Background: an optimization exercise with open tools, aiming at small area. Do not read the settings as production practice.
In this exercise RTL edits were held to simulation tests only and were not proved equivalent to the original.
The series may have gaps, and a smaller design here may also do less where the tests do not look.
Power is estimated from default activity; no workload was simulated.

## run.sh

```bash
#!/bin/bash
# synth_recipe.tcl (not shown) runs the flow's synth.tcl, then flattens the netlist and writes it again
# the make line also repeats each setting of config.mk as NAME=value (left out here)
make -C /OpenROAD-flow-scripts/flow DESIGN_CONFIG=/design/flow/config.mk WORK_HOME=/design/flow/orfs CLKGATE_MAP_FILE= SYNTH_SCRIPT=/design/flow/synth_recipe.tcl finish
```

## config.mk

```make
export PLATFORM = sky130hd
export DESIGN_NAME = ocx_tlx_parse_mac
export DESIGN_NICKNAME = ocx_tlx_parse_mac
export VERILOG_FILES = /design/flow/design.v
export SDC_FILE = /design/flow/constraint.sdc
export NUM_CORES = 8
export LEC_CHECK = 0
export CAP_MARGIN = 20
export CORE_MARGIN = 2
export CORE_UTILIZATION = 40
export SLEW_MARGIN = 20
```

## constraint.sdc

```tcl
create_clock -name core_clock -period 10.0 [get_ports {tlx_clk}]
set_input_delay 2.0000 -clock core_clock [delete_from_list [all_inputs] [get_ports {tlx_clk}]]
set_output_delay 2.0000 -clock core_clock [all_outputs]
set_load 0.01 [all_outputs]
```

## design.v

```verilog
`timescale 1ns / 1ps
module ocx_tlx_flit_parser(
    input tlx_clk,
    input reset_n,
    input [511:0] dlx_tlx_flit,
    input dlx_tlx_flit_valid,
    input dlx_tlx_flit_crc_err,
    output [55:0] credit_return,
    output credit_return_v,
    output [167:0] pars_ctl_info,
    output pars_ctl_valid,
    output [511:0] pars_data_flit,
    output pars_data_valid,
    output template0_slot0_v,
    output [27:0] template0_slot0,
    output parser_inprog,
    output [7:0] bad_data_indicator,
    output bookend_flit_v,
    output ctl_flit_parsed,
    output ctl_flit_parse_end,
    output [5:0] ctl_template,
    output [3:0] run_length,
    output crc_error
    );
wire [511:0] flit_din;
wire [511:0] ctl_flit_din;
wire [511:0] data_flit_din;
wire [3:0]data_cnt_din;
wire [3:0]data_cnt_unverif_din;
wire [55:0] credit_buffer_din;
wire credit_flag_din;
wire data_nctl;
wire flit_valid_s1_din;
reg flit_valid_s1_dout;
wire flit_crc_s1_din;
reg flit_crc_s1_dout;
reg [511:0] flit_dout;
reg [511:0] ctl_flit_dout;
reg [511:0] data_flit_dout;
reg [3:0]data_cnt_dout;
reg [3:0]data_cnt_unverif_dout;  
reg [55:0] credit_buffer_dout;
reg credit_flag_dout;
wire flit_valid_s2_din;
reg flit_valid_s2_dout;
reg flit_valid_s2_clone_dout;
wire flit_valid_s3_din;
reg flit_valid_s3_dout;
wire flit_valid_s4_din;
reg flit_valid_s4_dout;
wire flit_valid_s5_din;
reg flit_valid_s5_dout;
wire flit_valid_s6_din;
reg flit_valid_s6_dout;
wire flit_valid_s7_din;
reg flit_valid_s7_dout;
wire flit_valid_s8_din;
reg flit_valid_s8_dout;
wire flit_valid_s9_din;
reg flit_valid_s9_dout;
wire [167:0] pars_ctl_info_t0_din;
reg  [167:0] pars_ctl_info_t0_dout;
wire [111:0] pars_ctl_info_t1_din;
reg  [111:0] pars_ctl_info_t1_dout;
wire [55:0] pars_ctl_info_t2_din;
reg  [55:0] pars_ctl_info_t2_dout;
wire [167:0] pars_ctl_info_t3_din;
reg  [167:0] pars_ctl_info_t3_dout;
wire [5:0] ctl_info_template_din;
reg  [5:0] ctl_info_template_dout;
wire [5:0] ctl_info_template_s1_din;
reg  [5:0] ctl_info_template_s1_dout;
wire parse_inprog;
wire data_flit_valid_din;
reg data_flit_valid_dout;
wire bookend_flit_valid_din;
reg bookend_flit_valid_dout;
wire [7:0] bdi_din;
reg [7:0] bdi_dout;
wire pars_ctl_valid_din;
reg pars_ctl_valid_dout;
wire parse_block_null;
reg true_bookend_dout;
wire true_bookend_din;
reg ctl_flit_parse_dout;
wire ctl_flit_parse_din;
reg ctl_flit_parse_end_dout;
wire ctl_flit_parse_end_din;
always @(posedge tlx_clk)
    begin
    if (!reset_n)
    begin
        credit_buffer_dout[55:0]   <= 56'b0;  
        flit_dout[511:0]           <= 512'b0;
        ctl_flit_dout[511:0]       <= 512'b0;
        data_flit_dout[511:0]      <= 512'b0;
        flit_valid_s1_dout         <= 1'b0;
        flit_crc_s1_dout           <= 1'b0;
        data_cnt_dout[3:0]         <= 4'b0;
        data_cnt_unverif_dout[3:0] <= 4'b0;
        credit_flag_dout           <= 1'b0;
        flit_valid_s2_dout         <= 1'b0;
        flit_valid_s2_clone_dout   <= 1'b0;
        flit_valid_s3_dout         <= 1'b0;
        flit_valid_s4_dout         <= 1'b0;
        flit_valid_s5_dout         <= 1'b0;
        flit_valid_s6_dout         <= 1'b0;
        flit_valid_s7_dout         <= 1'b0;
        flit_valid_s8_dout         <= 1'b0;
        flit_valid_s9_dout         <= 1'b0;
        pars_ctl_info_t0_dout      <= 168'b0;
        pars_ctl_info_t1_dout      <= 112'b0;
        pars_ctl_info_t2_dout      <= 56'b0;
        pars_ctl_info_t3_dout      <= 168'b0;
        ctl_info_template_dout     <= 6'b0;
        ctl_info_template_s1_dout     <= 6'b0;
        data_flit_valid_dout       <= 1'b0;
        bookend_flit_valid_dout    <= 1'b0;
        bdi_dout    <= 8'b0;
        pars_ctl_valid_dout <= 1'b0;
        true_bookend_dout <= 1'b0;
        ctl_flit_parse_dout <= 1'b0;
        ctl_flit_parse_end_dout <= 1'b0;
    end
    else
        begin
        credit_buffer_dout[55:0] <= credit_buffer_din[55:0];  
        flit_dout[511:0] <= flit_din[511:0];
        ctl_flit_dout[511:0] <= ctl_flit_din[511:0];
        data_flit_dout[511:0] <= data_flit_din[511:0];
        flit_valid_s1_dout <= flit_valid_s1_din;
        flit_crc_s1_dout <= flit_crc_s1_din;
        data_cnt_dout[3:0] <= data_cnt_din[3:0];
        data_cnt_unverif_dout[3:0] <= data_cnt_unverif_din[3:0];
        credit_flag_dout <= credit_flag_din;
        flit_valid_s2_dout <= flit_valid_s2_din;
        flit_valid_s2_clone_dout <= flit_valid_s2_din;
        flit_valid_s3_dout <= flit_valid_s3_din;
        flit_valid_s4_dout <= flit_valid_s4_din;
        flit_valid_s5_dout <= flit_valid_s5_din;
        flit_valid_s6_dout <= flit_valid_s6_din;
        flit_valid_s7_dout <= flit_valid_s7_din;
        flit_valid_s8_dout <= flit_valid_s8_din;
        flit_valid_s9_dout <= flit_valid_s9_din;
        pars_ctl_info_t0_dout <= pars_ctl_info_t0_din;
        pars_ctl_info_t1_dout <= pars_ctl_info_t1_din;
        pars_ctl_info_t2_dout <= pars_ctl_info_t2_din;
        pars_ctl_info_t3_dout <= pars_ctl_info_t3_din;
        ctl_info_template_dout <= ctl_info_template_din;
        ctl_info_template_s1_dout <= ctl_info_template_s1_din;
        data_flit_valid_dout <= data_flit_valid_din;
        bookend_flit_valid_dout <= bookend_flit_valid_din;
        bdi_dout <= bdi_din;
        pars_ctl_valid_dout <= pars_ctl_valid_din;
        true_bookend_dout <= true_bookend_din;
        ctl_flit_parse_dout <= ctl_flit_parse_din;
        ctl_flit_parse_end_dout <= ctl_flit_parse_end_din;
        end
    end
    assign flit_valid_s1_din = dlx_tlx_flit_valid & ~dlx_tlx_flit_crc_err;  
    assign flit_valid_s2_din = flit_valid_s1_dout & ~data_nctl & ~parse_block_null & (flit_dout[451:448] <= 4'h8) ; 
    assign flit_valid_s3_din = flit_valid_s2_dout & (ctl_info_template_dout != 6'b0);  
    assign flit_valid_s4_din = flit_valid_s3_dout; 
    assign flit_valid_s5_din = flit_valid_s4_dout & (ctl_info_template_dout != 6'b000011);  
    assign flit_valid_s6_din = flit_valid_s5_dout & (ctl_info_template_dout != 6'b000001);  
    assign flit_valid_s7_din = flit_valid_s6_dout;
    assign flit_valid_s8_din = flit_valid_s7_dout;
    assign flit_valid_s9_din = flit_valid_s8_dout;
    assign ctl_flit_parse_din = flit_valid_s2_clone_dout;
    assign ctl_flit_parsed = ctl_flit_parse_dout;
    assign ctl_flit_parse_end_din = (flit_valid_s2_dout & (ctl_info_template_dout == 6'b0)) | (flit_valid_s4_dout & (ctl_info_template_dout == 6'b000011)) | (flit_valid_s5_dout & (ctl_info_template_dout == 6'b000001)) | flit_valid_s9_dout;
    assign ctl_flit_parse_end = ctl_flit_parse_end_dout;
    assign flit_crc_s1_din = dlx_tlx_flit_crc_err; 
    assign flit_din[511:0] = (dlx_tlx_flit_valid && ~dlx_tlx_flit_crc_err) ? dlx_tlx_flit[511:0] : flit_dout[511:0];
    assign data_nctl = (data_cnt_unverif_dout != 4'b0) ;  
    assign data_cnt_unverif_din[3:0] =  (flit_crc_s1_dout) ? data_cnt_dout[3:0] :  
                                        (flit_valid_s1_dout && (data_cnt_unverif_dout == 4'b0)) ? flit_dout[451:448] :
                                        (flit_valid_s1_dout && (data_cnt_unverif_dout > 4'b0)) ? (data_cnt_unverif_dout[3:0] - 4'b0001) :  
                                        data_cnt_unverif_dout[3:0];      
    assign data_cnt_din[3:0] = (flit_valid_s1_dout && (~data_nctl)) ? flit_dout[451:448] : data_cnt_dout[3:0];  
    assign true_bookend_din = (data_nctl) ? 1'b1  : 
                              (bookend_flit_valid_dout) ? 1'b0 : true_bookend_dout;
    assign bookend_flit_valid_din = flit_valid_s1_dout & ~data_nctl; 
    assign bdi_din = flit_valid_s1_dout ? flit_dout[459:452] : bdi_dout;
    assign ctl_flit_din[511:0] = (flit_valid_s2_din) ? flit_dout : ctl_flit_dout;
    assign data_flit_din[511:0] = ((data_nctl) && flit_valid_s1_dout) ? flit_dout : data_flit_dout;
    assign data_flit_valid_din = (data_nctl & flit_valid_s1_dout);
    assign run_length[3:0] = ((~data_nctl) && flit_valid_s1_dout) ? flit_dout[451:448] : 4'b0;
    assign credit_flag_din = (flit_valid_s1_dout & ~data_nctl) ;  
    assign credit_buffer_din[55:0] = (flit_valid_s1_dout && ~data_nctl) ? flit_dout[55:0] : credit_buffer_dout[55:0];
    assign bad_data_indicator[7:0] = bookend_flit_valid_dout && true_bookend_dout ? bdi_dout : 8'h00;  
    assign crc_error = (flit_crc_s1_dout & (data_nctl | true_bookend_din));  
    assign bookend_flit_v = bookend_flit_valid_dout & true_bookend_dout;  
    assign parse_block_null = flit_valid_s3_din |flit_valid_s4_din |flit_valid_s5_din |flit_valid_s6_din |flit_valid_s7_din |flit_valid_s8_din |flit_valid_s9_din;
    assign parse_inprog = flit_valid_s2_dout|flit_valid_s3_dout|flit_valid_s4_dout|flit_valid_s5_dout|flit_valid_s6_dout|flit_valid_s7_dout|flit_valid_s8_dout|flit_valid_s9_dout;
    assign pars_ctl_info_t0_din[167:0] = (flit_valid_s2_dout) ? ctl_flit_dout[279:112] : pars_ctl_info_t0_dout;
    assign pars_ctl_info_t1_din[111:0] = (flit_valid_s2_dout) ? ctl_flit_dout[111:0] :  
                                         (flit_valid_s3_dout) ? ctl_flit_dout[223:112] :
                                         (flit_valid_s4_dout) ? ctl_flit_dout[335:224] :
                                         (flit_valid_s5_dout) ? ctl_flit_dout[447:336] : pars_ctl_info_t1_dout;
    assign pars_ctl_info_t2_din[55:0]  = (flit_valid_s2_dout) ? ctl_flit_dout[55:0] :
                                         (flit_valid_s3_dout) ? ctl_flit_dout[111:56] :
                                         (flit_valid_s4_dout) ? ctl_flit_dout[167:112] :
                                         (flit_valid_s5_dout) ? ctl_flit_dout[223:168] : 
                                         (flit_valid_s6_dout) ? ctl_flit_dout[279:224] :
                                         (flit_valid_s7_dout) ? ctl_flit_dout[335:280] :
                                         (flit_valid_s8_dout) ? ctl_flit_dout[391:336] :
                                         (flit_valid_s9_dout) ? ctl_flit_dout[447:392] : pars_ctl_info_t2_dout;
    assign pars_ctl_info_t3_din[167:0] = (flit_valid_s2_dout) ? {56'b0, ctl_flit_dout[111:0]} :
                                         (flit_valid_s3_dout) ? ctl_flit_dout[279:112] :
                                         (flit_valid_s4_dout) ? ctl_flit_dout[447:280] : pars_ctl_info_t3_dout;       
    assign ctl_info_template_din[5:0] = (flit_valid_s2_din) ? flit_dout[465:460] : ctl_info_template_dout;
    assign ctl_info_template_s1_din[5:0] = ctl_info_template_dout;
    assign pars_ctl_info = (ctl_info_template_s1_dout == 6'b000000) ? pars_ctl_info_t0_dout :
                           (ctl_info_template_s1_dout == 6'b000001) ? {56'b0,pars_ctl_info_t1_dout} :
                           (ctl_info_template_s1_dout == 6'b000010) ? {112'b0,pars_ctl_info_t2_dout} :
                           (ctl_info_template_s1_dout == 6'b000011) ? pars_ctl_info_t3_dout :
                           168'b0;
    assign ctl_template = ctl_info_template_s1_dout;                           
    assign pars_ctl_valid_din = parse_inprog;
    assign pars_ctl_valid = pars_ctl_valid_dout;
    assign credit_return = credit_buffer_dout;
    assign credit_return_v = credit_flag_dout & credit_buffer_dout[7:0] == 8'h01;  
    assign pars_data_flit = data_flit_dout;
    assign pars_data_valid = data_flit_valid_dout;
    assign parser_inprog = flit_valid_s3_dout|flit_valid_s4_dout|flit_valid_s5_dout|flit_valid_s6_dout|flit_valid_s7_dout|flit_valid_s8_dout|flit_valid_s9_dout;
    assign template0_slot0_v = flit_valid_s2_dout & (ctl_info_template_dout == 6'b0);
    assign template0_slot0[27:0] = ctl_flit_dout[27:0];  
endmodule
`timescale 1ns / 1ps
module ocx_tlx_data_arb(
    input tlx_clk,
    input reset_n,
    input crc_error,
    input bookend_flit_v,     
    output dcp0_data_v,
    output dcp1_data_v,
    output [511:0] dcp0_data,
    output [511:0] dcp1_data,
    output good_crc,
    output crc_flush_done,
    output crc_flush_inprog,
    output cfg_data_v,
    output cfg_data_cnt_v,
    output [31:0] cfg_data_bus,
    input  control_parsing_end, 
    input  control_parsing_start,   
    input [511:0] pars_data_flit,
    input pars_data_valid,
    input [3:0] run_length,
    input [1:0] data_arb_vc_v,
    input data_arb_cfg_hint,
    input [3:0] data_arb_cfg_offset,
    input [1:0] data_arb_flit_cnt
    );
wire [511:0] dcp1_data_wire;
wire [1:0] data_arb_vc_v_din;
reg  [1:0] data_arb_vc_v_dout;
wire [2:0] data_arb_flit_cnt_din;
reg  [2:0] data_arb_flit_cnt_dout;
wire [2:0] data_arb_flit_cnt_dout_m1;
wire [511:0] data_pipe0_din,data_pipe1_din,data_pipe2_din,data_pipe3_din,data_pipe4_din,data_pipe5_din,data_pipe6_din,data_pipe7_din, data_pipe8_din, data_pipe9_din;
reg  [511:0] data_pipe0_dout, data_pipe1_dout, data_pipe2_dout, data_pipe3_dout, data_pipe4_dout, data_pipe5_dout, data_pipe6_dout, data_pipe7_dout, data_pipe8_dout, data_pipe9_dout;
wire [3:0] shift_reg_value;
wire data_vc_v;
wire [9:0] pipe_v_din;
reg  [9:0] pipe_v_dout;
wire rd_stg4_v_clone_dcp0,rd_stg3_v_clone_dcp0,rd_stg5_v_clone_dcp0, rd_stg6_v_clone_dcp0, rd_stg9_v_clone_dcp0;
wire rd_stg4_v_clone_dcp1,rd_stg3_v_clone_dcp1,rd_stg5_v_clone_dcp1, rd_stg6_v_clone_dcp1, rd_stg9_v_clone_dcp1;
wire rd_stg4_v_clone_cfg,rd_stg3_v_clone_cfg,rd_stg5_v_clone_cfg, rd_stg6_v_clone_cfg, rd_stg9_v_clone_cfg;
wire vc_shift_decr,vc_shift_incr;
wire [3:0] vc_shift_minus1, vc_shift_plus;
wire [3:0] vc_shift_load_ptr_din;
reg  [3:0] vc_shift_load_ptr_dout, vc_shift_load_ptr_dout_clone_dcp1, vc_shift_load_ptr_dout_clone_dcp0,vc_shift_load_ptr_dout_clone_cfg;
wire [15:0] vc_shift_din;
reg  [15:0] vc_shift_dout;
wire [15:0] vc_shift_verified_din;
reg  [15:0] vc_shift_verified_dout;
wire [15:0] cfg_shift_din;
reg  [15:0] cfg_shift_dout;
wire [15:0] cfg_shift_verified_din;
reg  [15:0] cfg_shift_verified_dout;
wire bookend_flit_din;
reg  bookend_flit_dout;
wire [8:0] good_crc_shift_din;
reg  [8:0] good_crc_shift_dout;
wire crc_flush_inprog_din;
reg  crc_flush_inprog_dout;
wire crc_flush_done_wire;
reg  [3:0] run_length_hold_dout;
wire [3:0] run_length_hold_din;
wire crc_error_din;
reg  crc_error_dout;
wire ctl_flit_parse_done_din;
reg  ctl_flit_parse_done_dout;
reg  crc_error_s2_dout;
wire crc_error_s2_din;
reg  crc_error_s3_dout;
wire crc_error_s3_din;
reg  [3:0] vc_shift_verif_ptr_dout;
wire [3:0] vc_shift_verif_ptr_din;
reg  data_arb_cfg_hint_dout;
wire data_arb_cfg_hint_din;
reg  [1:0] cfg_offset_wr_ptr_dout;
wire [1:0] cfg_offset_wr_ptr_din;
wire cfg_offset_incr;
wire cfg_offset_decr;
wire cfg_offset_hold;
reg  [31:0] cfg_data_bus_reg;
reg [3:0] cfg_offset_shift0_dout;
wire [3:0] cfg_offset_shift0_din;
reg [3:0] cfg_offset_shift1_dout;
wire [3:0] cfg_offset_shift1_din;
reg [3:0] cfg_offset_shift2_dout;
wire [3:0] cfg_offset_shift2_din;
reg [3:0] cfg_offset_shift3_dout;
wire [3:0] cfg_offset_shift3_din;
reg [3:0] cfg_offset_verif_shift0_dout;
wire [3:0] cfg_offset_verif_shift0_din;
reg [3:0] cfg_offset_verif_shift1_dout;
wire [3:0] cfg_offset_verif_shift1_din;
reg [3:0] cfg_offset_verif_shift2_dout;
wire [3:0] cfg_offset_verif_shift2_din;
reg [3:0] cfg_offset_verif_shift3_dout;
wire [3:0] cfg_offset_verif_shift3_din;
wire cfg_shift;
wire cfg_wr;
wire cfg_data_v_din;
reg  cfg_data_v_dout;
wire [511:0] cfg_data_bus_din;
reg  [511:0] cfg_data_bus_dout;
wire [3:0] data_arb_cfg_offset_din;
reg  [3:0] data_arb_cfg_offset_dout;
wire cfg_data_v_s1_din;
reg  cfg_data_v_s1_dout;
wire [1:0] cfg_offset_verif_ptr_din;
reg  [1:0] cfg_offset_verif_ptr_dout;
wire crc_reset;
reg  [9:0] pipe_v_clone_dout;
reg  [9:0] pipe_v_clone_cfg_dout;
wire [19:0]  vc_shift_verified_shifted_temp;
wire [18:0]  vc_shifted_reg_value_temp_1;
wire [19:0]  vc_shifted_reg_value_temp_0;
wire [19:0]  cfg_shifted_reg_verified_temp;
parameter [15:0] vc0_mask = 16'hFF;
always @(posedge tlx_clk)  
    begin
        if(!reset_n)
        begin
            data_arb_cfg_hint_dout            <= 1'b0;
            cfg_shift_verified_dout           <= 16'b0;
            cfg_shift_dout                    <= 16'b0;                      
            data_arb_vc_v_dout[1:0]           <= 2'b0;
            data_arb_flit_cnt_dout            <= 3'b0;
            data_pipe0_dout[511:0]            <= 512'b0;
            data_pipe1_dout[511:0]            <= 512'b0;
            data_pipe2_dout[511:0]            <= 512'b0;
            data_pipe3_dout[511:0]            <= 512'b0;
            data_pipe4_dout[511:0]            <= 512'b0;
            data_pipe5_dout[511:0]            <= 512'b0;
            data_pipe6_dout[511:0]            <= 512'b0;
            data_pipe7_dout[511:0]            <= 512'b0;
            data_pipe8_dout[511:0]            <= 512'b0;
            data_pipe9_dout[511:0]            <= 512'b0;
            vc_shift_dout[15:0]               <= 16'b0;
            vc_shift_load_ptr_dout_clone_cfg[3:0] <= 4'b0;
            vc_shift_load_ptr_dout_clone_dcp1[3:0] <= 4'b0;
            vc_shift_load_ptr_dout_clone_dcp0[3:0] <= 4'b0;
            vc_shift_verified_dout[15:0]      <= 16'b0;
            vc_shift_load_ptr_dout[3:0]       <= 4'b0;
            pipe_v_dout[9:0]                  <= 10'b0;
            pipe_v_clone_dout[9:0]            <= 10'b0;
            pipe_v_clone_cfg_dout[9:0]        <= 10'b0;
            bookend_flit_dout                 <= 1'b0;
            good_crc_shift_dout               <= 9'b0;
            crc_flush_inprog_dout             <= 1'b0;
            run_length_hold_dout              <= 4'b0;
            crc_error_dout                    <= 1'b0;
            crc_error_s2_dout                 <= 1'b0;
            crc_error_s3_dout                 <= 1'b0;
            ctl_flit_parse_done_dout          <= 1'b0;
            vc_shift_verif_ptr_dout[3:0]      <= 4'b0;
            cfg_offset_wr_ptr_dout[1:0]       <= 2'b0;
            cfg_data_bus_reg[31:0]            <= 32'b0;
            cfg_offset_shift0_dout            <= 4'b0;
            cfg_offset_shift1_dout            <= 4'b0;
            cfg_offset_shift2_dout            <= 4'b0;
            cfg_offset_shift3_dout            <= 4'b0;
            cfg_offset_verif_shift0_dout            <= 4'b0;
            cfg_offset_verif_shift1_dout            <= 4'b0;
            cfg_offset_verif_shift2_dout            <= 4'b0;
            cfg_offset_verif_shift3_dout            <= 4'b0;            
            cfg_data_v_dout                   <= 1'b0;
            cfg_data_bus_dout[511:0]          <= 512'b0;
            data_arb_cfg_offset_dout[3:0]     <= 4'b0;
            cfg_data_v_s1_dout                <= 1'b0;
            cfg_offset_verif_ptr_dout         <= 2'b0;
        end
        else
        begin
            bookend_flit_dout      <= bookend_flit_din;
            data_arb_vc_v_dout     <= data_arb_vc_v_din;
            data_arb_flit_cnt_dout <= data_arb_flit_cnt_din;
            data_pipe0_dout[511:0] <= data_pipe0_din[511:0];
            data_pipe1_dout[511:0] <= data_pipe1_din[511:0];
            data_pipe2_dout[511:0] <= data_pipe2_din[511:0];
            data_pipe3_dout[511:0] <= data_pipe3_din[511:0];
            data_pipe4_dout[511:0] <= data_pipe4_din[511:0];
            data_pipe5_dout[511:0] <= data_pipe5_din[511:0];
            data_pipe6_dout[511:0] <= data_pipe6_din[511:0];
            data_pipe7_dout[511:0] <= data_pipe7_din[511:0];
            data_pipe8_dout[511:0] <= data_pipe8_din[511:0];
            data_pipe9_dout[511:0] <= data_pipe9_din[511:0];
            vc_shift_dout[15:0] <= vc_shift_din[15:0];
            vc_shift_verified_dout[15:0] <= vc_shift_verified_din[15:0];
            vc_shift_load_ptr_dout[3:0] <= vc_shift_load_ptr_din[3:0];
            vc_shift_load_ptr_dout_clone_cfg[3:0] <= vc_shift_load_ptr_din[3:0];
            vc_shift_load_ptr_dout_clone_dcp1[3:0] <= vc_shift_load_ptr_din[3:0];
            vc_shift_load_ptr_dout_clone_dcp0[3:0] <= vc_shift_load_ptr_din[3:0];
            pipe_v_dout[9:0] <= pipe_v_din[9:0];
            pipe_v_clone_dout[9:0] <= pipe_v_din[9:0];
            pipe_v_clone_cfg_dout[9:0] <= pipe_v_din[9:0];
            good_crc_shift_dout[8:0] <= good_crc_shift_din[8:0];
            crc_flush_inprog_dout <= crc_flush_inprog_din;
            run_length_hold_dout <= run_length_hold_din;
            crc_error_dout <= crc_error_din;
            crc_error_s2_dout <= crc_error_s2_din;
            crc_error_s3_dout <= crc_error_s3_din;
            ctl_flit_parse_done_dout <= ctl_flit_parse_done_din;
            vc_shift_verif_ptr_dout[3:0]  <= vc_shift_verif_ptr_din[3:0];
            cfg_shift_verified_dout[15:0]     <= cfg_shift_verified_din[15:0];
            cfg_shift_dout[15:0]              <= cfg_shift_din[15:0]; 
            data_arb_cfg_hint_dout            <= data_arb_cfg_hint_din;  
            cfg_offset_wr_ptr_dout            <= cfg_offset_wr_ptr_din;           
            cfg_offset_shift0_dout            <= cfg_offset_shift0_din;
            cfg_offset_shift1_dout            <= cfg_offset_shift1_din;
            cfg_offset_shift2_dout            <= cfg_offset_shift2_din;
            cfg_offset_shift3_dout            <= cfg_offset_shift3_din;
            cfg_offset_verif_shift0_dout            <= cfg_offset_verif_shift0_din;
            cfg_offset_verif_shift1_dout            <= cfg_offset_verif_shift1_din;
            cfg_offset_verif_shift2_dout            <= cfg_offset_verif_shift2_din;
            cfg_offset_verif_shift3_dout            <= cfg_offset_verif_shift3_din;
            cfg_data_v_dout                   <= cfg_data_v_din;
            cfg_data_bus_dout[511:0]          <= cfg_data_bus_din[511:0];
            data_arb_cfg_offset_dout[3:0]     <= data_arb_cfg_offset_din[3:0];
            cfg_data_v_s1_dout                <= cfg_data_v_s1_din;
            cfg_offset_verif_ptr_dout         <= cfg_offset_verif_ptr_din;
          case ( cfg_offset_shift0_dout[3:0] )        
            4'b0000:  cfg_data_bus_reg <= cfg_data_bus_dout[ 31:  0];
            4'b0001:  cfg_data_bus_reg <= cfg_data_bus_dout[ 63: 32];
            4'b0010:  cfg_data_bus_reg <= cfg_data_bus_dout[ 95: 64];
            4'b0011:  cfg_data_bus_reg <= cfg_data_bus_dout[127: 96];
            4'b0100:  cfg_data_bus_reg <= cfg_data_bus_dout[159:128];
            4'b0101:  cfg_data_bus_reg <= cfg_data_bus_dout[191:160];
            4'b0110:  cfg_data_bus_reg <= cfg_data_bus_dout[223:192];
            4'b0111:  cfg_data_bus_reg <= cfg_data_bus_dout[255:224];
            4'b1000:  cfg_data_bus_reg <= cfg_data_bus_dout[287:256];
            4'b1001:  cfg_data_bus_reg <= cfg_data_bus_dout[319:288];
            4'b1010:  cfg_data_bus_reg <= cfg_data_bus_dout[351:320];
            4'b1011:  cfg_data_bus_reg <= cfg_data_bus_dout[383:352];
            4'b1100:  cfg_data_bus_reg <= cfg_data_bus_dout[415:384];
            4'b1101:  cfg_data_bus_reg <= cfg_data_bus_dout[447:416];
            4'b1110:  cfg_data_bus_reg <= cfg_data_bus_dout[479:448];
            4'b1111:  cfg_data_bus_reg <= cfg_data_bus_dout[511:480];
            default:  cfg_data_bus_reg <= 32'hBADDBADD;     
          endcase                     
        end
    end   
wire unused_intentionally;
assign unused_intentionally = (| {pipe_v_clone_dout[2:0],
vc_shift_verified_shifted_temp[19:16],
vc_shifted_reg_value_temp_1[18:16],
vc_shifted_reg_value_temp_0[19:16],
cfg_shifted_reg_verified_temp[19:16],
cfg_offset_verif_shift2_dout[3:0],
cfg_offset_verif_shift3_dout[3:0],
pipe_v_clone_cfg_dout[2:0]} );
assign crc_error_din = crc_error;
assign crc_error_s2_din = crc_error_dout;
assign crc_error_s3_din = crc_error_s2_dout;
assign ctl_flit_parse_done_din = control_parsing_end ? 1'b1 :
                                 control_parsing_start ? 1'b0 : ctl_flit_parse_done_dout;
assign good_crc_shift_din = bookend_flit_v ? 9'b111111111 : good_crc_shift_dout <<< 1;   
assign crc_flush_inprog_din = (|(good_crc_shift_dout[8:0] & pipe_v_dout[9:1])) && crc_error_dout ? 1'b1 :
                             !(|(good_crc_shift_dout[8:0] & pipe_v_dout[9:1])) ? 1'b0 : crc_flush_inprog_dout;
assign crc_flush_done_wire = ~crc_flush_inprog_din & crc_flush_inprog_dout;  
assign pipe_v_din[0] = crc_error_dout ? 1'b0 : pars_data_valid;
assign pipe_v_din[1] = crc_error_dout && ~good_crc_shift_dout[0] ? 1'b0 : pipe_v_dout[0];
assign pipe_v_din[2] = crc_error_dout && ~good_crc_shift_dout[1] ? 1'b0 : pipe_v_dout[1];
assign pipe_v_din[3] = crc_error_dout && ~good_crc_shift_dout[2] ? 1'b0 : pipe_v_dout[2];
assign pipe_v_din[4] = crc_error_dout && ~good_crc_shift_dout[3] ? 1'b0 : (pipe_v_dout[3] & ~rd_stg3_v_clone_dcp1);
assign pipe_v_din[5] = crc_error_dout && ~good_crc_shift_dout[4] ? 1'b0 : (pipe_v_dout[4] & ~rd_stg4_v_clone_dcp1);
assign pipe_v_din[6] = crc_error_dout && ~good_crc_shift_dout[5] ? 1'b0 : (pipe_v_dout[5] & ~rd_stg5_v_clone_dcp1);
assign pipe_v_din[7] = crc_error_dout && ~good_crc_shift_dout[6] ? 1'b0 : (pipe_v_dout[6] & ~rd_stg6_v_clone_dcp1);
assign pipe_v_din[8] = crc_error_dout && ~good_crc_shift_dout[7] ? 1'b0 : pipe_v_dout[7];
assign pipe_v_din[9] = crc_error_dout && ~good_crc_shift_dout[8] ? 1'b0 : pipe_v_dout[8];
assign data_pipe0_din[511:0] = pars_data_flit[511:0];
assign data_pipe1_din[511:0] = data_pipe0_dout[511:0];
assign data_pipe2_din[511:0] = data_pipe1_dout[511:0];
assign data_pipe3_din[511:0] = data_pipe2_dout[511:0];
assign data_pipe4_din[511:0] = data_pipe3_dout[511:0];
assign data_pipe5_din[511:0] = data_pipe4_dout[511:0];
assign data_pipe6_din[511:0] = data_pipe5_dout[511:0];
assign data_pipe7_din[511:0] = data_pipe6_dout[511:0];
assign data_pipe8_din[511:0] = data_pipe7_dout[511:0];
assign data_pipe9_din[511:0] = data_pipe8_dout[511:0];
assign data_arb_vc_v_din = data_arb_vc_v;
assign data_arb_flit_cnt_din[2:0] = (data_arb_flit_cnt == 2'b01) ? 3'b001 :  
                                    (data_arb_flit_cnt == 2'b10) ? 3'b010 :  
                                    (data_arb_flit_cnt == 2'b11) ? 3'b100 : 3'b000;  
assign data_vc_v = |data_arb_vc_v_dout;
assign shift_reg_value[3:0] = (data_arb_flit_cnt_dout == 3'b001) ? 4'b0001 :  
                              (data_arb_flit_cnt_dout == 3'b010) ? 4'b0011 :  
                              (data_arb_flit_cnt_dout == 3'b100) ? 4'b1111 : 4'b0000;  
assign vc_shift_minus1[3:0] = vc_shift_load_ptr_dout[3:0] - 4'b0001;
assign data_arb_flit_cnt_dout_m1[2:0] = (data_arb_flit_cnt_dout[2:0] - 3'b001);
assign vc_shift_plus[3:0] = data_vc_v && (rd_stg4_v_clone_dcp0 || rd_stg3_v_clone_dcp1 || rd_stg5_v_clone_dcp1 || rd_stg6_v_clone_dcp1 || rd_stg9_v_clone_dcp1) ? {1'b0,data_arb_flit_cnt_dout_m1[2:0]} + vc_shift_load_ptr_dout[3:0] :  
                            data_vc_v ? {1'b0,data_arb_flit_cnt_dout[2:0]} + vc_shift_load_ptr_dout[3:0] : 4'b0;
assign vc_shift_incr = data_vc_v;
assign vc_shift_decr = (rd_stg4_v_clone_dcp1 | rd_stg3_v_clone_dcp1 | rd_stg5_v_clone_dcp1 | rd_stg6_v_clone_dcp1 | rd_stg9_v_clone_dcp1);        
assign run_length_hold_din = (run_length > 4'b0) ? run_length : run_length_hold_dout;     
assign vc_shift_verif_ptr_din[3:0] = control_parsing_start && data_vc_v ? {1'b0, data_arb_flit_cnt_dout}   :
                                     control_parsing_start ? 4'b0 :
                                     data_vc_v ? vc_shift_verif_ptr_dout + {1'b0,data_arb_flit_cnt_dout} : vc_shift_verif_ptr_dout;                          
assign vc_shift_load_ptr_din[3:0] = (ctl_flit_parse_done_dout && crc_error_s3_dout && ~(control_parsing_start || bookend_flit_v || crc_flush_inprog_dout)) ? run_length_hold_dout :
                                    vc_shift_incr ? vc_shift_plus :
                                    vc_shift_decr ? vc_shift_minus1 : vc_shift_load_ptr_dout;
assign vc_shift_verified_shifted_temp[19:0] = ({16'b0, shift_reg_value[3:0]} <<< vc_shift_verif_ptr_dout[3:0]);
assign vc_shift_verified_din[15:0] = control_parsing_start && data_arb_vc_v_dout[1] ? {12'b0,shift_reg_value} :
                                     control_parsing_start && data_arb_vc_v_dout[0] ? 16'b0 :
                                     data_arb_vc_v_dout[1] ? vc_shift_verified_dout[15:0] |  (vc_shift_verified_shifted_temp[15:0]) :
                                     data_arb_vc_v_dout[0] ? vc_shift_verified_dout[15:0] & ((vc_shift_verified_shifted_temp[15:0]) ^ vc0_mask) :
                                     vc_shift_verified_dout;
assign vc_shifted_reg_value_temp_1[18:0] = ({15'b0, shift_reg_value[3:0]} <<< (vc_shift_load_ptr_dout[3:0]-4'h1));
assign vc_shifted_reg_value_temp_0[19:0] = ({16'b0, shift_reg_value[3:0]} <<< vc_shift_load_ptr_dout[3:0]);
assign vc_shift_din[15:0] = (ctl_flit_parse_done_dout && crc_error_s3_dout && ~(control_parsing_start || crc_flush_inprog_dout)) ? vc_shift_verified_dout :
                            data_arb_vc_v_dout[1] && vc_shift_decr ? (vc_shift_dout[15:0] >> 1) |  (vc_shifted_reg_value_temp_1[15:0]) :
                            data_arb_vc_v_dout[0] && vc_shift_decr ? (vc_shift_dout[15:0] >> 1) & ((vc_shifted_reg_value_temp_1[15:0]) ^ vc0_mask) : 
                            data_arb_vc_v_dout[1] ? vc_shift_dout[15:0] |  (vc_shifted_reg_value_temp_0[15:0]) :
                            data_arb_vc_v_dout[0] ? vc_shift_dout[15:0] & ((vc_shifted_reg_value_temp_0[15:0]) ^ vc0_mask) : 
                            vc_shift_decr ? vc_shift_dout >> 1 : vc_shift_dout;
assign crc_reset = (ctl_flit_parse_done_dout & crc_error_s3_dout & ~(control_parsing_start | crc_flush_inprog_dout));
assign data_arb_cfg_hint_din = data_arb_cfg_hint;
assign cfg_shift_din[15:0] = (ctl_flit_parse_done_dout && crc_error_s3_dout && ~(control_parsing_start || crc_flush_inprog_dout)) ? cfg_shift_verified_dout :                            
                            data_arb_cfg_hint_dout && vc_shift_decr ? (cfg_shift_dout[15:0] >> 1) |  (vc_shifted_reg_value_temp_1[15:0]) :                             
                            data_arb_cfg_hint_dout ? cfg_shift_dout[15:0] | (vc_shifted_reg_value_temp_0[15:0]) :
                            |data_arb_vc_v_dout && vc_shift_decr    ? (cfg_shift_dout[15:0] >> 1) & ((vc_shifted_reg_value_temp_1[15:0]) ^ vc0_mask) :
                            |data_arb_vc_v_dout    ? cfg_shift_dout[15:0] & ((vc_shifted_reg_value_temp_0[15:0]) ^ vc0_mask) : 
                            vc_shift_decr ? cfg_shift_dout >> 1 : cfg_shift_dout;
assign cfg_shifted_reg_verified_temp[19:0] = ({16'b0, shift_reg_value[3:0]} <<< vc_shift_verif_ptr_dout[3:0]);
assign cfg_shift_verified_din[15:0] = control_parsing_start && data_arb_cfg_hint_dout ? {12'b0,shift_reg_value} :
                                   control_parsing_start && |data_arb_vc_v_dout ? 16'b0 :
                                   data_arb_cfg_hint_dout ? cfg_shift_verified_dout[15:0] |  (cfg_shifted_reg_verified_temp[15:0]) :
                                   |data_arb_vc_v_dout    ? cfg_shift_verified_dout[15:0] & ((cfg_shifted_reg_verified_temp[15:0]) ^ vc0_mask) :
                                   cfg_shift_verified_dout;
assign data_arb_cfg_offset_din = data_arb_cfg_offset;
assign cfg_offset_incr = data_arb_cfg_hint_dout;
assign cfg_offset_decr = cfg_data_v_dout;
assign cfg_offset_hold = data_arb_cfg_hint_dout & cfg_data_v_dout;
assign cfg_offset_wr_ptr_din[1:0] =  crc_reset ? cfg_offset_verif_ptr_dout:
                                     cfg_offset_hold ? cfg_offset_wr_ptr_dout:
                                     cfg_offset_incr ? cfg_offset_wr_ptr_dout + 2'b01:
                                     cfg_offset_decr ? cfg_offset_wr_ptr_dout - 2'b01: cfg_offset_wr_ptr_dout;
assign cfg_offset_verif_ptr_din[1:0] = control_parsing_start && cfg_offset_incr ? 2'b01:  
                                       cfg_offset_incr ? cfg_offset_verif_ptr_dout + 2'b01: 
                                       control_parsing_start ? 2'b00 : cfg_offset_verif_ptr_dout;                                     
assign cfg_shift = cfg_data_v_dout;
assign cfg_wr = data_arb_cfg_hint_dout;                                     
assign cfg_offset_shift0_din[3:0] = crc_reset ? cfg_offset_verif_shift0_dout :
                                    cfg_offset_hold && (cfg_offset_wr_ptr_dout - 2'b01 == 2'b00) ? data_arb_cfg_offset_dout:
                                    cfg_wr && (cfg_offset_wr_ptr_dout == 2'b00) ? data_arb_cfg_offset_dout :
                                    cfg_shift ? cfg_offset_shift1_dout : cfg_offset_shift0_dout;
assign cfg_offset_shift1_din[3:0] = crc_reset ? cfg_offset_verif_shift1_dout :
                                    cfg_offset_hold && (cfg_offset_wr_ptr_dout - 2'b01 == 2'b01) ? data_arb_cfg_offset_dout:
                                    cfg_wr && (cfg_offset_wr_ptr_dout == 2'b01) ? data_arb_cfg_offset_dout :
                                    cfg_shift ? cfg_offset_shift2_dout : cfg_offset_shift1_dout; 
assign cfg_offset_shift2_din[3:0] = crc_reset ? cfg_offset_verif_shift0_dout :
                                    cfg_offset_hold && (cfg_offset_wr_ptr_dout - 2'b01 == 2'b10) ? data_arb_cfg_offset_dout:
                                    cfg_wr && (cfg_offset_wr_ptr_dout == 2'b10) ? data_arb_cfg_offset_dout :
                                    cfg_shift ? cfg_offset_shift3_dout : cfg_offset_shift2_dout;
assign cfg_offset_shift3_din[3:0] = crc_reset ? cfg_offset_verif_shift0_dout :
                                    cfg_offset_hold && (cfg_offset_wr_ptr_dout - 2'b01 == 2'b11) ? data_arb_cfg_offset_dout:
                                    cfg_wr && (cfg_offset_wr_ptr_dout == 2'b11) ? data_arb_cfg_offset_dout :
                                    cfg_shift ? 4'h0 : cfg_offset_shift3_dout; 
assign cfg_offset_verif_shift0_din[3:0] = bookend_flit_v ? 4'h0 :
                                          cfg_wr && (cfg_offset_wr_ptr_dout == 2'b00) ? data_arb_cfg_offset_dout : cfg_offset_verif_shift0_dout;
assign cfg_offset_verif_shift1_din[3:0] = bookend_flit_v ? 4'h0 :
                                          cfg_wr && (cfg_offset_wr_ptr_dout == 2'b01) ? data_arb_cfg_offset_dout : cfg_offset_verif_shift1_dout;                                           
assign cfg_offset_verif_shift2_din[3:0] = bookend_flit_v ? 4'h0 :
                                          cfg_wr && (cfg_offset_wr_ptr_dout == 2'b10) ? data_arb_cfg_offset_dout : cfg_offset_verif_shift2_dout;
assign cfg_offset_verif_shift3_din[3:0] = bookend_flit_v ? 4'h0 :
                                          cfg_wr && (cfg_offset_wr_ptr_dout == 2'b11) ? data_arb_cfg_offset_dout :cfg_offset_verif_shift3_dout;                                                                                                                                      
assign rd_stg9_v_clone_dcp0 = pipe_v_dout[9] & (vc_shift_load_ptr_dout_clone_dcp0 > 4'b0);
assign rd_stg6_v_clone_dcp0 = pipe_v_dout[6] & ~(|pipe_v_dout[9:7]) & (vc_shift_load_ptr_dout_clone_dcp0 > 4'b0);
assign rd_stg5_v_clone_dcp0 = pipe_v_dout[5] & ~(|pipe_v_dout[9:6]) & (vc_shift_load_ptr_dout_clone_dcp0 > 4'b0);
assign rd_stg4_v_clone_dcp0 = pipe_v_dout[4] & ~(|pipe_v_dout[9:5]) & (vc_shift_load_ptr_dout_clone_dcp0 > 4'b0);
assign rd_stg3_v_clone_dcp0 = pipe_v_dout[3] & ~(|pipe_v_dout[9:4]) & (vc_shift_load_ptr_dout_clone_dcp0 > 4'b0);
assign rd_stg9_v_clone_dcp1 = pipe_v_clone_dout[9] & vc_shift_load_ptr_dout_clone_dcp1 > 4'b0;
assign rd_stg6_v_clone_dcp1 = pipe_v_clone_dout[6] & ~(|pipe_v_clone_dout[9:7]) & vc_shift_load_ptr_dout_clone_dcp1 > 4'b0;
assign rd_stg5_v_clone_dcp1 = pipe_v_clone_dout[5] & ~(|pipe_v_clone_dout[9:6]) & vc_shift_load_ptr_dout_clone_dcp1 > 4'b0;
assign rd_stg4_v_clone_dcp1 = pipe_v_clone_dout[4] & ~(|pipe_v_clone_dout[9:5]) & vc_shift_load_ptr_dout_clone_dcp1 > 4'b0;
assign rd_stg3_v_clone_dcp1 = pipe_v_clone_dout[3] & ~(|pipe_v_clone_dout[9:4]) & vc_shift_load_ptr_dout_clone_dcp1 > 4'b0;
assign rd_stg9_v_clone_cfg = pipe_v_clone_cfg_dout[9] & vc_shift_load_ptr_dout_clone_cfg > 4'b0;
assign rd_stg6_v_clone_cfg = pipe_v_clone_cfg_dout[6] & ~(|pipe_v_clone_cfg_dout[9:7]) & vc_shift_load_ptr_dout_clone_cfg > 4'b0;
assign rd_stg5_v_clone_cfg = pipe_v_clone_cfg_dout[5] & ~(|pipe_v_clone_cfg_dout[9:6]) & vc_shift_load_ptr_dout_clone_cfg > 4'b0;
assign rd_stg4_v_clone_cfg = pipe_v_clone_cfg_dout[4] & ~(|pipe_v_clone_cfg_dout[9:5]) & vc_shift_load_ptr_dout_clone_cfg > 4'b0;
assign rd_stg3_v_clone_cfg = pipe_v_clone_cfg_dout[3] & ~(|pipe_v_clone_cfg_dout[9:4]) & vc_shift_load_ptr_dout_clone_cfg > 4'b0;
assign dcp0_data_v = (rd_stg4_v_clone_dcp0 | rd_stg3_v_clone_dcp0 | rd_stg5_v_clone_dcp0 | rd_stg6_v_clone_dcp0 | rd_stg9_v_clone_dcp0) & ~vc_shift_dout[0];
assign dcp1_data_v = (rd_stg4_v_clone_dcp1 | rd_stg3_v_clone_dcp1 | rd_stg5_v_clone_dcp1 | rd_stg6_v_clone_dcp1 | rd_stg9_v_clone_dcp1) & (vc_shift_dout[0] & ~cfg_shift_dout[0]);
assign dcp0_data = (rd_stg9_v_clone_dcp0) ? data_pipe9_dout :
                   (rd_stg6_v_clone_dcp0) ? data_pipe6_dout :
                   (rd_stg5_v_clone_dcp0) ? data_pipe5_dout :
                   (rd_stg3_v_clone_dcp0) ? data_pipe3_dout :
                   (rd_stg4_v_clone_dcp0) ? data_pipe4_dout : 512'b0; 
assign dcp1_data_wire = (rd_stg9_v_clone_dcp1) ? data_pipe9_dout :
                   (rd_stg6_v_clone_dcp1) ? data_pipe6_dout :
                   (rd_stg5_v_clone_dcp1) ? data_pipe5_dout :
                   (rd_stg3_v_clone_dcp1) ? data_pipe3_dout :
                   (rd_stg4_v_clone_dcp1) ? data_pipe4_dout : 512'b0;
assign dcp1_data = dcp1_data_wire;
assign bookend_flit_din = (pars_data_valid || crc_error) ? 1'b0 :
                          (bookend_flit_v) ? 1'b1 : bookend_flit_dout;                            
assign good_crc = bookend_flit_dout | (|(good_crc_shift_dout[8:0] & pipe_v_dout[9:1]));  
assign crc_flush_done = crc_flush_done_wire;
assign crc_flush_inprog = crc_flush_inprog_din;    
assign cfg_data_v_din = (rd_stg4_v_clone_cfg | rd_stg3_v_clone_cfg | rd_stg5_v_clone_cfg | rd_stg6_v_clone_cfg | rd_stg9_v_clone_cfg) & (vc_shift_dout[0] & cfg_shift_dout[0]);
assign cfg_data_v_s1_din = cfg_data_v_dout & ~crc_reset;
assign cfg_data_v = cfg_data_v_s1_dout;                                       
assign cfg_data_bus_din = dcp1_data_wire;
assign cfg_data_bus = cfg_data_bus_reg;
assign cfg_data_cnt_v = cfg_data_v_din;  
endmodule
`timescale 1ns / 1ps
module ocx_tlx_ctl_fsm(
    input tlx_clk,
    input reset_n,
    input [55:0] credit_return,
    input credit_return_v,
    input [167:0] pars_ctl_info,
    input pars_ctl_valid,
    input ctl_flit_parsed,
    input ctl_flit_parse_end,
    output [55:0] ctl_vc0_bus,
    output [167:0] ctl_vc1_bus,
    output ctl_vc0_v,
    output ctl_vc1_v,
    output [3:0] rcv_xmt_credit_vcx0,
    output [3:0] rcv_xmt_credit_vcx3,
    output [5:0] rcv_xmt_credit_dcpx0,
    output [5:0] rcv_xmt_credit_dcpx3,
    output rcv_xmt_credit_tlx_v,
    output data_arb_cfg_hint,
    output bdi_cfg_hint,
    output [3:0] data_arb_cfg_offset,
    output cmd_credit_enable,
    output [1:0] data_arb_vc_v,
    output [1:0] data_bdi_vc_V,
    output data_hold_vc0,
    output data_hold_vc1,
    output control_parsing_end,
    output control_parsing_start,
    output [1:0] data_bdi_flit_cnt,
    output [1:0] data_arb_flit_cnt
    );
wire [55:0] credit_return_din;
reg  [55:0] credit_return_dout;
wire credit_return_v_din;
reg  credit_return_v_dout;
wire [167:0] pars_ctl_info_din;
reg  [167:0] pars_ctl_info_dout;
wire pars_ctl_valid_din;
reg  pars_ctl_valid_dout;
wire ctl_flit_parsed_din;
reg  ctl_flit_parsed_dout;
wire ctl_flit_parse_end_din;
reg  ctl_flit_parse_end_dout;
wire [1:0] data_arb_flit_cnt_din;
reg  [1:0] data_arb_flit_cnt_dout;
wire [1:0] data_arb_vc_v_din;
reg  [1:0] data_arb_vc_v_dout;
wire cfg_hint_din;
reg  cfg_hint_dout;
wire ctl_vc0_valid;
wire ctl_vc1_valid;
wire data_vc0_valid;
wire data_vc1_valid;
always @(posedge tlx_clk) 
    begin
        if(!reset_n)
        begin
        credit_return_dout <= 56'b0;
        credit_return_v_dout <= 1'b0;
        pars_ctl_valid_dout <= 1'b0;
        pars_ctl_info_dout <= 168'b0;
        ctl_flit_parsed_dout <= 1'b0;
        ctl_flit_parse_end_dout <= 1'b0;
        data_arb_vc_v_dout <= 2'b0;
        data_arb_flit_cnt_dout <= 2'b0;
        cfg_hint_dout <= 1'b0;
        end
        else
        begin
        credit_return_dout <= credit_return_din;
        credit_return_v_dout <= credit_return_v_din;
        pars_ctl_valid_dout <= pars_ctl_valid_din;
        pars_ctl_info_dout <= pars_ctl_info_din;
        ctl_flit_parsed_dout <= ctl_flit_parsed_din;
        ctl_flit_parse_end_dout <= ctl_flit_parse_end_din;
        data_arb_vc_v_dout <= data_arb_vc_v_din;
        data_arb_flit_cnt_dout <= data_arb_flit_cnt_din;
        cfg_hint_dout <= cfg_hint_din;
        end
    end   
assign credit_return_din[55:0] = credit_return_v ? credit_return[55:0] : credit_return_dout;
assign credit_return_v_din = credit_return_v;
assign pars_ctl_info_din[167:0] = pars_ctl_info[167:0];
assign pars_ctl_valid_din = pars_ctl_valid;
assign ctl_vc0_valid = ~(~pars_ctl_info_dout[1] & ~pars_ctl_info_dout[2] & ~pars_ctl_info_dout[3] & ~pars_ctl_info_dout[4])  
                    & (~pars_ctl_info_dout[7] & ~pars_ctl_info_dout[6] & ~pars_ctl_info_dout[5]) & pars_ctl_valid_dout;  
assign ctl_vc0_v = ctl_vc0_valid;  
assign ctl_vc0_bus[55:0] = pars_ctl_info_dout[55:0];                  
assign ctl_vc1_valid = (pars_ctl_info_dout[5] | pars_ctl_info_dout[7] | pars_ctl_info_dout[6]) & pars_ctl_valid_dout;  
assign ctl_vc1_v = ctl_vc1_valid;
assign ctl_vc1_bus[167:0] = pars_ctl_info_dout[167:0];
assign data_vc0_valid = ~(~pars_ctl_info[1] & ~pars_ctl_info[2] & ~pars_ctl_info[3] & ~pars_ctl_info[4])  
                       & (~pars_ctl_info[7] & ~pars_ctl_info[6] & ~pars_ctl_info[5]) & pars_ctl_valid;  
assign data_vc1_valid = (pars_ctl_info[5] | pars_ctl_info[7] | pars_ctl_info[6]) & pars_ctl_valid;  
assign data_arb_vc_v_din[0] = data_vc0_valid & ((pars_ctl_info[7:0] == 8'h04) | (pars_ctl_info[7:0] == 8'h06));
assign data_arb_vc_v_din[1] = data_vc1_valid & ((pars_ctl_info[7:0] == 8'h81) |
                                           (pars_ctl_info[7:0] == 8'h82) |
                                           (pars_ctl_info[7:0] == 8'h86) |
                                           (pars_ctl_info[7:0] == 8'hE1));
assign cfg_hint_din = data_vc1_valid & pars_ctl_info[7:0] == 8'hE1;                                           
assign data_arb_cfg_hint = cfg_hint_din;    
assign data_arb_cfg_offset[3:0] = pars_ctl_info[33:30];                                      
assign data_arb_vc_v[1:0] = data_arb_vc_v_din[1:0];  
assign data_bdi_vc_V[1:0] = data_arb_vc_v_dout[1:0]; 
assign bdi_cfg_hint = cfg_hint_dout;             
assign cmd_credit_enable = ctl_vc1_valid & ((pars_ctl_info_dout[7:0] != 8'hE1) | (pars_ctl_info_dout[7:0] != 8'hE0));                                          
assign data_hold_vc0 = ctl_vc0_valid & ((pars_ctl_info_dout[7:0] == 8'h04) | (pars_ctl_info_dout[7:0] == 8'h06));                                           
assign data_hold_vc1 = ctl_vc1_valid & ((pars_ctl_info_dout[7:0] == 8'h81) |
                       (pars_ctl_info_dout[7:0] == 8'h82) |
                       (pars_ctl_info_dout[7:0] == 8'h86) |
                       (pars_ctl_info_dout[7:0] == 8'hE1));                                           
assign data_arb_flit_cnt_din[1:0] = (data_vc0_valid && (pars_ctl_info[7:0] == 8'h04 || pars_ctl_info[7:0] == 8'h06)) ? pars_ctl_info[27:26] :  
                                (data_vc1_valid && pars_ctl_info[7:0] == 8'h81) ? pars_ctl_info[111:110] :  
                                (data_vc1_valid && (pars_ctl_info[7:0] == 8'h82 || pars_ctl_info[7:0] == 8'h86 || pars_ctl_info[7:0] == 8'hE1)) ? 2'b01 :  
                                2'b00;
assign data_arb_flit_cnt = data_arb_flit_cnt_din;
assign data_bdi_flit_cnt = data_arb_flit_cnt_dout;                                
assign ctl_flit_parsed_din = ctl_flit_parsed ? 1'b1 :
                             ctl_flit_parsed_dout && (ctl_vc0_valid || ctl_vc1_valid) ? 1'b0 : ctl_flit_parsed_dout; 
assign ctl_flit_parse_end_din = ctl_flit_parse_end;                                               
assign control_parsing_start = ctl_flit_parsed_dout & (ctl_vc0_valid | ctl_vc1_valid);  
assign control_parsing_end = ctl_flit_parse_end_dout;
assign rcv_xmt_credit_vcx0 = credit_return_dout[11:8];    
assign rcv_xmt_credit_vcx3 = credit_return_dout[23:20]; 
assign rcv_xmt_credit_dcpx0 = credit_return_dout[37:32];   
assign rcv_xmt_credit_dcpx3 = credit_return_dout[55:50];   
assign rcv_xmt_credit_tlx_v = credit_return_v_dout;
endmodule
`timescale 1ns / 1ps
module ocx_tlx_parse_mac(
    output fp_rcv_cmd_valid,
    output [167:0] fp_rcv_cmd_info,
    output fp_rcv_cmd_data_v,
    output [511:0] fp_rcv_cmd_data_bus,
    output fp_rcv_resp_valid,
    output [55:0] fp_rcv_resp_info,
    output fp_rcv_resp_data_v,
    output data_hold_vc0,
    output data_hold_vc1,
    output [7:0] bad_data_indicator,
    output good_crc,
    output crc_flush_done,
    output crc_flush_inprog,
    output crc_error,
    output bookend_flit_v,
    output [3:0] run_length,
    output [1:0] data_arb_vc_v,
    output [1:0] data_arb_flit_cnt,
    output control_parsing_start,
    output control_parsing_end,
    output [511:0] fp_rcv_resp_data_bus,
    output rcv_xmt_credit_tlx_v,
    output [3:0] rcv_xmt_credit_vcx0,
    output [3:0] rcv_xmt_credit_vcx3,
    output [5:0] rcv_xmt_credit_dcpx0,
    output [5:0] rcv_xmt_credit_dcpx3,
    output ctl_flit_start,
    output template0_slot0_v,
    output [27:0] template0_slot0,
    output parser_inprog,    
    output [5:0] ctl_template,
    output [167:0] pars_ctl_info,
    output pars_ctl_valid,
    output cfg_data_v,
    output cfg_data_cnt_v,
    output [31:0] cfg_data_bus,
    output cmd_credit_enable,
    output bdi_cfg_hint,
    input [511:0] dlx_tlx_flit,
    input dlx_tlx_flit_valid,
    input dlx_tlx_flit_crc_err,
    input reset_n,
    input tlx_clk
    );   
    wire [55:0] credit_return;
    wire credit_return_v;
    wire [167:0] pars_ctl_info_wire;
    wire pars_ctl_valid_wire;
    wire ctl_flit_parsed;
    wire [1:0] data_arb_vc_v_wire;
    wire [1:0] data_arb_flit_cnt_wire;
    wire [511:0] pars_data_flit;
    wire pars_data_valid;  
    wire crc_error_int;
    wire data_arb_cfg_hint;
    wire [3:0] data_arb_cfg_offset;
    wire ctl_flit_parse_end;
    wire bookend_flit_v_wire;
    wire [3:0] run_length_wire;
    wire control_parsing_start_wire;
    wire control_parsing_end_wire;
    assign crc_error = crc_error_int;
    assign ctl_flit_start = ctl_flit_parsed;
    assign pars_ctl_info = pars_ctl_info_wire;
    assign pars_ctl_valid = pars_ctl_valid_wire;
    ocx_tlx_flit_parser flit_parser(
        .tlx_clk            (tlx_clk),                   
        .reset_n            (reset_n),                   
        .dlx_tlx_flit       (dlx_tlx_flit),              
        .dlx_tlx_flit_valid (dlx_tlx_flit_valid),        
        .dlx_tlx_flit_crc_err (dlx_tlx_flit_crc_err),        
        .pars_ctl_info      (pars_ctl_info_wire),             
        .pars_ctl_valid     (pars_ctl_valid_wire),            
        .pars_data_flit     (pars_data_flit),            
        .pars_data_valid    (pars_data_valid),           
        .bad_data_indicator (bad_data_indicator),             
        .crc_error          (crc_error_int),         
        .bookend_flit_v     (bookend_flit_v_wire),            
        .run_length         (run_length_wire),            
        .parser_inprog      (parser_inprog),
        .template0_slot0    (template0_slot0),
        .template0_slot0_v  (template0_slot0_v),
        .ctl_flit_parsed    (ctl_flit_parsed),   
        .ctl_flit_parse_end (ctl_flit_parse_end),  
        .ctl_template       (ctl_template),   
        .credit_return      (credit_return),        
        .credit_return_v    (credit_return_v)     
        );      
    assign bookend_flit_v         = bookend_flit_v_wire;
    assign run_length             = run_length_wire;
    assign control_parsing_start  = control_parsing_start_wire;
    assign control_parsing_end    = control_parsing_end_wire;
    ocx_tlx_data_arb data_arb(
        .tlx_clk            (tlx_clk),                   
        .reset_n            (reset_n),                   
        .dcp0_data_v        (fp_rcv_resp_data_v),               
        .dcp1_data_v        (fp_rcv_cmd_data_v),               
        .dcp0_data          (fp_rcv_resp_data_bus),                 
        .dcp1_data          (fp_rcv_cmd_data_bus),                 
        .good_crc           (good_crc),                 
        .crc_flush_inprog   (crc_flush_inprog),
        .crc_flush_done     (crc_flush_done),
        .control_parsing_start  (control_parsing_start_wire),
        .control_parsing_end(control_parsing_end_wire),
        .data_arb_vc_v      (data_arb_vc_v_wire),           
        .data_arb_flit_cnt  (data_arb_flit_cnt_wire),           
        .pars_data_flit     (pars_data_flit),            
        .pars_data_valid    (pars_data_valid),           
        .bookend_flit_v     (bookend_flit_v_wire),            
        .run_length         (run_length_wire),            
        .data_arb_cfg_hint  (data_arb_cfg_hint),
        .data_arb_cfg_offset(data_arb_cfg_offset),
        .cfg_data_v         (cfg_data_v),
        .cfg_data_cnt_v     (cfg_data_cnt_v),
        .cfg_data_bus       (cfg_data_bus),
        .crc_error          (crc_error_int)
        );
    ocx_tlx_ctl_fsm control_fsm(
        .tlx_clk                (tlx_clk),               
        .reset_n                (reset_n),                   
        .credit_return          (credit_return),    
        .credit_return_v        (credit_return_v),  
        .pars_ctl_info          (pars_ctl_info_wire),         
        .pars_ctl_valid         (pars_ctl_valid_wire),        
        .data_hold_vc0          (data_hold_vc0),   
        .data_hold_vc1          (data_hold_vc1),   
        .data_arb_vc_v          (data_arb_vc_v_wire),           
        .data_arb_flit_cnt      (data_arb_flit_cnt_wire),           
        .data_bdi_vc_V          (data_arb_vc_v),           
        .data_bdi_flit_cnt      (data_arb_flit_cnt),           
        .data_arb_cfg_hint      (data_arb_cfg_hint),
        .data_arb_cfg_offset    (data_arb_cfg_offset),
        .bdi_cfg_hint           (bdi_cfg_hint),  
        .cmd_credit_enable      (cmd_credit_enable),     
        .ctl_flit_parsed        (ctl_flit_parsed), 
        .ctl_flit_parse_end     (ctl_flit_parse_end),
        .control_parsing_start  (control_parsing_start_wire),
        .control_parsing_end    (control_parsing_end_wire),
        .ctl_vc0_bus            (fp_rcv_resp_info),           
        .ctl_vc1_bus            (fp_rcv_cmd_info),           
        .ctl_vc0_v              (fp_rcv_resp_valid),             
        .ctl_vc1_v              (fp_rcv_cmd_valid),             
        .rcv_xmt_credit_vcx0    (rcv_xmt_credit_vcx0),   
        .rcv_xmt_credit_vcx3    (rcv_xmt_credit_vcx3),   
        .rcv_xmt_credit_dcpx0   (rcv_xmt_credit_dcpx0),  
        .rcv_xmt_credit_dcpx3   (rcv_xmt_credit_dcpx3),  
        .rcv_xmt_credit_tlx_v   (rcv_xmt_credit_tlx_v)   
        );
endmodule
```

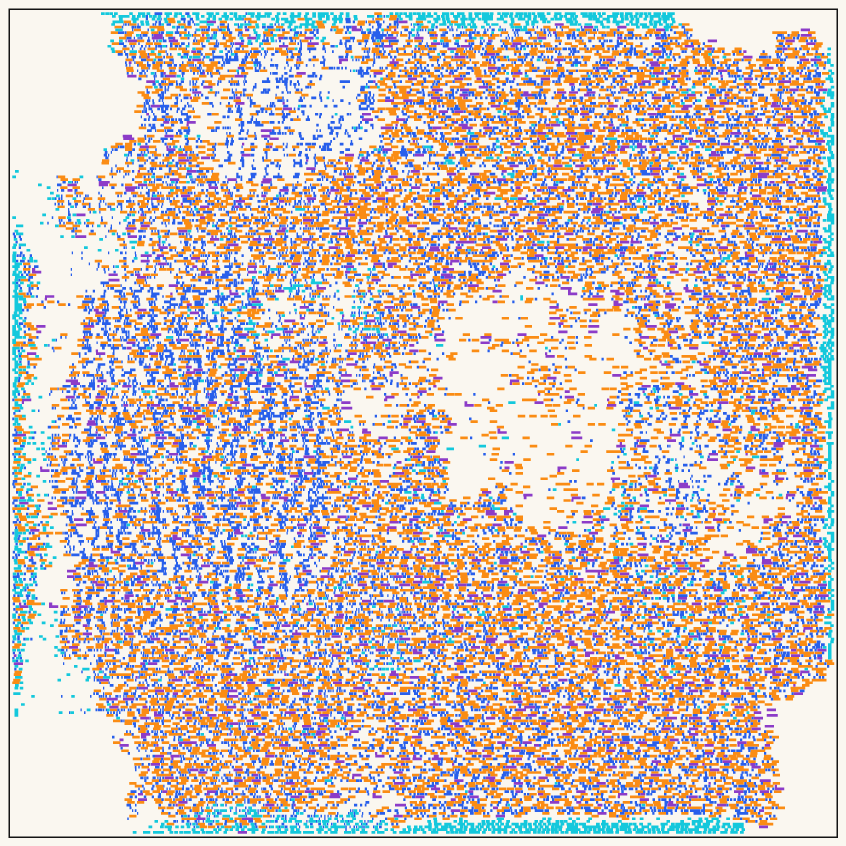
Fig. 1. Cells coloured by class (run 1).
Drawn at 1 px/um.
legend:
  blue:
    class: combinational and other logic
    cells: 16808
    share_of_their_area: 31%
  orange:
    class: flops
    cells: 8043
    share_of_their_area: 52%
  purple:
    class: clock drivers and dummy loads
    cells: 1516
    share_of_their_area: 9.2%
  cyan:
    class: other buffers and delay cells
    cells: 2400
    share_of_their_area: 7.7%

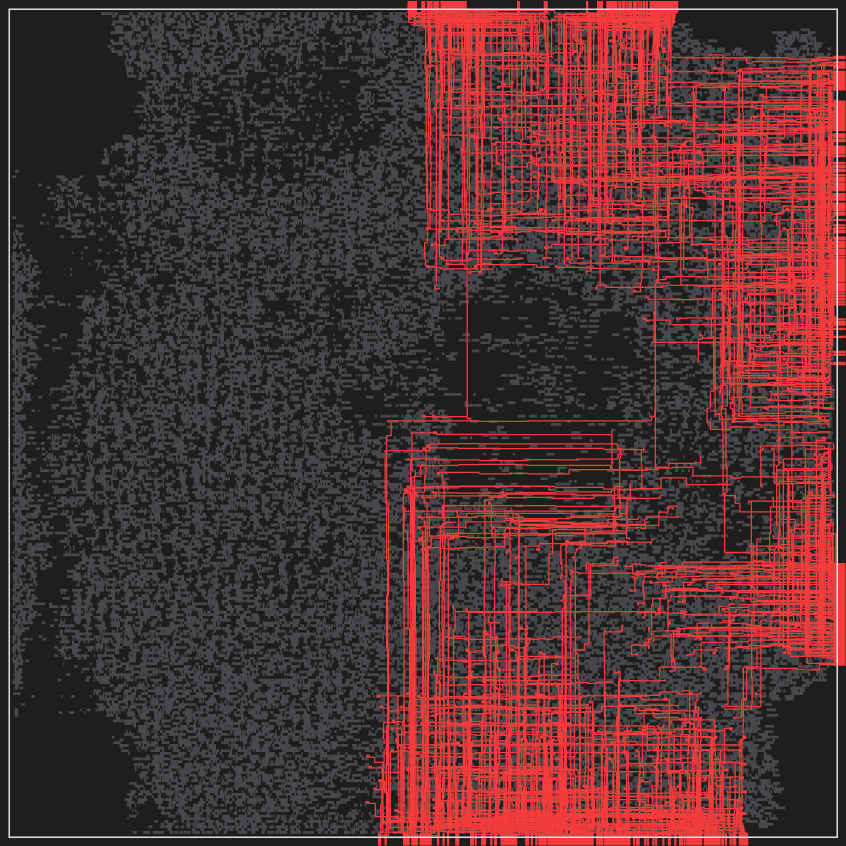
Fig. 2. Wires at chosen ports, followed through buffers (run 1).
Drawn at 1 px/um.
legend:
  red:
    port: fp_rcv_resp_data_bus
    bits: 512
    direction: output
    end_cells: 512
    buffers: 541
    wire: 133 mm

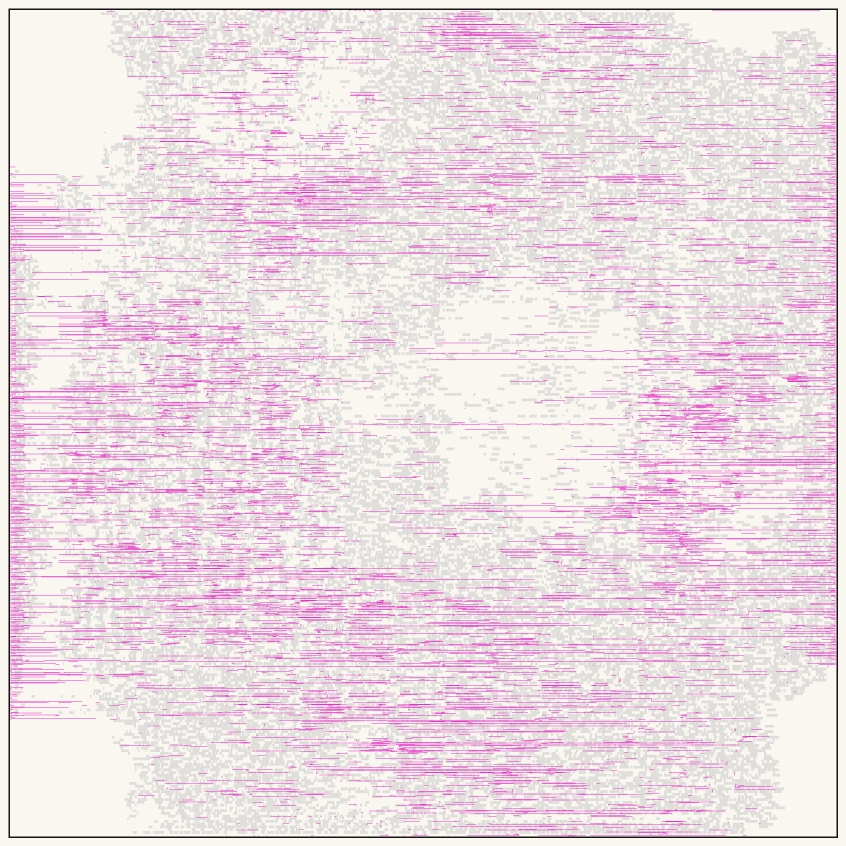
Fig. 3. Signal wires on met3 (run 1).
Drawn at 1 px/um. Cells faint in the background.
share of all routed wire: 8.4%
wire length on this layer: 106 mm
longest straight run: 381 um
main direction: horizontal
vias: 204000
Global Route met3 Usage: 0.0750
final WL: 1260000 um

run 1: logic make-up after synthesis:
logic type	share of synthesized area
AND/OR/NAND/NOR	0.218
flip-flops	0.595
AO/OA/AOI/OAI	0.109
buffers and inverters	0.0489
multiplexers	0.0283
adder cells (fa/ha/maj)	0.000888
XOR/XNOR	0.000453
run 1: power groups by stage:
stage / clock [mW] / sequential [mW] / combinational [mW]
floorplan: 0 / 33.0 / 0.741
global placement: 0 / 33.1 / 1.36
detailed placement: 0 / 33.1 / 1.38
CTS: 32.6 / 32.4 / 1.38
global route: 34.0 / 32.4 / 1.48
finish: 32.4 / 32.4 / 1.40
run 1: layer usage:
metal / share of wire / wire length [um] / up-vias / track usage
li1: - / - / 92000 / -
met1: 0.40 / 507000 / 99900 / 0.454
met2: 0.42 / 522000 / 9843 / 0.499
met3: 0.084 / 106000 / 2350 / 0.0750
met4: 0.096 / 121000 / 106 / 0.301
met5: 0.00056 / 709 / - / 0
run 1: cell type report:
class,count,area share
multi-input cells,16600,0.298
diodes,902,0.00695
repair buffers,2400,0.0737
clock buffers,1182,0.0738
clock inverters,334,0.0141
flip-flops and latches,8043,0.496
well taps,8968,0.0346
inverters,257,0.00300
==> out/qor.txt, run 1 <==
Cell variety after synth -> 84
R2R Path Start -> data_arb.vc_shift_load_ptr_dout[1]$_SDFFE_PN0P_
P per Cell Area -> 204 mW/mm^2
Core area -> 0.675 sq mm
Relative slew slack -> 0.112
Vias in the first global route -> 185000
Commonest non-fill, non-tap cells in the layout -> 8027 x dfxtp_1, 5827 x and2_1, 3553 x nand2_1
Reg power frac -> 0.490
Synth Cell Area -> 0.271 sq mm
Int Pwr -> 51.4 mW
YS warnings -> 3
NumNets Final -> 28600
Post-CTS Resized -> 0
Slack of the critical path -> 1.40 ns
Worst Min Path Start -> data_arb.data_pipe2_dout[61]$_SDFF_PN0_
Cell family with most CP delay -> buffers and inverters
Crit Path Max Fanout -> 42
Avg Inst Size Synth -> 9.84 sq um
Max Cap Viol -> 0
Critical path depth -> 10
Final Wtd Congestion -> 0.995
Pin slew with the least headroom to its limit -> 1.33 ns
Register area share after synthesis -> 0.595
Unrepaired setup endpoints after global routing -> no
Largest net degree at the start of global routing -> 274
Max rail drop VDD -> 0.218 mV
Yosys top cell area share -> 0.595
Hold WS -> 0.402 ns
Cells on Worst Hold Path -> 1
Remaining DRCs -> 0
CP Launch Type -> register
Clock power frac -> 0.489
Top-count cell post-synth -> dfxtp_1
Commonest register cell after synthesis -> dfxtp_1
Hold WC Path Type -> register to register
Most common library cell in the layout ignoring fill and taps -> dfxtp_1
Pre-antenna DRT Iters -> 6
Chip Height -> 826 um
Pleak -> 120 nW
Total congestion overflow -> 0
Buffers plus inverters on the worst setup path -> 4
Capture point of the worst path -> fp_rcv_resp_data_bus[18]
First-pass GRT wire length -> 1640000 um
Register area -> 0.161 sq mm
CTS tree -> done
Setup TNS -> 0 ns
Layout cell share with drive strength beyond 1 -> 0.0700
Combinational Power Share -> 0.021
Post-synth top cells -> 8043 x dfxtp_1, 5832 x and2_1, 3555 x nand2_1
Top post-synthesis cells by area -> dfxtp_1 60%, and2_1 13%, nand2_1 4.9%, a21oi_1 4.0%, clkbuf_1 2.5%
Synth Net Count -> 28000
Clock latency on the worst-skew pair -> 1.18 ns
Dominant cell type by area after synthesis -> dfxtp_1
WS Path Type -> register to output pin
Worst path slowest cell -> o21ai_0
Sw frac -> 0.223
Fill count -> 63500
# setup viols final -> 0
NetSw -> 14.8 mW
TritonCTS buffer count -> 817
Worst Setup SP -> data_arb.vc_shift_load_ptr_dout[1]$_SDFFE_PN0P_
Final instance area -> 0.325 sq mm
Row count -> 302
Number of failing hold endpoints at the final stage -> 0
Non-filler instance count after layout -> 38600
Highest Clock Rate -> 116 MHz
Final Cycle Share -> 0.860
Die X -> 826 um
Status -> no timing/DRC/antenna violations
CP required -> 8.00 ns
Starting density of the core -> 0.401
Placed Cells -> 36200
Post-CTS setup buffer count -> 0
Root Buffer -> clkbuf_16
Place WS -> 2.71 ns
Dpl hpwl -> 935000 um
Synth Register Bits -> 8043
Slowest stage delay, CP -> 1.01 ns
## Run 2: large edit since run 1, in outline
design.v: 912 -> 729 lines; modules unchanged: 1
  ocx_tlx_flit_parser: edited, 228 -> 176 lines
  ocx_tlx_data_arb: edited, 402 -> 268 lines
  ocx_tlx_parse_mac: edited, 150 -> 153 lines
==> module ocx_tlx_flit_parser as of run 2 <==
module ocx_tlx_flit_parser(
    input tlx_clk,
    input reset_n,
    input [511:0] dlx_tlx_flit,
    input dlx_tlx_flit_valid,
    input dlx_tlx_flit_crc_err,
    output [55:0] credit_return,
    output credit_return_v,
    output [167:0] pars_ctl_info,
    output pars_ctl_valid,
    output [511:0] pars_data_flit,
    output [10*512-1:0] pars_data_pipe,
    output pars_data_valid,
    output template0_slot0_v,
    output [27:0] template0_slot0,
    output parser_inprog,
    output [7:0] bad_data_indicator,
    output bookend_flit_v,
    output ctl_flit_parsed,
    output ctl_flit_parse_end,
    output [5:0] ctl_template,
    output [3:0] run_length,
    output crc_error
    );
reg  [511:0] flit_dout;           
reg  [511:0] data_flit_dout;      
reg  [10*512-1:0] data_pipe;      
reg  [27:0] ctl_slot0_dout;
reg  [167:0] pars_ctl_info_dout;
reg  flit_valid_s1_dout;
reg  flit_crc_s1_dout;
reg  [3:0] data_cnt_dout;
reg  [3:0] data_cnt_unverif_dout;
reg  flit_valid_s2_dout, flit_valid_s3_dout, flit_valid_s4_dout, flit_valid_s5_dout;
reg  flit_valid_s6_dout, flit_valid_s7_dout, flit_valid_s8_dout, flit_valid_s9_dout;
reg  [5:0] ctl_info_template_dout;
reg  [5:0] ctl_info_template_s1_dout;
reg  data_flit_valid_dout;
reg  bookend_flit_valid_dout;
reg  pars_ctl_valid_dout;
reg  true_bookend_dout;
reg  ctl_flit_parse_dout;
reg  ctl_flit_parse_end_dout;
wire data_nctl = (data_cnt_unverif_dout != 4'b0);  
wire [3:0] flit_rl = flit_dout[451:448];
wire [5:0] tmpl = ctl_info_template_dout;
wire ctl_v = flit_valid_s1_dout & ~data_nctl;
wire flit_valid_s3_din = flit_valid_s2_dout & (tmpl != 6'b0);  
wire flit_valid_s5_din = flit_valid_s4_dout & (tmpl != 6'b000011);  
wire flit_valid_s6_din = flit_valid_s5_dout & (tmpl != 6'b000001);  
wire parse_block_null = flit_valid_s3_din | flit_valid_s3_dout | flit_valid_s5_din | flit_valid_s6_din |
                        flit_valid_s6_dout | flit_valid_s7_dout | flit_valid_s8_dout;
wire flit_valid_s2_din = ctl_v & ~parse_block_null & (flit_rl <= 4'h8);
wire true_bookend_din = data_nctl ? 1'b1 : bookend_flit_valid_dout ? 1'b0 : true_bookend_dout;
wire [3:0] data_cnt_unverif_din = flit_crc_s1_dout ? data_cnt_dout :
                                  (flit_valid_s1_dout && !data_nctl) ? flit_rl :
                                  flit_valid_s1_dout ? data_cnt_unverif_dout - 4'b0001 :
                                  data_cnt_unverif_dout;
wire [511:0] pipe0 = data_pipe[0*512 +: 512];
wire [511:0] pipe1 = data_pipe[1*512 +: 512];
wire [511:0] pipe2 = data_pipe[2*512 +: 512];
wire [511:0] pipe3 = data_pipe[3*512 +: 512];
wire [511:0] pipe4 = data_pipe[4*512 +: 512];
wire [511:0] pipe5 = data_pipe[5*512 +: 512];
wire [511:0] pipe6 = data_pipe[6*512 +: 512];
reg [167:0] pars_ctl_info_din;
always @(*)
    begin
    pars_ctl_info_din = pars_ctl_info_dout;
    if (flit_valid_s2_dout)
        case (tmpl)
        6'd0:      pars_ctl_info_din = data_flit_dout[279:112];
        6'd1,6'd3: pars_ctl_info_din = {56'b0, data_flit_dout[111:0]};
        6'd2:      pars_ctl_info_din = {112'b0, data_flit_dout[55:0]};
        default:   pars_ctl_info_din = 168'b0;
        endcase
    else
        case (tmpl)
        6'd1: pars_ctl_info_din[111:0] = flit_valid_s3_dout ? pipe0[223:112] :
                                         flit_valid_s4_dout ? pipe1[335:224] :
                                         flit_valid_s5_dout ? pipe2[447:336] : pars_ctl_info_dout[111:0];
        6'd2: pars_ctl_info_din[55:0]  = flit_valid_s3_dout ? pipe0[111:56] :
                                         flit_valid_s4_dout ? pipe1[167:112] :
                                         flit_valid_s5_dout ? pipe2[223:168] :
                                         flit_valid_s6_dout ? pipe3[279:224] :
                                         flit_valid_s7_dout ? pipe4[335:280] :
                                         flit_valid_s8_dout ? pipe5[391:336] :
                                         flit_valid_s9_dout ? pipe6[447:392] : pars_ctl_info_dout[55:0];
        6'd3: pars_ctl_info_din        = flit_valid_s3_dout ? pipe0[279:112] :
                                         flit_valid_s4_dout ? pipe1[447:280] : pars_ctl_info_dout;
        default: ;
        endcase
    end
always @(posedge tlx_clk)
    begin
    flit_dout <= dlx_tlx_flit;
    data_flit_dout <= flit_dout;
    data_pipe <= {data_pipe[9*512-1:0], data_flit_dout};
    end
always @(posedge tlx_clk)
    begin
    if (!reset_n)
    begin
        ctl_slot0_dout          <= 28'b0;
        pars_ctl_info_dout      <= 168'b0;
        flit_valid_s1_dout      <= 1'b0;
        flit_crc_s1_dout        <= 1'b0;
        data_cnt_dout           <= 4'b0;
        data_cnt_unverif_dout   <= 4'b0;
        flit_valid_s2_dout      <= 1'b0;
        flit_valid_s3_dout      <= 1'b0;
        flit_valid_s4_dout      <= 1'b0;
        flit_valid_s5_dout      <= 1'b0;
        flit_valid_s6_dout      <= 1'b0;
        flit_valid_s7_dout      <= 1'b0;
        flit_valid_s8_dout      <= 1'b0;
        flit_valid_s9_dout      <= 1'b0;
        ctl_info_template_dout  <= 6'b0;
        ctl_info_template_s1_dout <= 6'b0;
        data_flit_valid_dout    <= 1'b0;
        bookend_flit_valid_dout <= 1'b0;
        pars_ctl_valid_dout     <= 1'b0;
        true_bookend_dout       <= 1'b0;
        ctl_flit_parse_dout     <= 1'b0;
        ctl_flit_parse_end_dout <= 1'b0;
    end
    else
    begin
        if (flit_valid_s2_din)
        begin
            ctl_slot0_dout <= flit_dout[27:0];
            ctl_info_template_dout <= flit_dout[465:460];
        end
        pars_ctl_info_dout      <= pars_ctl_info_din;
        flit_valid_s1_dout      <= dlx_tlx_flit_valid & ~dlx_tlx_flit_crc_err;
        flit_crc_s1_dout        <= dlx_tlx_flit_crc_err;
        if (ctl_v)
            data_cnt_dout       <= flit_rl;
        data_cnt_unverif_dout   <= data_cnt_unverif_din;
        flit_valid_s2_dout      <= flit_valid_s2_din;
        flit_valid_s3_dout      <= flit_valid_s3_din;
        flit_valid_s4_dout      <= flit_valid_s3_dout;
        flit_valid_s5_dout      <= flit_valid_s5_din;
        flit_valid_s6_dout      <= flit_valid_s6_din;
        flit_valid_s7_dout      <= flit_valid_s6_dout;
        flit_valid_s8_dout      <= flit_valid_s7_dout;
        flit_valid_s9_dout      <= flit_valid_s8_dout;
        ctl_info_template_s1_dout <= ctl_info_template_dout;
        data_flit_valid_dout    <= data_nctl & flit_valid_s1_dout;
        bookend_flit_valid_dout <= ctl_v;
        pars_ctl_valid_dout     <= flit_valid_s2_dout | flit_valid_s3_dout | flit_valid_s4_dout | flit_valid_s5_dout |
                                   flit_valid_s6_dout | flit_valid_s7_dout | flit_valid_s8_dout | flit_valid_s9_dout;
        true_bookend_dout       <= true_bookend_din;
        ctl_flit_parse_dout     <= flit_valid_s2_dout;
        ctl_flit_parse_end_dout <= (flit_valid_s2_dout & (tmpl == 6'b0)) | (flit_valid_s4_dout & (tmpl == 6'b000011)) |
                                   (flit_valid_s5_dout & (tmpl == 6'b000001)) | flit_valid_s9_dout;
    end
    end
assign ctl_flit_parsed = ctl_flit_parse_dout;
assign ctl_flit_parse_end = ctl_flit_parse_end_dout;
assign run_length = ctl_v ? flit_rl : 4'b0;
assign bad_data_indicator = (bookend_flit_valid_dout && true_bookend_dout) ? data_flit_dout[459:452] : 8'h00;  
assign crc_error = flit_crc_s1_dout & (data_nctl | true_bookend_din);  
assign bookend_flit_v = bookend_flit_valid_dout & true_bookend_dout;  
assign pars_ctl_info = pars_ctl_info_dout;
assign ctl_template = ctl_info_template_s1_dout;
assign pars_ctl_valid = pars_ctl_valid_dout;
assign credit_return = data_flit_dout[55:0];
assign credit_return_v = bookend_flit_valid_dout & data_flit_dout[7:0] == 8'h01;  
assign pars_data_flit = data_flit_dout;
assign pars_data_pipe = data_pipe;
assign pars_data_valid = data_flit_valid_dout;
assign parser_inprog = flit_valid_s3_dout|flit_valid_s4_dout|flit_valid_s5_dout|flit_valid_s6_dout|flit_valid_s7_dout|flit_valid_s8_dout|flit_valid_s9_dout;
assign template0_slot0_v = flit_valid_s2_dout & (tmpl == 6'b0);
assign template0_slot0 = ctl_slot0_dout;
endmodule
==> module ocx_tlx_parse_mac as of run 2 <==
module ocx_tlx_parse_mac(
    output fp_rcv_cmd_valid,
    output [167:0] fp_rcv_cmd_info,
    output fp_rcv_cmd_data_v,
    output [511:0] fp_rcv_cmd_data_bus,
    output fp_rcv_resp_valid,
    output [55:0] fp_rcv_resp_info,
    output fp_rcv_resp_data_v,
    output data_hold_vc0,
    output data_hold_vc1,
    output [7:0] bad_data_indicator,
    output good_crc,
    output crc_flush_done,
    output crc_flush_inprog,
    output crc_error,
    output bookend_flit_v,
    output [3:0] run_length,
    output [1:0] data_arb_vc_v,
    output [1:0] data_arb_flit_cnt,
    output control_parsing_start,
    output control_parsing_end,
    output [511:0] fp_rcv_resp_data_bus,
    output rcv_xmt_credit_tlx_v,
    output [3:0] rcv_xmt_credit_vcx0,
    output [3:0] rcv_xmt_credit_vcx3,
    output [5:0] rcv_xmt_credit_dcpx0,
    output [5:0] rcv_xmt_credit_dcpx3,
    output ctl_flit_start,
    output template0_slot0_v,
    output [27:0] template0_slot0,
    output parser_inprog,    
    output [5:0] ctl_template,
    output [167:0] pars_ctl_info,
    output pars_ctl_valid,
    output cfg_data_v,
    output cfg_data_cnt_v,
    output [31:0] cfg_data_bus,
    output cmd_credit_enable,
    output bdi_cfg_hint,
    input [511:0] dlx_tlx_flit,
    input dlx_tlx_flit_valid,
    input dlx_tlx_flit_crc_err,
    input reset_n,
    input tlx_clk
    );   
    wire [55:0] credit_return;
    wire credit_return_v;
    wire [167:0] pars_ctl_info_wire;
    wire pars_ctl_valid_wire;
    wire ctl_flit_parsed;
    wire [1:0] data_arb_vc_v_wire;
    wire [1:0] data_arb_flit_cnt_wire;
    wire [511:0] pars_data_flit;
    wire [10*512-1:0] pars_data_pipe;
    wire pars_data_valid;  
    wire crc_error_int;
    wire data_arb_cfg_hint;
    wire [3:0] data_arb_cfg_offset;
    wire ctl_flit_parse_end;
    wire bookend_flit_v_wire;
    wire [3:0] run_length_wire;
    wire control_parsing_start_wire;
    wire control_parsing_end_wire;
    assign crc_error = crc_error_int;
    assign ctl_flit_start = ctl_flit_parsed;
    assign pars_ctl_info = pars_ctl_info_wire;
    assign pars_ctl_valid = pars_ctl_valid_wire;
    ocx_tlx_flit_parser flit_parser(
        .tlx_clk            (tlx_clk),                   
        .reset_n            (reset_n),                   
        .dlx_tlx_flit       (dlx_tlx_flit),              
        .dlx_tlx_flit_valid (dlx_tlx_flit_valid),        
        .dlx_tlx_flit_crc_err (dlx_tlx_flit_crc_err),        
        .pars_ctl_info      (pars_ctl_info_wire),             
        .pars_ctl_valid     (pars_ctl_valid_wire),            
        .pars_data_flit     (pars_data_flit),            
        .pars_data_pipe     (pars_data_pipe),            
        .pars_data_valid    (pars_data_valid),           
        .bad_data_indicator (bad_data_indicator),             
        .crc_error          (crc_error_int),         
        .bookend_flit_v     (bookend_flit_v_wire),            
        .run_length         (run_length_wire),            
        .parser_inprog      (parser_inprog),
        .template0_slot0    (template0_slot0),
        .template0_slot0_v  (template0_slot0_v),
        .ctl_flit_parsed    (ctl_flit_parsed),   
        .ctl_flit_parse_end (ctl_flit_parse_end),  
        .ctl_template       (ctl_template),   
        .credit_return      (credit_return),        
        .credit_return_v    (credit_return_v)     
        );      
    assign bookend_flit_v         = bookend_flit_v_wire;
    assign run_length             = run_length_wire;
    assign control_parsing_start  = control_parsing_start_wire;
    assign control_parsing_end    = control_parsing_end_wire;
    ocx_tlx_data_arb data_arb(
        .tlx_clk            (tlx_clk),                   
        .reset_n            (reset_n),                   
        .dcp0_data_v        (fp_rcv_resp_data_v),               
        .dcp1_data_v        (fp_rcv_cmd_data_v),               
        .dcp0_data          (fp_rcv_resp_data_bus),                 
        .dcp1_data          (fp_rcv_cmd_data_bus),                 
        .good_crc           (good_crc),                 
        .crc_flush_inprog   (crc_flush_inprog),
        .crc_flush_done     (crc_flush_done),
        .control_parsing_start  (control_parsing_start_wire),
        .control_parsing_end(control_parsing_end_wire),
        .data_arb_vc_v      (data_arb_vc_v_wire),           
        .data_arb_flit_cnt  (data_arb_flit_cnt_wire),           
        .pars_data_flit     (pars_data_flit),            
        .pars_data_pipe     (pars_data_pipe),            
        .pars_data_valid    (pars_data_valid),           
        .bookend_flit_v     (bookend_flit_v_wire),            
        .run_length         (run_length_wire),            
        .data_arb_cfg_hint  (data_arb_cfg_hint),
        .data_arb_cfg_offset(data_arb_cfg_offset),
        .cfg_data_v         (cfg_data_v),
        .cfg_data_cnt_v     (cfg_data_cnt_v),
        .cfg_data_bus       (cfg_data_bus),
        .crc_error          (crc_error_int)
        );
    ocx_tlx_ctl_fsm control_fsm(
        .tlx_clk                (tlx_clk),               
        .reset_n                (reset_n),                   
        .credit_return          (credit_return),    
        .credit_return_v        (credit_return_v),  
        .pars_ctl_info          (pars_ctl_info_wire),         
        .pars_ctl_valid         (pars_ctl_valid_wire),        
        .data_hold_vc0          (data_hold_vc0),   
        .data_hold_vc1          (data_hold_vc1),   
        .data_arb_vc_v          (data_arb_vc_v_wire),           
        .data_arb_flit_cnt      (data_arb_flit_cnt_wire),           
        .data_bdi_vc_V          (data_arb_vc_v),           
        .data_bdi_flit_cnt      (data_arb_flit_cnt),           
        .data_arb_cfg_hint      (data_arb_cfg_hint),
        .data_arb_cfg_offset    (data_arb_cfg_offset),
        .bdi_cfg_hint           (bdi_cfg_hint),  
        .cmd_credit_enable      (cmd_credit_enable),     
        .ctl_flit_parsed        (ctl_flit_parsed), 
        .ctl_flit_parse_end     (ctl_flit_parse_end),
        .control_parsing_start  (control_parsing_start_wire),
        .control_parsing_end    (control_parsing_end_wire),
        .ctl_vc0_bus            (fp_rcv_resp_info),           
        .ctl_vc1_bus            (fp_rcv_cmd_info),           
        .ctl_vc0_v              (fp_rcv_resp_valid),             
        .ctl_vc1_v              (fp_rcv_cmd_valid),             
        .rcv_xmt_credit_vcx0    (rcv_xmt_credit_vcx0),   
        .rcv_xmt_credit_vcx3    (rcv_xmt_credit_vcx3),   
        .rcv_xmt_credit_dcpx0   (rcv_xmt_credit_dcpx0),  
        .rcv_xmt_credit_dcpx3   (rcv_xmt_credit_dcpx3),  
        .rcv_xmt_credit_tlx_v   (rcv_xmt_credit_tlx_v)   
        );
endmodule
==> run 2 against run 1 <==
Sequential share of layout area rose by 10 points. Synthesized area decreased by 34%. Critical endpoint is now fp_rcv_resp_data_bus[366]. Still clean. Critical path depth shrank 1.
==> out/qor.txt, run 2 <==
Status -> no timing/DRC/antenna violations
Met1 GRT Util -> 0.482
Final Wtd Congestion -> 0.984
Buffers plus inverters on the worst setup path -> 4
Commonest register cell after synthesis -> dfxtp_1
Placed Cells -> 20800
Post-synth top cells -> 6771 x dfxtp_1, 829 x nor2_1, 689 x o21ai_0
Fill count -> 39000
Largest power group -> registers
Row count -> 246
Hold WC Path Type -> register to register
Final Cycle Share -> 0.840
Yosys top cell area share -> 0.755
Post-CTS Hold Buffers -> 0
Final Slew Violations -> 0
Pleak -> 87.7 nW
Register area -> 0.136 sq mm
Tapcell Cnt -> 5952
Cell variety after synth -> 91
Setup TNS -> 0 ns
Total sequential power -> 29.5 mW
Sw frac -> 0.223
Initial antenna violation count -> 288
Post-CTS setup buffer count -> 0
Diodes inserted -> 143
Largest Register -> flit_parser.data_pipe
Clock latency on the worst-skew pair -> 1.10 ns
Reg power frac -> 0.522
Detail Route Antenna Nets -> 0
Register area share after synthesis -> 0.755
Dominant cell type by area after synthesis -> dfxtp_1
Worst Setup SP -> data_arb.vc_shift_load_ptr_dout[0]$_SDFFE_PN0P_
Total power -> 56.5 mW
Chip Height -> 674 um
Sequential cell area share -> 0.599
Met2 routed WL -> 368000 um
Largest registers -> flit_parser.data_pipe: 5120 flops, flit_parser.data_flit_dout: 512 flops, flit_parser.flit_dout: 512 flops
P per Cell Area -> 249 mW/mm^2
# H-tree levels -> 6
Synth Cell Area -> 0.180 sq mm
Inverters -> 63
Clock buf count -> 929
Slowest stage delay, CP -> 0.92 ns
Unrepaired setup endpoints after global routing -> no
# port buffers -> 2055
R2R Path Start -> control_fsm.pars_ctl_info_dout[5]$_SDFF_PN0_
Die X -> 674 um
Clock-pin slew of the registers on the worst-case setup and hold paths -> 0.07 ns
Top post-synthesis cells by area -> dfxtp_1 75%, a22oi_1 2.7%, buf_4 2.5%, mux2i_1 2.0%, o21ai_0 1.9%
Die ar. -> 0.455 sq mm
Starting density of the core -> 0.401
CTS tree -> done
Syn Inst Count -> 13900
Clock power frac -> 0.462
Non-filler instance count after layout -> 22100
Commonest non-fill, non-tap cells in the layout -> 6759 x dfxtp_1, 2054 x clkdlybuf4s50_1, 822 x nor2_1
Synth Register Bits -> 6771
Synth Net Count -> 14400
Cell family with most CP delay -> buffers and inverters
Worst Min Path Start -> flit_parser.data_pipe[4074]$_DFF_P_
GRT busiest layer -> met2
Multi-input gates -> 5673
Layout cell share with drive strength beyond 1 -> 0.0985
NetSw -> 12.6 mW
YS warnings -> 3
Vias in the first global route -> 111000
Top-count cell post-synth -> dfxtp_1
WS Path Type -> register to output pin
Seq_cells -> 6771
Comb group -> 0.910 mW
Root Buffer -> clkbuf_16
Number of failing hold endpoints at the final stage -> 0
Pre-antenna DRT Iters -> 10
Worst path slowest cell -> clkdlybuf4s50_1
First-pass GRT wire length -> 1110000 um
Most common library cell in the layout ignoring fill and taps -> dfxtp_1
Int Pwr -> 43.9 mW
Area of the multi-input gates -> 0.0368 sq mm
Total congestion overflow -> 0
Multi-input combinational area share -> 0.162
Worst-case clock buffer depth -> 4
Highest Clock Rate -> 119 MHz
Via-per-instance ratio -> 5.45
Dpl hpwl -> 682000 um
NumNets Final -> 16000
Relative slew slack -> 0.162
Biggest Area Class -> registers
Combinational Power Share -> 0.016
Max Cap Viol -> 0
CP required -> 8.00 ns
Largest net degree at the start of global routing -> 156
Non-clk bufs -> 2335
Layout clock area frac -> 0.101
Global Route met2 Usage -> 0.539
Remaining DRCs -> 0
Fraction of area in non-clock buffers -> 0.102
Final worst clock skew -> 0.0494 ns
Crit Path Max Fanout -> 94
Max rail drop VDD -> 0.198 mV
# setup viols final -> 0
Core area -> 0.448 sq mm
Flip-flop count of the largest register after layout -> 5120
Avg Inst Size Synth -> 12.9 sq um
Pin slew with the least headroom to its limit -> 1.25 ns
CP Launch Type -> register
Data arrival, critical path -> 6.40 ns
TritonCTS buffer count -> 662
Crit path cell chain -> inv_1 -> ha_1 -> nor3b_1 -> nor4b_4 -> buf_4 -> buf_12 -> nand2_1 -> nand3_1 -> clkdlybuf4s50_1
Post-synth EDFFs -> 0
Clock group power -> 26.1 mW
Post-CTS Resized -> 0
-- run 2: logic make-up after synthesis --
group | after synthesis | share of synthesized area
and+or+nand+nor | 1991 | 0.0496
xor gates and xnor gates | 15 | 0.000731
buffers and inverters | 1466 | 0.0445
AOI/OAI and AO/OA | 3242 | 0.126
adders and majority gates | 18 | 0.00134
DFF | 6771 | 0.755
muxes | 407 | 0.0238
-- run 2: final timing paths --
check                                          endpoint  slack (ns)  cells after the start
setup reg to reg  data_arb.cfg_word_dout[19]$_SDFF_PN0_        3.89                     12
hold / removal      flit_parser.data_pipe[4586]$_DFF_P_        0.30                      0
setup / recovery              fp_rcv_resp_data_bus[366]        1.60                      9
hold reg to reg     flit_parser.data_pipe[4586]$_DFF_P_        0.30                      0
-- run 2: per-stage QoR --
| step | cell area (sq um) | util | hold slack [ns] | worst slack (ns) |
|---|---|---|---|---|
| floorplan | 180000 | - | 0.310 | 5.17 |
| global placement | 203000 | 0.453 | 0.309 | 2.90 |
| detailed placement | 203000 | 0.453 | 0.312 | 2.93 |
| CTS | 226000 | 0.504 | 0.282 | 1.72 |
| global route | 226000 | 0.505 | 0.309 | 1.66 |
| finish | 226000 | 0.505 | 0.297 | 1.60 |
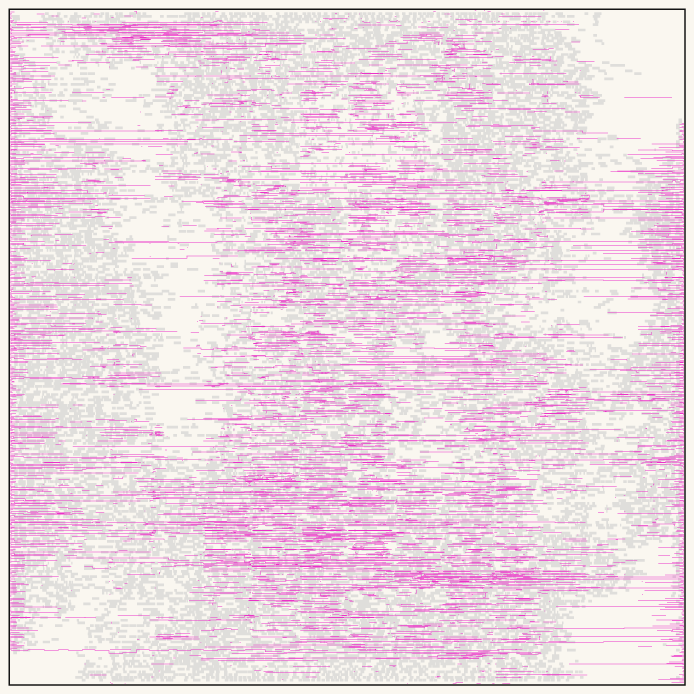
Fig. 4. Signal wires on met3 (run 2).
Drawn at 1 px/um. Cells faint in the background.
longest straight run: 330 um
share of all routed wire: 10%
wire length on this layer: 89.5 mm
Global Route met3 Usage: 0.108
vias: 121000
final WL: 878000 um

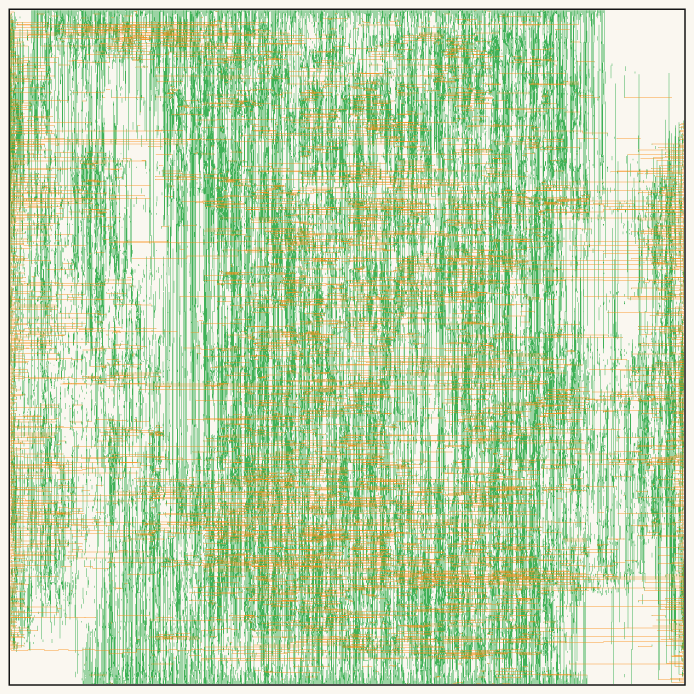
Fig. 5. Routed metal, one colour a layer (run 2).
Drawn at 1 px/um. Two of the layers only.
legend:
  green:
    layer: metal 2
    wire_length: 368 mm
  orange:
    layer: metal 3
    wire_length: 89.5 mm
Wirelength per Cell: 39.7 um
GR Util All Layers: 0.372

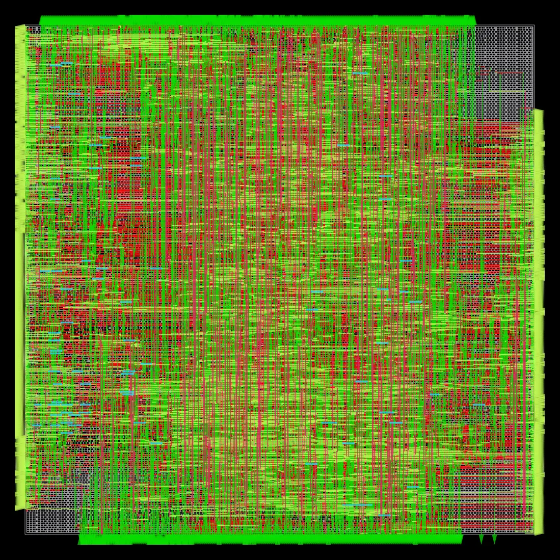
Fig. 6. The routed nets (run 2).
M1 wire length: 353000 um
Met3 Wirelength: 89500 um
top routing layer in use: met5

==> run 2 -> run 3 <==
--- a/design.v
+++ b/design.v
@@ -9,4 +9,5 @@
     output credit_return_v,
     output [167:0] pars_ctl_info,
+    output [167:0] pars_ctl_info_s1,
     output pars_ctl_valid,
     output [511:0] pars_data_flit,
@@ -28,5 +29,6 @@
 reg  [10*512-1:0] data_pipe;      
 reg  [27:0] ctl_slot0_dout;
-reg  [167:0] pars_ctl_info_dout;
+reg  [167:0] pars_ctl_info_s1_dout;  
+reg  parse_s3_done, parse_s4_done, parse_s5_done, parse_s6_done, parse_s7_done, parse_s8_done, parse_s9_done;
 reg  flit_valid_s1_dout;
 reg  flit_crc_s1_dout;
@@ -58,4 +60,6 @@
                                   flit_valid_s1_dout ? data_cnt_unverif_dout - 4'b0001 :
                                   data_cnt_unverif_dout;
+wire [5:0] tmpl_s1 = ctl_info_template_s1_dout;
+wire parse_s2_done = ctl_flit_parse_dout;
 wire [511:0] pipe0 = data_pipe[0*512 +: 512];
 wire [511:0] pipe1 = data_pipe[1*512 +: 512];
@@ -65,32 +69,57 @@
 wire [511:0] pipe5 = data_pipe[5*512 +: 512];
 wire [511:0] pipe6 = data_pipe[6*512 +: 512];
-reg [167:0] pars_ctl_info_din;
-always @(*)
-    begin
-    pars_ctl_info_din = pars_ctl_info_dout;
-    if (flit_valid_s2_dout)
-        case (tmpl)
-        6'd0:      pars_ctl_info_din = data_flit_dout[279:112];
-        6'd1,6'd3: pars_ctl_info_din = {56'b0, data_flit_dout[111:0]};
-        6'd2:      pars_ctl_info_din = {112'b0, data_flit_dout[55:0]};
-        default:   pars_ctl_info_din = 168'b0;
-        endcase
-    else
-        case (tmpl)
-        6'd1: pars_ctl_info_din[111:0] = flit_valid_s3_dout ? pipe0[223:112] :
-                                         flit_valid_s4_dout ? pipe1[335:224] :
-                                         flit_valid_s5_dout ? pipe2[447:336] : pars_ctl_info_dout[111:0];
-        6'd2: pars_ctl_info_din[55:0]  = flit_valid_s3_dout ? pipe0[111:56] :
-                                         flit_valid_s4_dout ? pipe1[167:112] :
-                                         flit_valid_s5_dout ? pipe2[223:168] :
-                                         flit_valid_s6_dout ? pipe3[279:224] :
-                                         flit_valid_s7_dout ? pipe4[335:280] :
-                                         flit_valid_s8_dout ? pipe5[391:336] :
-                                         flit_valid_s9_dout ? pipe6[447:392] : pars_ctl_info_dout[55:0];
-        6'd3: pars_ctl_info_din        = flit_valid_s3_dout ? pipe0[279:112] :
-                                         flit_valid_s4_dout ? pipe1[447:280] : pars_ctl_info_dout;
-        default: ;
-        endcase
-    end
+wire [511:0] pipe7 = data_pipe[7*512 +: 512];
+wire t0 = (tmpl_s1 == 6'd0);
+wire t1 = (tmpl_s1 == 6'd1);
+wire t2 = (tmpl_s1 == 6'd2);
+wire t3 = (tmpl_s1 == 6'd3);
+wire ld_t0_2  = parse_s2_done & t0;
+wire ld_t13_2 = parse_s2_done & (t1 | t3);
+wire ld_t2_2  = parse_s2_done & t2;
+wire ld_t13_3 = parse_s3_done & (t1 | t3);
+wire ld_t1_4  = parse_s4_done & t1;
+wire ld_t1_5  = parse_s5_done & t1;
+wire ld_t2_3  = parse_s3_done & t2;
+wire ld_t2_4  = parse_s4_done & t2;
+wire ld_t2_5  = parse_s5_done & t2;
+wire ld_t2_6  = parse_s6_done & t2;
+wire ld_t2_7  = parse_s7_done & t2;
+wire ld_t2_8  = parse_s8_done & t2;
+wire ld_t2_9  = parse_s9_done & t2;
+wire ld_t3_3  = parse_s3_done & t3;
+wire ld_t3_4  = parse_s4_done & t3;
+wire ld_lo  = parse_s2_done | ((t1 | t3) & (parse_s3_done | parse_s4_done)) | ld_t1_5 |
+              (t2 & (parse_s3_done | parse_s4_done | parse_s5_done | parse_s6_done | parse_s7_done | parse_s8_done | parse_s9_done));
+wire ld_mid = parse_s2_done | ((t1 | t3) & (parse_s3_done | parse_s4_done)) | ld_t1_5;
+wire ld_hi  = parse_s2_done | ld_t3_3 | ld_t3_4;
+wire [167:0] pars_ctl_info_cur;
+assign pars_ctl_info_cur[55:0] =
+    ({56{ld_t0_2}}  & pipe0[167:112]) |
+    ({56{ld_t13_2 | ld_t2_2}} & pipe0[55:0]) |
+    ({56{ld_t13_3}} & pipe1[167:112]) |
+    ({56{ld_t1_4}}  & pipe2[279:224]) |
+    ({56{ld_t1_5}}  & pipe3[391:336]) |
+    ({56{ld_t2_3}}  & pipe1[111:56]) |
+    ({56{ld_t2_4}}  & pipe2[167:112]) |
+    ({56{ld_t2_5}}  & pipe3[223:168]) |
+    ({56{ld_t2_6}}  & pipe4[279:224]) |
+    ({56{ld_t2_7}}  & pipe5[335:280]) |
+    ({56{ld_t2_8}}  & pipe6[391:336]) |
+    ({56{ld_t2_9}}  & pipe7[447:392]) |
+    ({56{ld_t3_4}}  & pipe2[335:280]) |
+    ({56{~ld_lo}}   & pars_ctl_info_s1_dout[55:0]);
+assign pars_ctl_info_cur[111:56] =
+    ({56{ld_t0_2}}  & pipe0[223:168]) |
+    ({56{ld_t13_2}} & pipe0[111:56]) |
+    ({56{ld_t13_3}} & pipe1[223:168]) |
+    ({56{ld_t1_4}}  & pipe2[335:280]) |
+    ({56{ld_t1_5}}  & pipe3[447:392]) |
+    ({56{ld_t3_4}}  & pipe2[391:336]) |
+    ({56{~ld_mid}}  & pars_ctl_info_s1_dout[111:56]);
+assign pars_ctl_info_cur[167:112] =
+    ({56{ld_t0_2}}  & pipe0[279:224]) |
+    ({56{ld_t3_3}}  & pipe1[279:224]) |
+    ({56{ld_t3_4}}  & pipe2[447:392]) |
+    ({56{~ld_hi}}   & pars_ctl_info_s1_dout[167:112]);
 always @(posedge tlx_clk)
     begin
@@ -104,5 +133,6 @@
     begin
         ctl_slot0_dout          <= 28'b0;
-        pars_ctl_info_dout      <= 168'b0;
+        pars_ctl_info_s1_dout   <= 168'b0;
+        {parse_s3_done, parse_s4_done, parse_s5_done, parse_s6_done, parse_s7_done, parse_s8_done, parse_s9_done} <= 7'b0;
         flit_valid_s1_dout      <= 1'b0;
         flit_crc_s1_dout        <= 1'b0;
@@ -133,5 +163,7 @@
             ctl_info_template_dout <= flit_dout[465:460];
         end
-        pars_ctl_info_dout      <= pars_ctl_info_din;
+        pars_ctl_info_s1_dout   <= pars_ctl_info_cur;
+        {parse_s3_done, parse_s4_done, parse_s5_done, parse_s6_done, parse_s7_done, parse_s8_done, parse_s9_done} <=
+            {flit_valid_s3_dout, flit_valid_s4_dout, flit_valid_s5_dout, flit_valid_s6_dout, flit_valid_s7_dout, flit_valid_s8_dout, flit_valid_s9_dout};
         flit_valid_s1_dout      <= dlx_tlx_flit_valid & ~dlx_tlx_flit_crc_err;
         flit_crc_s1_dout        <= dlx_tlx_flit_crc_err;
@@ -164,5 +196,6 @@
 assign crc_error = flit_crc_s1_dout & (data_nctl | true_bookend_din);  
 assign bookend_flit_v = bookend_flit_valid_dout & true_bookend_dout;  
-assign pars_ctl_info = pars_ctl_info_dout;
+assign pars_ctl_info = pars_ctl_info_cur;
+assign pars_ctl_info_s1 = pars_ctl_info_s1_dout;
 assign ctl_template = ctl_info_template_s1_dout;
 assign pars_ctl_valid = pars_ctl_valid_dout;
@@ -452,4 +485,5 @@
     input credit_return_v,
     input [167:0] pars_ctl_info,
+    input [167:0] pars_ctl_info_s1,  
     input pars_ctl_valid,
     input ctl_flit_parsed,
@@ -481,6 +515,5 @@
 wire credit_return_v_din;
 reg  credit_return_v_dout;
-wire [167:0] pars_ctl_info_din;
-reg  [167:0] pars_ctl_info_dout;
+wire [167:0] pars_ctl_info_dout;
 wire pars_ctl_valid_din;
 reg  pars_ctl_valid_dout;
@@ -506,5 +539,4 @@
         credit_return_v_dout <= 1'b0;
         pars_ctl_valid_dout <= 1'b0;
-        pars_ctl_info_dout <= 168'b0;
         ctl_flit_parsed_dout <= 1'b0;
         ctl_flit_parse_end_dout <= 1'b0;
@@ -518,5 +550,4 @@
         credit_return_v_dout <= credit_return_v_din;
         pars_ctl_valid_dout <= pars_ctl_valid_din;
-        pars_ctl_info_dout <= pars_ctl_info_din;
         ctl_flit_parsed_dout <= ctl_flit_parsed_din;
         ctl_flit_parse_end_dout <= ctl_flit_parse_end_din;
@@ -528,5 +559,5 @@
 assign credit_return_din[55:0] = credit_return_v ? credit_return[55:0] : credit_return_dout;
 assign credit_return_v_din = credit_return_v;
-assign pars_ctl_info_din[167:0] = pars_ctl_info[167:0];
+assign pars_ctl_info_dout = pars_ctl_info_s1;
 assign pars_ctl_valid_din = pars_ctl_valid;
 assign ctl_vc0_valid = ~(~pars_ctl_info_dout[1] & ~pars_ctl_info_dout[2] & ~pars_ctl_info_dout[3] & ~pars_ctl_info_dout[4])  
@@ -623,4 +654,5 @@
     wire credit_return_v;
     wire [167:0] pars_ctl_info_wire;
+    wire [167:0] pars_ctl_info_s1;
     wire pars_ctl_valid_wire;
     wire ctl_flit_parsed;
@@ -649,4 +681,5 @@
         .dlx_tlx_flit_crc_err (dlx_tlx_flit_crc_err),        
         .pars_ctl_info      (pars_ctl_info_wire),             
+        .pars_ctl_info_s1   (pars_ctl_info_s1),             
         .pars_ctl_valid     (pars_ctl_valid_wire),            
         .pars_data_flit     (pars_data_flit),            
@@ -702,4 +735,5 @@
         .credit_return_v        (credit_return_v),  
         .pars_ctl_info          (pars_ctl_info_wire),         
+        .pars_ctl_info_s1       (pars_ctl_info_s1),         
         .pars_ctl_valid         (pars_ctl_valid_wire),        
         .data_hold_vc0          (data_hold_vc0),   
==> flow/run.sh (new file) <==
#!/bin/bash
# The standard layout (standard.sh), with two changes passed to ORFS through
# its own variables:
#  - port buffers are sky130_fd_sc_hd__buf_1 instead of the cell buffer_ports
#    picks by default (every input and output port still gets its buffer);
#  - clock tree synthesis uses clkbuf_8 leaf buffers on clusters of at most 14
#    sinks within 60 um, and inserts no dummy loads.
# Synthesis, floorplan, power grid, tap cells, placement, routing and all
# repair steps are the standard flow's. make's full output goes to flow.log
# here; ORFS writes each step's log under orfs/logs.
set -euo pipefail
export BUFFER_PORTS_ARGS="-buffer_cell sky130_fd_sc_hd__buf_1"
export CTS_ARGS="-sink_clustering_enable -repair_clock_nets -dont_use_dummy_load -sink_clustering_size 14 -sink_clustering_max_diameter 60 -buf_list sky130_fd_sc_hd__clkbuf_8"
bash standard.sh > flow.log 2>&1
==> standard.sh (new file) <==
#!/bin/bash
# synth_recipe.tcl (not shown) runs the flow's synth.tcl, then flattens the netlist and writes it again
# the make line also repeats each setting of config.mk as NAME=value (left out here)
make -C /OpenROAD-flow-scripts/flow DESIGN_CONFIG=/design/flow/config.mk WORK_HOME=/design/flow/orfs CLKGATE_MAP_FILE= SYNTH_SCRIPT=/design/flow/synth_recipe.tcl "${@:-finish}"
removed: run.sh
==> run 3 against run 2 <==
Wire length down 7.7%. Utilization down 6.0 points. Largest cell class unchanged. Cell area down 17%. Final cell count down 10%. Still clean on timing, DRC and antenna.
==> out/qor.txt, run 3 <==
Row count -> 238
Comb group -> 0.319 mW
TritonCTS buffer count -> 583
P per Cell Area -> 227 mW/mm^2
Initial antenna violation count -> 175
Final Slew Violations -> 0
Cell family with most CP delay -> buffers and inverters
Status -> no timing/DRC/antenna violations
Area of the multi-input gates -> 0.0299 sq mm
Sink Count -> 6606
Final Wtd Congestion -> 1.03
Crit. End Element -> output pin
NetSw -> 9.50 mW
Setup TNS -> 0 ns
Largest registers -> flit_parser.data_pipe: 5120 flops, flit_parser.data_flit_dout: 512 flops, flit_parser.flit_dout: 512 flops
Post-CTS setup buffer count -> 0
Pre-antenna DRT Iters -> 14
Final Cycle Share -> 0.826
# H-tree levels -> 6
Hold WS -> 0.222 ns
GR Util All Layers -> 0.365
DP Area -> 0.179 sq mm
# port buffers -> 2055
Combinational Power Share -> 0.008
Die X -> 653 um
Max Cap Viol -> 0
Vias in the first global route -> 99700
Most common library cell in the layout ignoring fill and taps -> dfxtp_1
Ys async rst share -> 0
Unrepaired setup endpoints after global routing -> no
Root Buffer -> clkbuf_8
Dominant cell type by area after synthesis -> dfxtp_1
NumNets Final -> 14700
Core area -> 0.420 sq mm
Data arrival, critical path -> 6.26 ns
Flip-flop count of the largest register after layout -> 5120
Final worst clock skew -> 0.158 ns
Yosys top cell area share -> 0.785
Reg power frac -> 0.673
CP Launch Type -> register
Highest Clock Rate -> 121 MHz
Via-per-instance ratio -> 5.53
Synth Cell Area -> 0.168 sq mm
Synth Net Count -> 13100
Clock-pin slew of the registers on the worst-case setup and hold paths -> 0.09 ns
Fill count -> 38800
Initial drt markers -> 16000
Register area -> 0.132 sq mm
Die ar. -> 0.426 sq mm
Buffers plus inverters on the worst setup path -> 4
Compound-gate portion of the synthesized area -> 0.115
Placed Cells -> 19100
Clock group power -> 13.6 mW
Detail Route Antenna Nets -> 0
Synth Register Bits -> 6606
Clock power frac -> 0.320
Dpl hpwl -> 634000 um
Hold WC Path Type -> register to register
Number of failing hold endpoints at the final stage -> 0
Main combinational cell family by area after synthesis -> compound AO/OA/AOI/OAI gates
Top-count cell post-synth -> dfxtp_1
Post-synth top cells -> 6606 x dfxtp_1, 955 x nand2_1, 792 x a22oi_1
Crit path cell chain -> inv_1 -> ha_1 -> nor3b_1 -> nor4_4 -> buf_12 -> buf_4 -> a222oi_1 -> nand2_1 -> buf_1
Commonest non-fill, non-tap cells in the layout -> 6603 x dfxtp_1, 2044 x buf_1, 953 x nand2_1
Chip Height -> 653 um
CTS tree -> done
Avg Inst Size Synth -> 13.4 sq um
Syn Inst Count -> 12600
# setup viols final -> 0
Wirelength per Cell -> 40.9 um
Max rail drop VDD -> 0.150 mV
Simple-Gate Fraction of Synth Area -> 0.0537
IO Count -> 2056
Post-synthesis mux area share -> 0.00302
Sw frac -> 0.224
WS Path Type -> register to output pin
Total sequential power -> 28.5 mW
Largest power group -> registers
Slowest stage delay, CP -> 0.73 ns
Area grow syn2layout -> 11.0%
Worst-case clock buffer depth -> 4
Post-synth EDFFs -> 0
Remaining DRCs -> 0
First-pass GRT wire length -> 1010000 um
Largest net degree at the start of global routing -> 140
Final instance area -> 0.187 sq mm
Slack of the critical path -> 1.74 ns
Place WS -> 3.26 ns
Post-CTS Hold Buffers -> 0
Register area share after synthesis -> 0.785
Non-filler instance count after layout -> 19800
Pin slew with the least headroom to its limit -> 1.42 ns
Total power -> 42.4 mW
Synth Area in XOR/XNOR -> 0.000780
Cell variety after synth -> 80
Post-layout util -> 0.445
CP required -> 8.00 ns
Layout cell share with drive strength beyond 1 -> 0.0627
Min Tclk post-route -> 8.26 ns
Crit Path Max Fanout -> 93
YS warnings -> 3
Total congestion overflow -> 0
Pleak -> 75.3 nW
Synth Area in Adders -> 0.00143
Top post-synthesis cells by area -> dfxtp_1 78%, a222oi_1 3.9%, a22oi_1 3.5%, buf_4 2.5%, nand2_1 2.1%
Commonest register cell after synthesis -> dfxtp_1
Relative slew slack -> 0.0505
Largest Register -> flit_parser.data_pipe
Starting density of the core -> 0.401
Worst path slowest cell -> dfxtp_1
Post-CTS Resized -> 0
Clock latency on the worst-skew pair -> 1.30 ns
Int Pwr -> 32.9 mW
==> run 3: final cells by class <==
class | instances | share of cell area
inverters | 35 | 0.000743
diodes | 150 | 0.00201
repair buffers | 2231 | 0.0502
well taps | 5520 | 0.0369
clock buffers | 583 | 0.0429
multi-input cells | 4701 | 0.160
flip-flops and latches | 6606 | 0.707
==> run 3: worst paths after layout <==
check	cells past startpoint	from	slack (ns)	endpoint
worst max-delay path	9	data_arb.vc_shift_load_ptr_dout[0]$_SDFFE_PN0P_	1.74	fp_rcv_resp_data_bus[274]
worst min-delay path	0	flit_parser.data_pipe[1850]$_DFF_P_	0.22	flit_parser.data_pipe[2362]$_DFF_P_
worst max register to register	14	flit_parser.pars_ctl_info_s1_dout[5]$_SDFF_PN0_	3.76	data_arb.cfg_word_dout[17]$_SDFF_PN0_
worst min register to register	0	flit_parser.data_pipe[1850]$_DFF_P_	0.22	flit_parser.data_pipe[2362]$_DFF_P_
==> run 3: per-layer routing <==
metal / part of all wire / up-vias / GRT usage
li1: - / 46600 / -
met1: 0.39 / 54400 / 0.458
met2: 0.41 / 7026 / 0.513
met3: 0.12 / 1500 / 0.138
met4: 0.084 / 81 / 0.259
met5: 0.00091 / - / 0
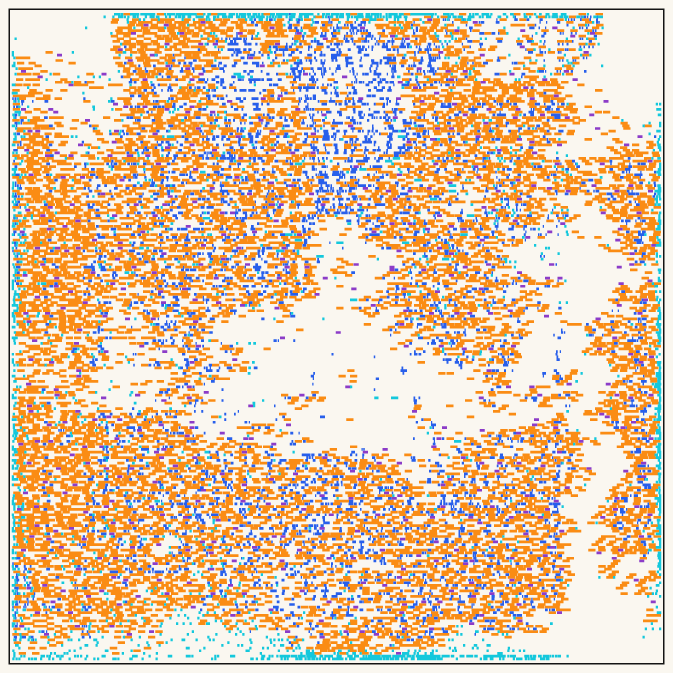
Fig. 7. Cells coloured by class (run 3).
Drawn at 1 px/um.
legend:
  cyan:
    class: other buffers and delay cells
    cells: 2231
    share_of_their_area: 5.2%
  blue:
    class: combinational and other logic
    cells: 4736
    share_of_their_area: 17%
  purple:
    class: clock drivers
    cells: 583
    share_of_their_area: 4.5%
  orange:
    class: flops
    cells: 6606
    share_of_their_area: 74%

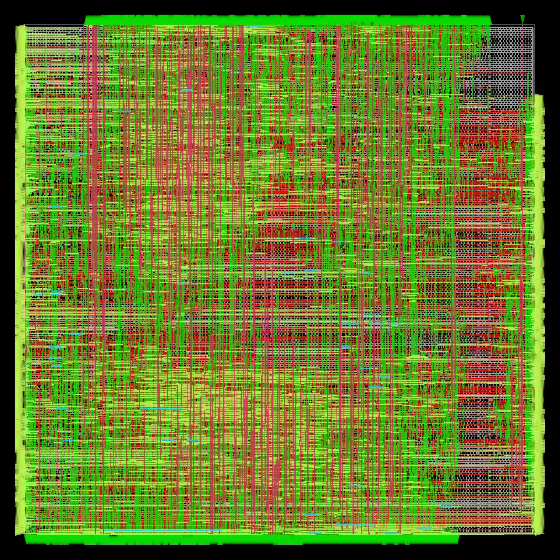
Fig. 8. The routed nets (run 3).
Met3 Wirelength: 94900 um
M1 wire length: 318000 um

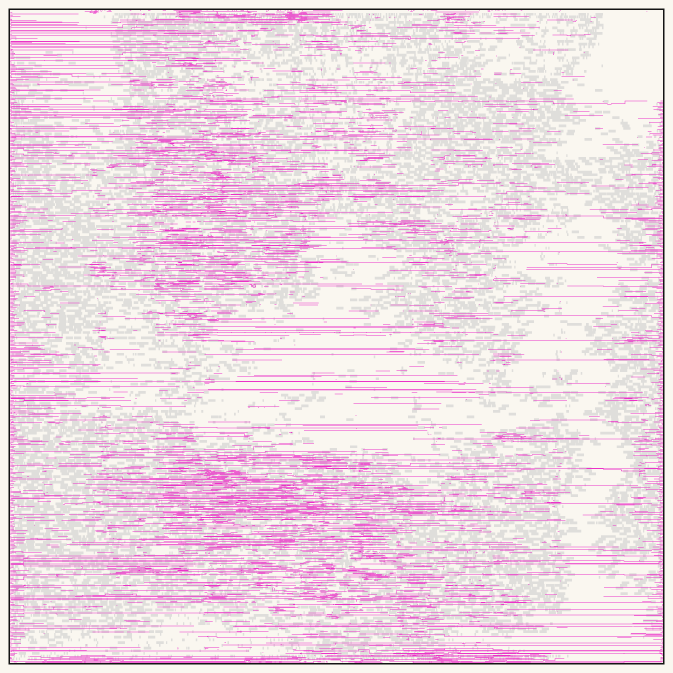
Fig. 9. Signal wires on met3 (run 3).
Drawn at 1 px/um. Cells faint in the background.
nets with wire on the layer: 2518
main direction: horizontal
longest straight run: 351 um
wire length on this layer: 94.9 mm
share of all routed wire: 12%
final WL: 811000 um
Global Route met3 Usage: 0.138
vias: 110000

==> run 3 -> run 4 <==
==> run.sh (new file) <==
#!/bin/bash
# synth_recipe.tcl (not shown) runs the flow's synth.tcl, then flattens the netlist and writes it again
# the make line also repeats each setting of config.mk as NAME=value (left out here)
make -C /OpenROAD-flow-scripts/flow DESIGN_CONFIG=/design/flow/config.mk WORK_HOME=/design/flow/orfs CLKGATE_MAP_FILE= SYNTH_SCRIPT=/design/flow/synth_recipe.tcl finish
--- a/config.mk
+++ b/config.mk
@@ -9,3 +9,6 @@
 export CORE_MARGIN = 2
 export CORE_UTILIZATION = 40
+export CTS_BUF_LIST = sky130_fd_sc_hd__clkbuf_8
+export CTS_CLUSTER_DIAMETER = 60
+export CTS_CLUSTER_SIZE = 14
 export SLEW_MARGIN = 20
removed: flow/run.sh
removed: standard.sh
==> run 4 against run 3 <==
Cell area is 7.5% higher. Sequential cell count stayed put. Power grew 2.6%. Register-to-register slack is essentially flat. Synthesized area is the same. Sequential share of layout area shrank 4.9 points. Fmax down 3.4%. Wire length grew 0.91%. Still clean on timing, DRC and antenna. Die area unchanged. Final cell count increased by 0.37%. Largest cell class unchanged.
==> out/qor.txt, run 4 <==
Post-synth top cells -> 6606 x dfxtp_1, 955 x nand2_1, 792 x a22oi_1
Pre-antenna DRT Iters -> 11
Area grow syn2layout -> 19.3%
NumNets Final -> 14700
Post-CTS Resized -> 0
Layout clock area frac -> 0.0468
Worst path slowest cell -> and3_4
Hold EP -> flit_parser.data_flit_dout[329]$_DFF_P_
Clock latency on the worst-skew pair -> 1.31 ns
Top-count cell post-synth -> dfxtp_1
Combinational Power Share -> 0.010
Row count -> 238
Via-per-instance ratio -> 5.46
Vias in the first global route -> 101000
Crit Path Max Fanout -> 100
Root Buffer -> clkbuf_8
R2R cell count -> 14
Min Tclk post-route -> 8.56 ns
Status -> no timing/DRC/antenna violations
Pleak -> 80.7 nW
Critical path depth -> 9
CTS tree -> done
Met2 routed WL -> 341000 um
Post-CTS setup buffer count -> 0
Clock group power -> 14.5 mW
Unrepaired setup endpoints after global routing -> no
Register area share after synthesis -> 0.785
Setup TNS -> 0 ns
R2R setup slack -> 3.76 ns
Sink Count -> 6606
Fill count -> 37200
Post-CTS Hold Buffers -> 0
Fraction of area in non-clock buffers -> 0.110
# setup viols final -> 0
Crit. End Element -> output pin
Top post-synthesis cells by area -> dfxtp_1 78%, a222oi_1 3.9%, a22oi_1 3.5%, buf_4 2.5%, nand2_1 2.1%
Vias -> 109000
Die ar. -> 0.426 sq mm
Worst-case clock buffer depth -> 4
Synth Cell Area -> 0.168 sq mm
Sequential cell area share -> 0.658
# port buffers -> 2055
Max rail drop VDD -> 0.162 mV
Tapcell Cnt -> 5520
Highest Clock Rate -> 117 MHz
Pin slew with the least headroom to its limit -> 1.36 ns
Cell family with most CP delay -> buffers and inverters
R2R Path Start -> data_arb.vc_shift_load_ptr_dout[0]$_SDFFE_PN0P_
Met1 GRT Util -> 0.474
Syn Inst Count -> 12600
Top routing layer in use -> met5
Inverters -> 35
Final worst clock skew -> 0.108 ns
Initial antenna violation count -> 170
Largest net degree at the start of global routing -> 136
Seq_cells -> 6606
Worst R2R End -> data_arb.cfg_word_dout[18]$_SDFF_PN0_
Flip-flop count of the largest register after layout -> 5120
Dpl hpwl -> 642000 um
TritonCTS buffer count -> 572
Largest power group -> registers
Hold WC Path Type -> register to register
P per Cell Area -> 217 mW/mm^2
Synth Net Count -> 13100
IO Count -> 2056
Slowest stage delay, CP -> 0.93 ns
Cell variety after synth -> 80
Final WL -> 818000 um
Final Slew Violations -> 0
Comb group -> 0.452 mW
Commonest non-fill, non-tap cells in the layout -> 6604 x dfxtp_1, 2049 x clkdlybuf4s50_1, 953 x nand2_1
Multi-input combinational area share -> 0.149
Synth Register Bits -> 6606
Final Wtd Congestion -> 0.979
Largest Register -> flit_parser.data_pipe
Total sequential power -> 28.5 mW
Relative slew slack -> 0.0900
Commonest register cell after synthesis -> dfxtp_1
Post-synth EDFFs -> 0
Diodes inserted -> 89
Total congestion overflow -> 0
Global Route met2 Usage -> 0.538
Yosys top cell area share -> 0.785
Wirelength per Cell -> 41.1 um
Layout cell share with drive strength beyond 1 -> 0.0696
-- run 4: cell count changes in the layout (fill, tap and decap cells not counted), sizes merged --
| cell | previous run | this run |
|---|---|---|
| clkinv | 0 | 24 |
| clkdlybuf4s50 | 0 | 2049 |
| buf | 2227 | 175 |
| diode | 150 | 89 |
| bufinv | 0 | 7 |
| clkbuf | 587 | 596 |
| inv | 35 | 105 |
| clkinvlp | 0 | 27 |
-- run 4: cells by family after synthesis --
family | after synthesis | synth area share
buf+inv | 1263 | 0.0409
xor+xnor | 15 | 0.000780
mux | 50 | 0.00302
compound gates | 2529 | 0.115
simple gates | 2089 | 0.0537
fa+ha+maj | 18 | 0.00143
flops | 6606 | 0.785
-- run 4: metrics by stage --
step | util | hold slack, ns | instances | instance area, sq um | power, mW
2_1_floorplan | - | 0.310 | 12600 | 168000 | 28.6
3_3_place_gp | 0.455 | 0.310 | 19100 | 191000 | 29.5
3_5_place_dp | 0.456 | 0.312 | 19100 | 191000 | 29.6
4_1_cts | 0.478 | 0.296 | 19800 | 201000 | 43.6
5_1_grt | 0.478 | 0.291 | 19800 | 201000 | 44.8
6_report | 0.479 | 0.289 | 19900 | 201000 | 43.5
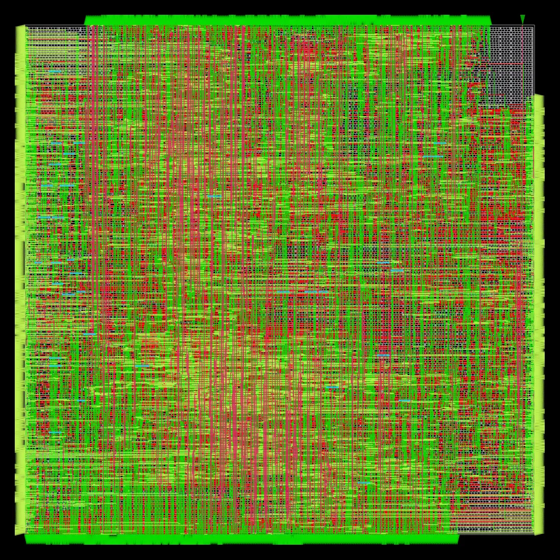
Fig. 10. The routed nets (run 4).
Met3 Wirelength: 86200 um
GR Util All Layers: 0.369

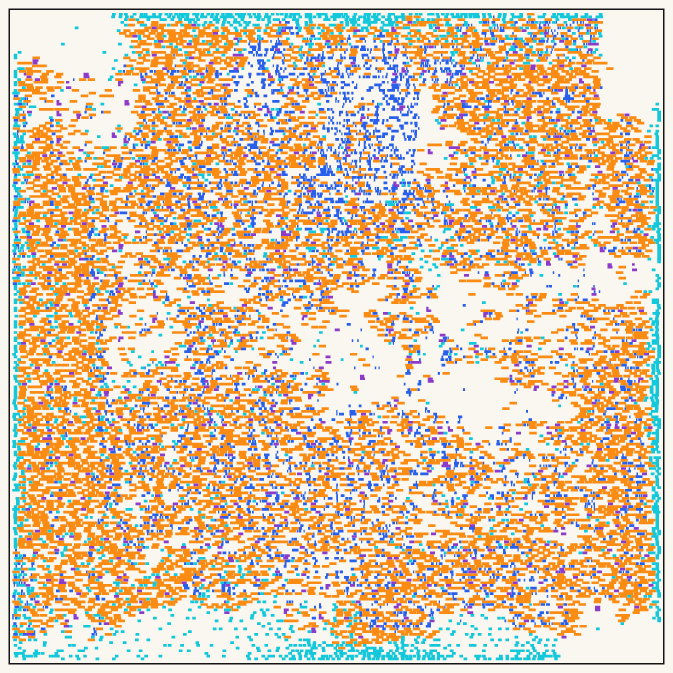
Fig. 11. Cells coloured by class (run 4).
Drawn at 1 px/um.
legend:
  orange:
    class: flops
    cells: 6606
    share_of_their_area: 68%
  blue:
    class: combinational and other logic
    cells: 4736
    share_of_their_area: 15%
  cyan:
    class: other buffers and delay cells
    cells: 2225
    share_of_their_area: 11%
  purple:
    class: clock drivers and dummy loads
    cells: 723
    share_of_their_area: 4.9%

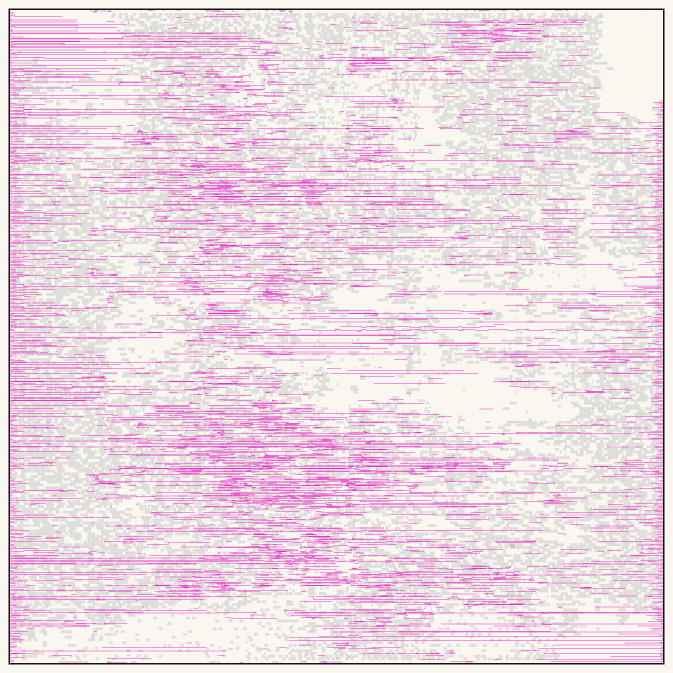
Fig. 12. Signal wires on met3 (run 4).
Drawn at 1 px/um. Cells faint in the background.
share of all routed wire: 11%
wire length on this layer: 86.2 mm
longest straight run: 373 um

## Run 5: large edit since run 4, in outline
design.v: 763 -> 766 lines; modules unchanged: 2
  ocx_tlx_flit_parser: edited, 209 -> 204 lines
  ocx_tlx_data_arb: edited, 268 -> 276 lines
==> flow/run.sh (new file) <==
#!/bin/bash
# The standard layout (standard.sh), with two changes passed to ORFS through
# its own variables:
#  - port buffers are sky130_fd_sc_hd__buf_1 instead of the cell buffer_ports
#    picks by default (every input and output port still gets its buffer);
#  - clock tree synthesis uses clkbuf_4 buffers, clusters of at most 8 sinks
#    within 40 um, and inserts no dummy loads.
# Synthesis, floorplan, power grid, tap cells, placement, routing and all
# repair steps are the standard flow's. make's full output goes to flow.log
# here; ORFS writes each step's log under orfs/logs.
set -euo pipefail
export BUFFER_PORTS_ARGS="-buffer_cell sky130_fd_sc_hd__buf_1"
export CTS_ARGS="-sink_clustering_enable -repair_clock_nets -dont_use_dummy_load -sink_clustering_size 8 -sink_clustering_max_diameter 40 -buf_list sky130_fd_sc_hd__clkbuf_4"
bash standard.sh > flow.log 2>&1
==> standard.sh (new file) <==
#!/bin/bash
# synth_recipe.tcl (not shown) runs the flow's synth.tcl, then flattens the netlist and writes it again
# the make line also repeats each setting of config.mk as NAME=value (left out here)
make -C /OpenROAD-flow-scripts/flow DESIGN_CONFIG=/design/flow/config.mk WORK_HOME=/design/flow/orfs CLKGATE_MAP_FILE= SYNTH_SCRIPT=/design/flow/synth_recipe.tcl "${@:-finish}"
--- a/config.mk
+++ b/config.mk
@@ -9,6 +9,3 @@
 export CORE_MARGIN = 2
 export CORE_UTILIZATION = 40
-export CTS_BUF_LIST = sky130_fd_sc_hd__clkbuf_8
-export CTS_CLUSTER_DIAMETER = 60
-export CTS_CLUSTER_SIZE = 14
 export SLEW_MARGIN = 20
removed: run.sh
==> run 5 against run 4 <==
Still clean on timing, DRC and antenna. Non-clock buffer count up 16. Sequential power barely moved. Sequential cell count fell by 3. Sequential share of layout area grew 5.5 points. Final cell count fell by 0.81%. Via count increased by 3.9%. Synthesized cell count down 4.1%. Setup slack got worse by 0.27 ns. Count of clock-buffer cells in the layout rose by 348. Critical endpoint is now pars_ctl_info[54].
==> out/qor.txt, run 5 <==
Post-synth EDFFs -> 0
Met3 Wirelength -> 116000 um
Post-layout util -> 0.444
Synth Cell Area -> 0.168 sq mm
Clock-pin slew of the registers on the worst-case setup and hold paths -> 0.10 ns
Layout cell share with drive strength beyond 1 -> 0.0878
Via-per-instance ratio -> 5.72
Max Cap Viol -> 0
Worst path slowest cell -> nor2_4
Tapcell Cnt -> 5497
Post-synth top cells -> 6603 x dfxtp_1, 856 x nand2_1, 770 x a22oi_1
Buffers plus inverters on the worst setup path -> 2
Flip-flop count of the largest register after layout -> 5120
Clock power frac -> 0.305
Final Cycle Share -> 0.883
Commonest register cell after synthesis -> dfxtp_1
WS Path Type -> register to output pin
Root Buffer -> clkbuf_4
Combinational Power Share -> 0.008
Starting density of the core -> 0.402
Main combinational cell family by area after synthesis -> compound AO/OA/AOI/OAI gates
Area of the multi-input gates -> 0.0291 sq mm
Total congestion overflow -> 0
Compound-gate portion of the synthesized area -> 0.110
Min Tclk post-route -> 8.83 ns
Simple-Gate Fraction of Synth Area -> 0.0476
P per Cell Area -> 225 mW/mm^2
Synth Register Bits -> 6603
# setup viols final -> 0
Data arrival, critical path -> 6.83 ns
Syn Inst Count -> 12100
Clock buf count -> 943
Top routing layer in use -> met5
Status -> no timing/DRC/antenna violations
DP Area -> 0.178 sq mm
Sw frac -> 0.233
Top-count cell post-synth -> dfxtp_1
Final worst clock skew -> 0.237 ns
Max rail drop VDD -> 0.135 mV
Int Pwr -> 32.0 mW
Synth Area in XOR/XNOR -> 0.000835
Largest registers -> flit_parser.data_pipe: 5120 flops, flit_parser.data_flit_dout: 512 flops, flit_parser.flit_dout: 512 flops
Diodes inserted -> 183
Core area -> 0.417 sq mm
Cell family with most CP delay -> simple AND/OR/NAND/NOR gates
Most common library cell in the layout ignoring fill and taps -> dfxtp_1
Multi-input gates -> 4232
Wirelength per Cell -> 43.9 um
Register area -> 0.132 sq mm
Highest Clock Rate -> 113 MHz
Die ar. -> 0.425 sq mm
Post-synthesis mux area share -> 0.0115
Slowest stage delay, CP -> 0.86 ns
Crit Path Max Fanout -> 35
Layout clock area frac -> 0.0382
Placed Cells -> 18600
Crit. End Element -> output pin
Vias in the first global route -> 101000
Post-CTS Resized -> 0
Inverters -> 38
Initial drt markers -> 19700
run 5: path summary, 6_finish.rpt:
| check | start | endpoint | depth (start not counted) |
|---|---|---|---|
| min | flit_parser.data_pipe[1061]$_DFF_P_ | flit_parser.data_pipe[1573]$_DFF_P_ | 0 |
| min reg2reg | flit_parser.data_pipe[1061]$_DFF_P_ | flit_parser.data_pipe[1573]$_DFF_P_ | 0 |
| max reg2reg | flit_parser.pars_ctl_info_s1_dout[3]$_SDFF_PN0_ | data_arb.cfg_word_dout[31]$_SDFF_PN0_ | 13 |
| max | flit_parser.ctl_info_template_s1_dout[1]$_SDFF_PN0_ | pars_ctl_info[54] | 8 |
run 5: power by group through the flow:
stage | Combinational (mW) | Sequential (mW) | Clock, mW
4_1_cts | 0.345 | 28.6 | 12.8
3_5_place_dp | 0.344 | 29.2 | 0
3_3_place_gp | 0.344 | 29.2 | 0
5_1_grt | 0.363 | 28.7 | 13.9
6_report | 0.352 | 28.6 | 12.7
2_1_floorplan | 0.112 | 28.5 | 0
run 5: per-layer routing:
metal / GRT usage / vias up
li1: - / 46300
met1: 0.487 / 55800
met2: 0.546 / 8883
met3: 0.168 / 1820
met4: 0.269 / 88
met5: 0.00170 / -
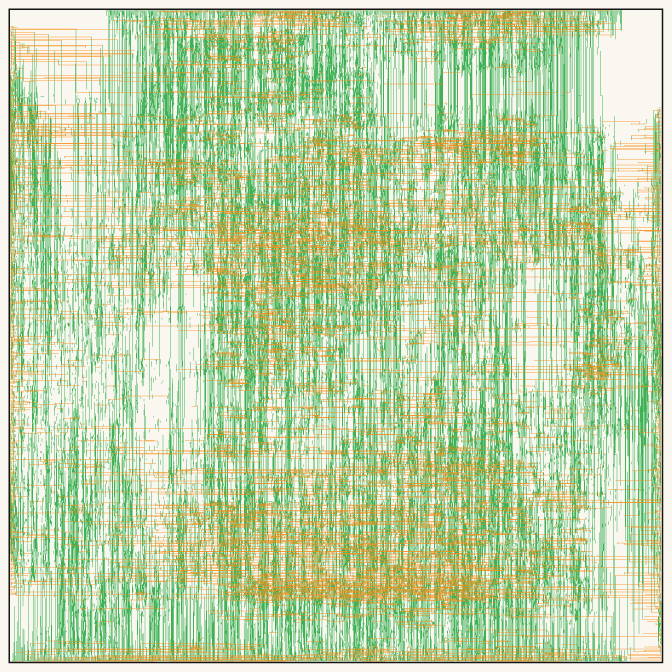
Fig. 13. Routed metal, one colour a layer (run 5).
Drawn at 1 px/um. Two of the layers only.
legend:
  green:
    layer: metal 2
    wire_length: 353 mm
  orange:
    layer: metal 3
    wire_length: 116 mm
GR Util All Layers: 0.392
final WL: 866000 um

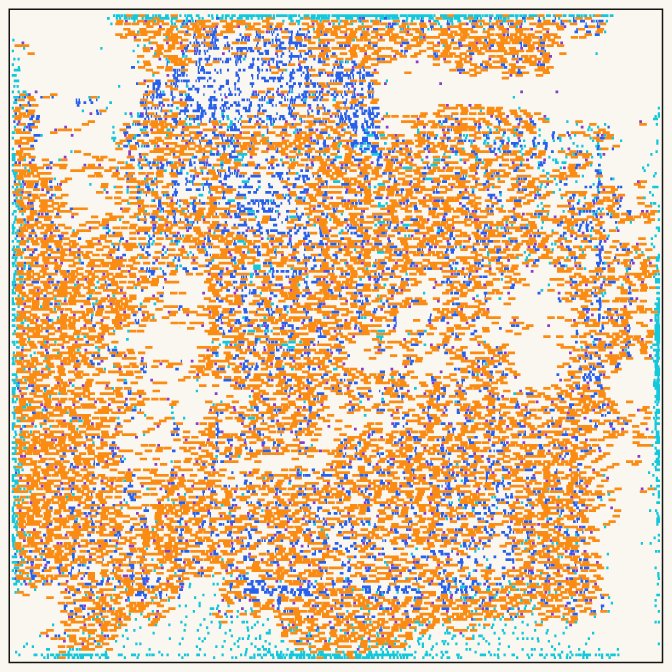
Fig. 14. Cells coloured by class (run 5).
Drawn at 1 px/um.
legend:
  orange:
    class: flops
    cells: 6603
    share_of_their_area: 74%
  blue:
    class: combinational and other logic
    cells: 4270
    share_of_their_area: 16%
  cyan:
    class: other buffers and delay cells
    cells: 2241
    share_of_their_area: 5.4%
  purple:
    class: clock drivers
    cells: 943
    share_of_their_area: 4.0%

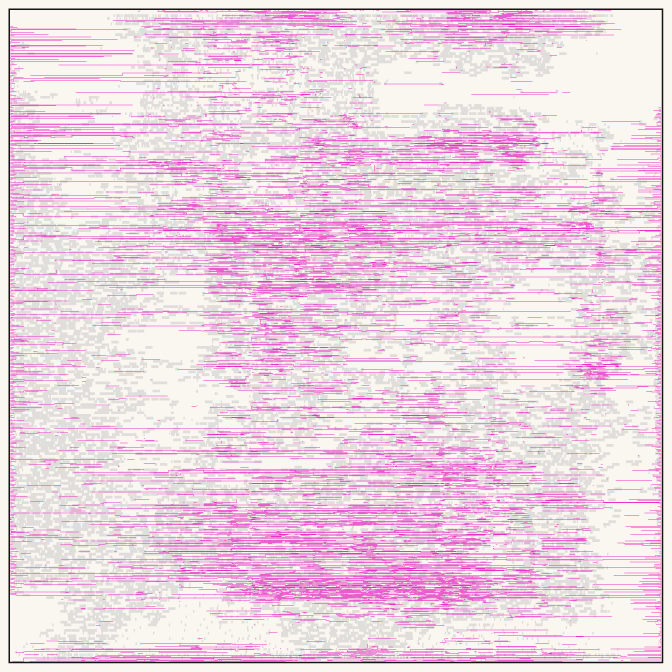
Fig. 15. Signal wires on met3 (run 5).
Drawn at 1 px/um. Cells faint in the background.
Global Route met3 Usage: 0.168
vias: 113000

==> what the ideal ports hide <==
In the flow no input, the clock included, has a driving cell. The finished layouts below were timed again as built, in two steps.
Step 1, drivers: a clkbuf_16 drives tlx_clk and a buf_2 each remaining input, both assumed.
Step 2 times the ports against the registers' clock, not the clock port: input delays grow and output delays shrink by t, the midpoint of the rising clock arrivals with the driver on.
Three values: ideal, step 1, step 2; two values: the first two.
| run | t, ns | setup WS [ns] |
|---|---|---|
| run 1 | 1.302 | 1.403 / 1.255 / 2.558 |
| run 2 | 1.210 | 1.603 / 1.471 / 2.681 |
| run 3 | 1.333 | 1.735 / 1.613 / 2.945 |
| run 4 | 1.378 | 1.442 / 1.319 / 2.697 |
| run 5 | 1.833 | 1.169 / 1.053 / 2.885 |
After both steps setup and hold are still met in every run listed.
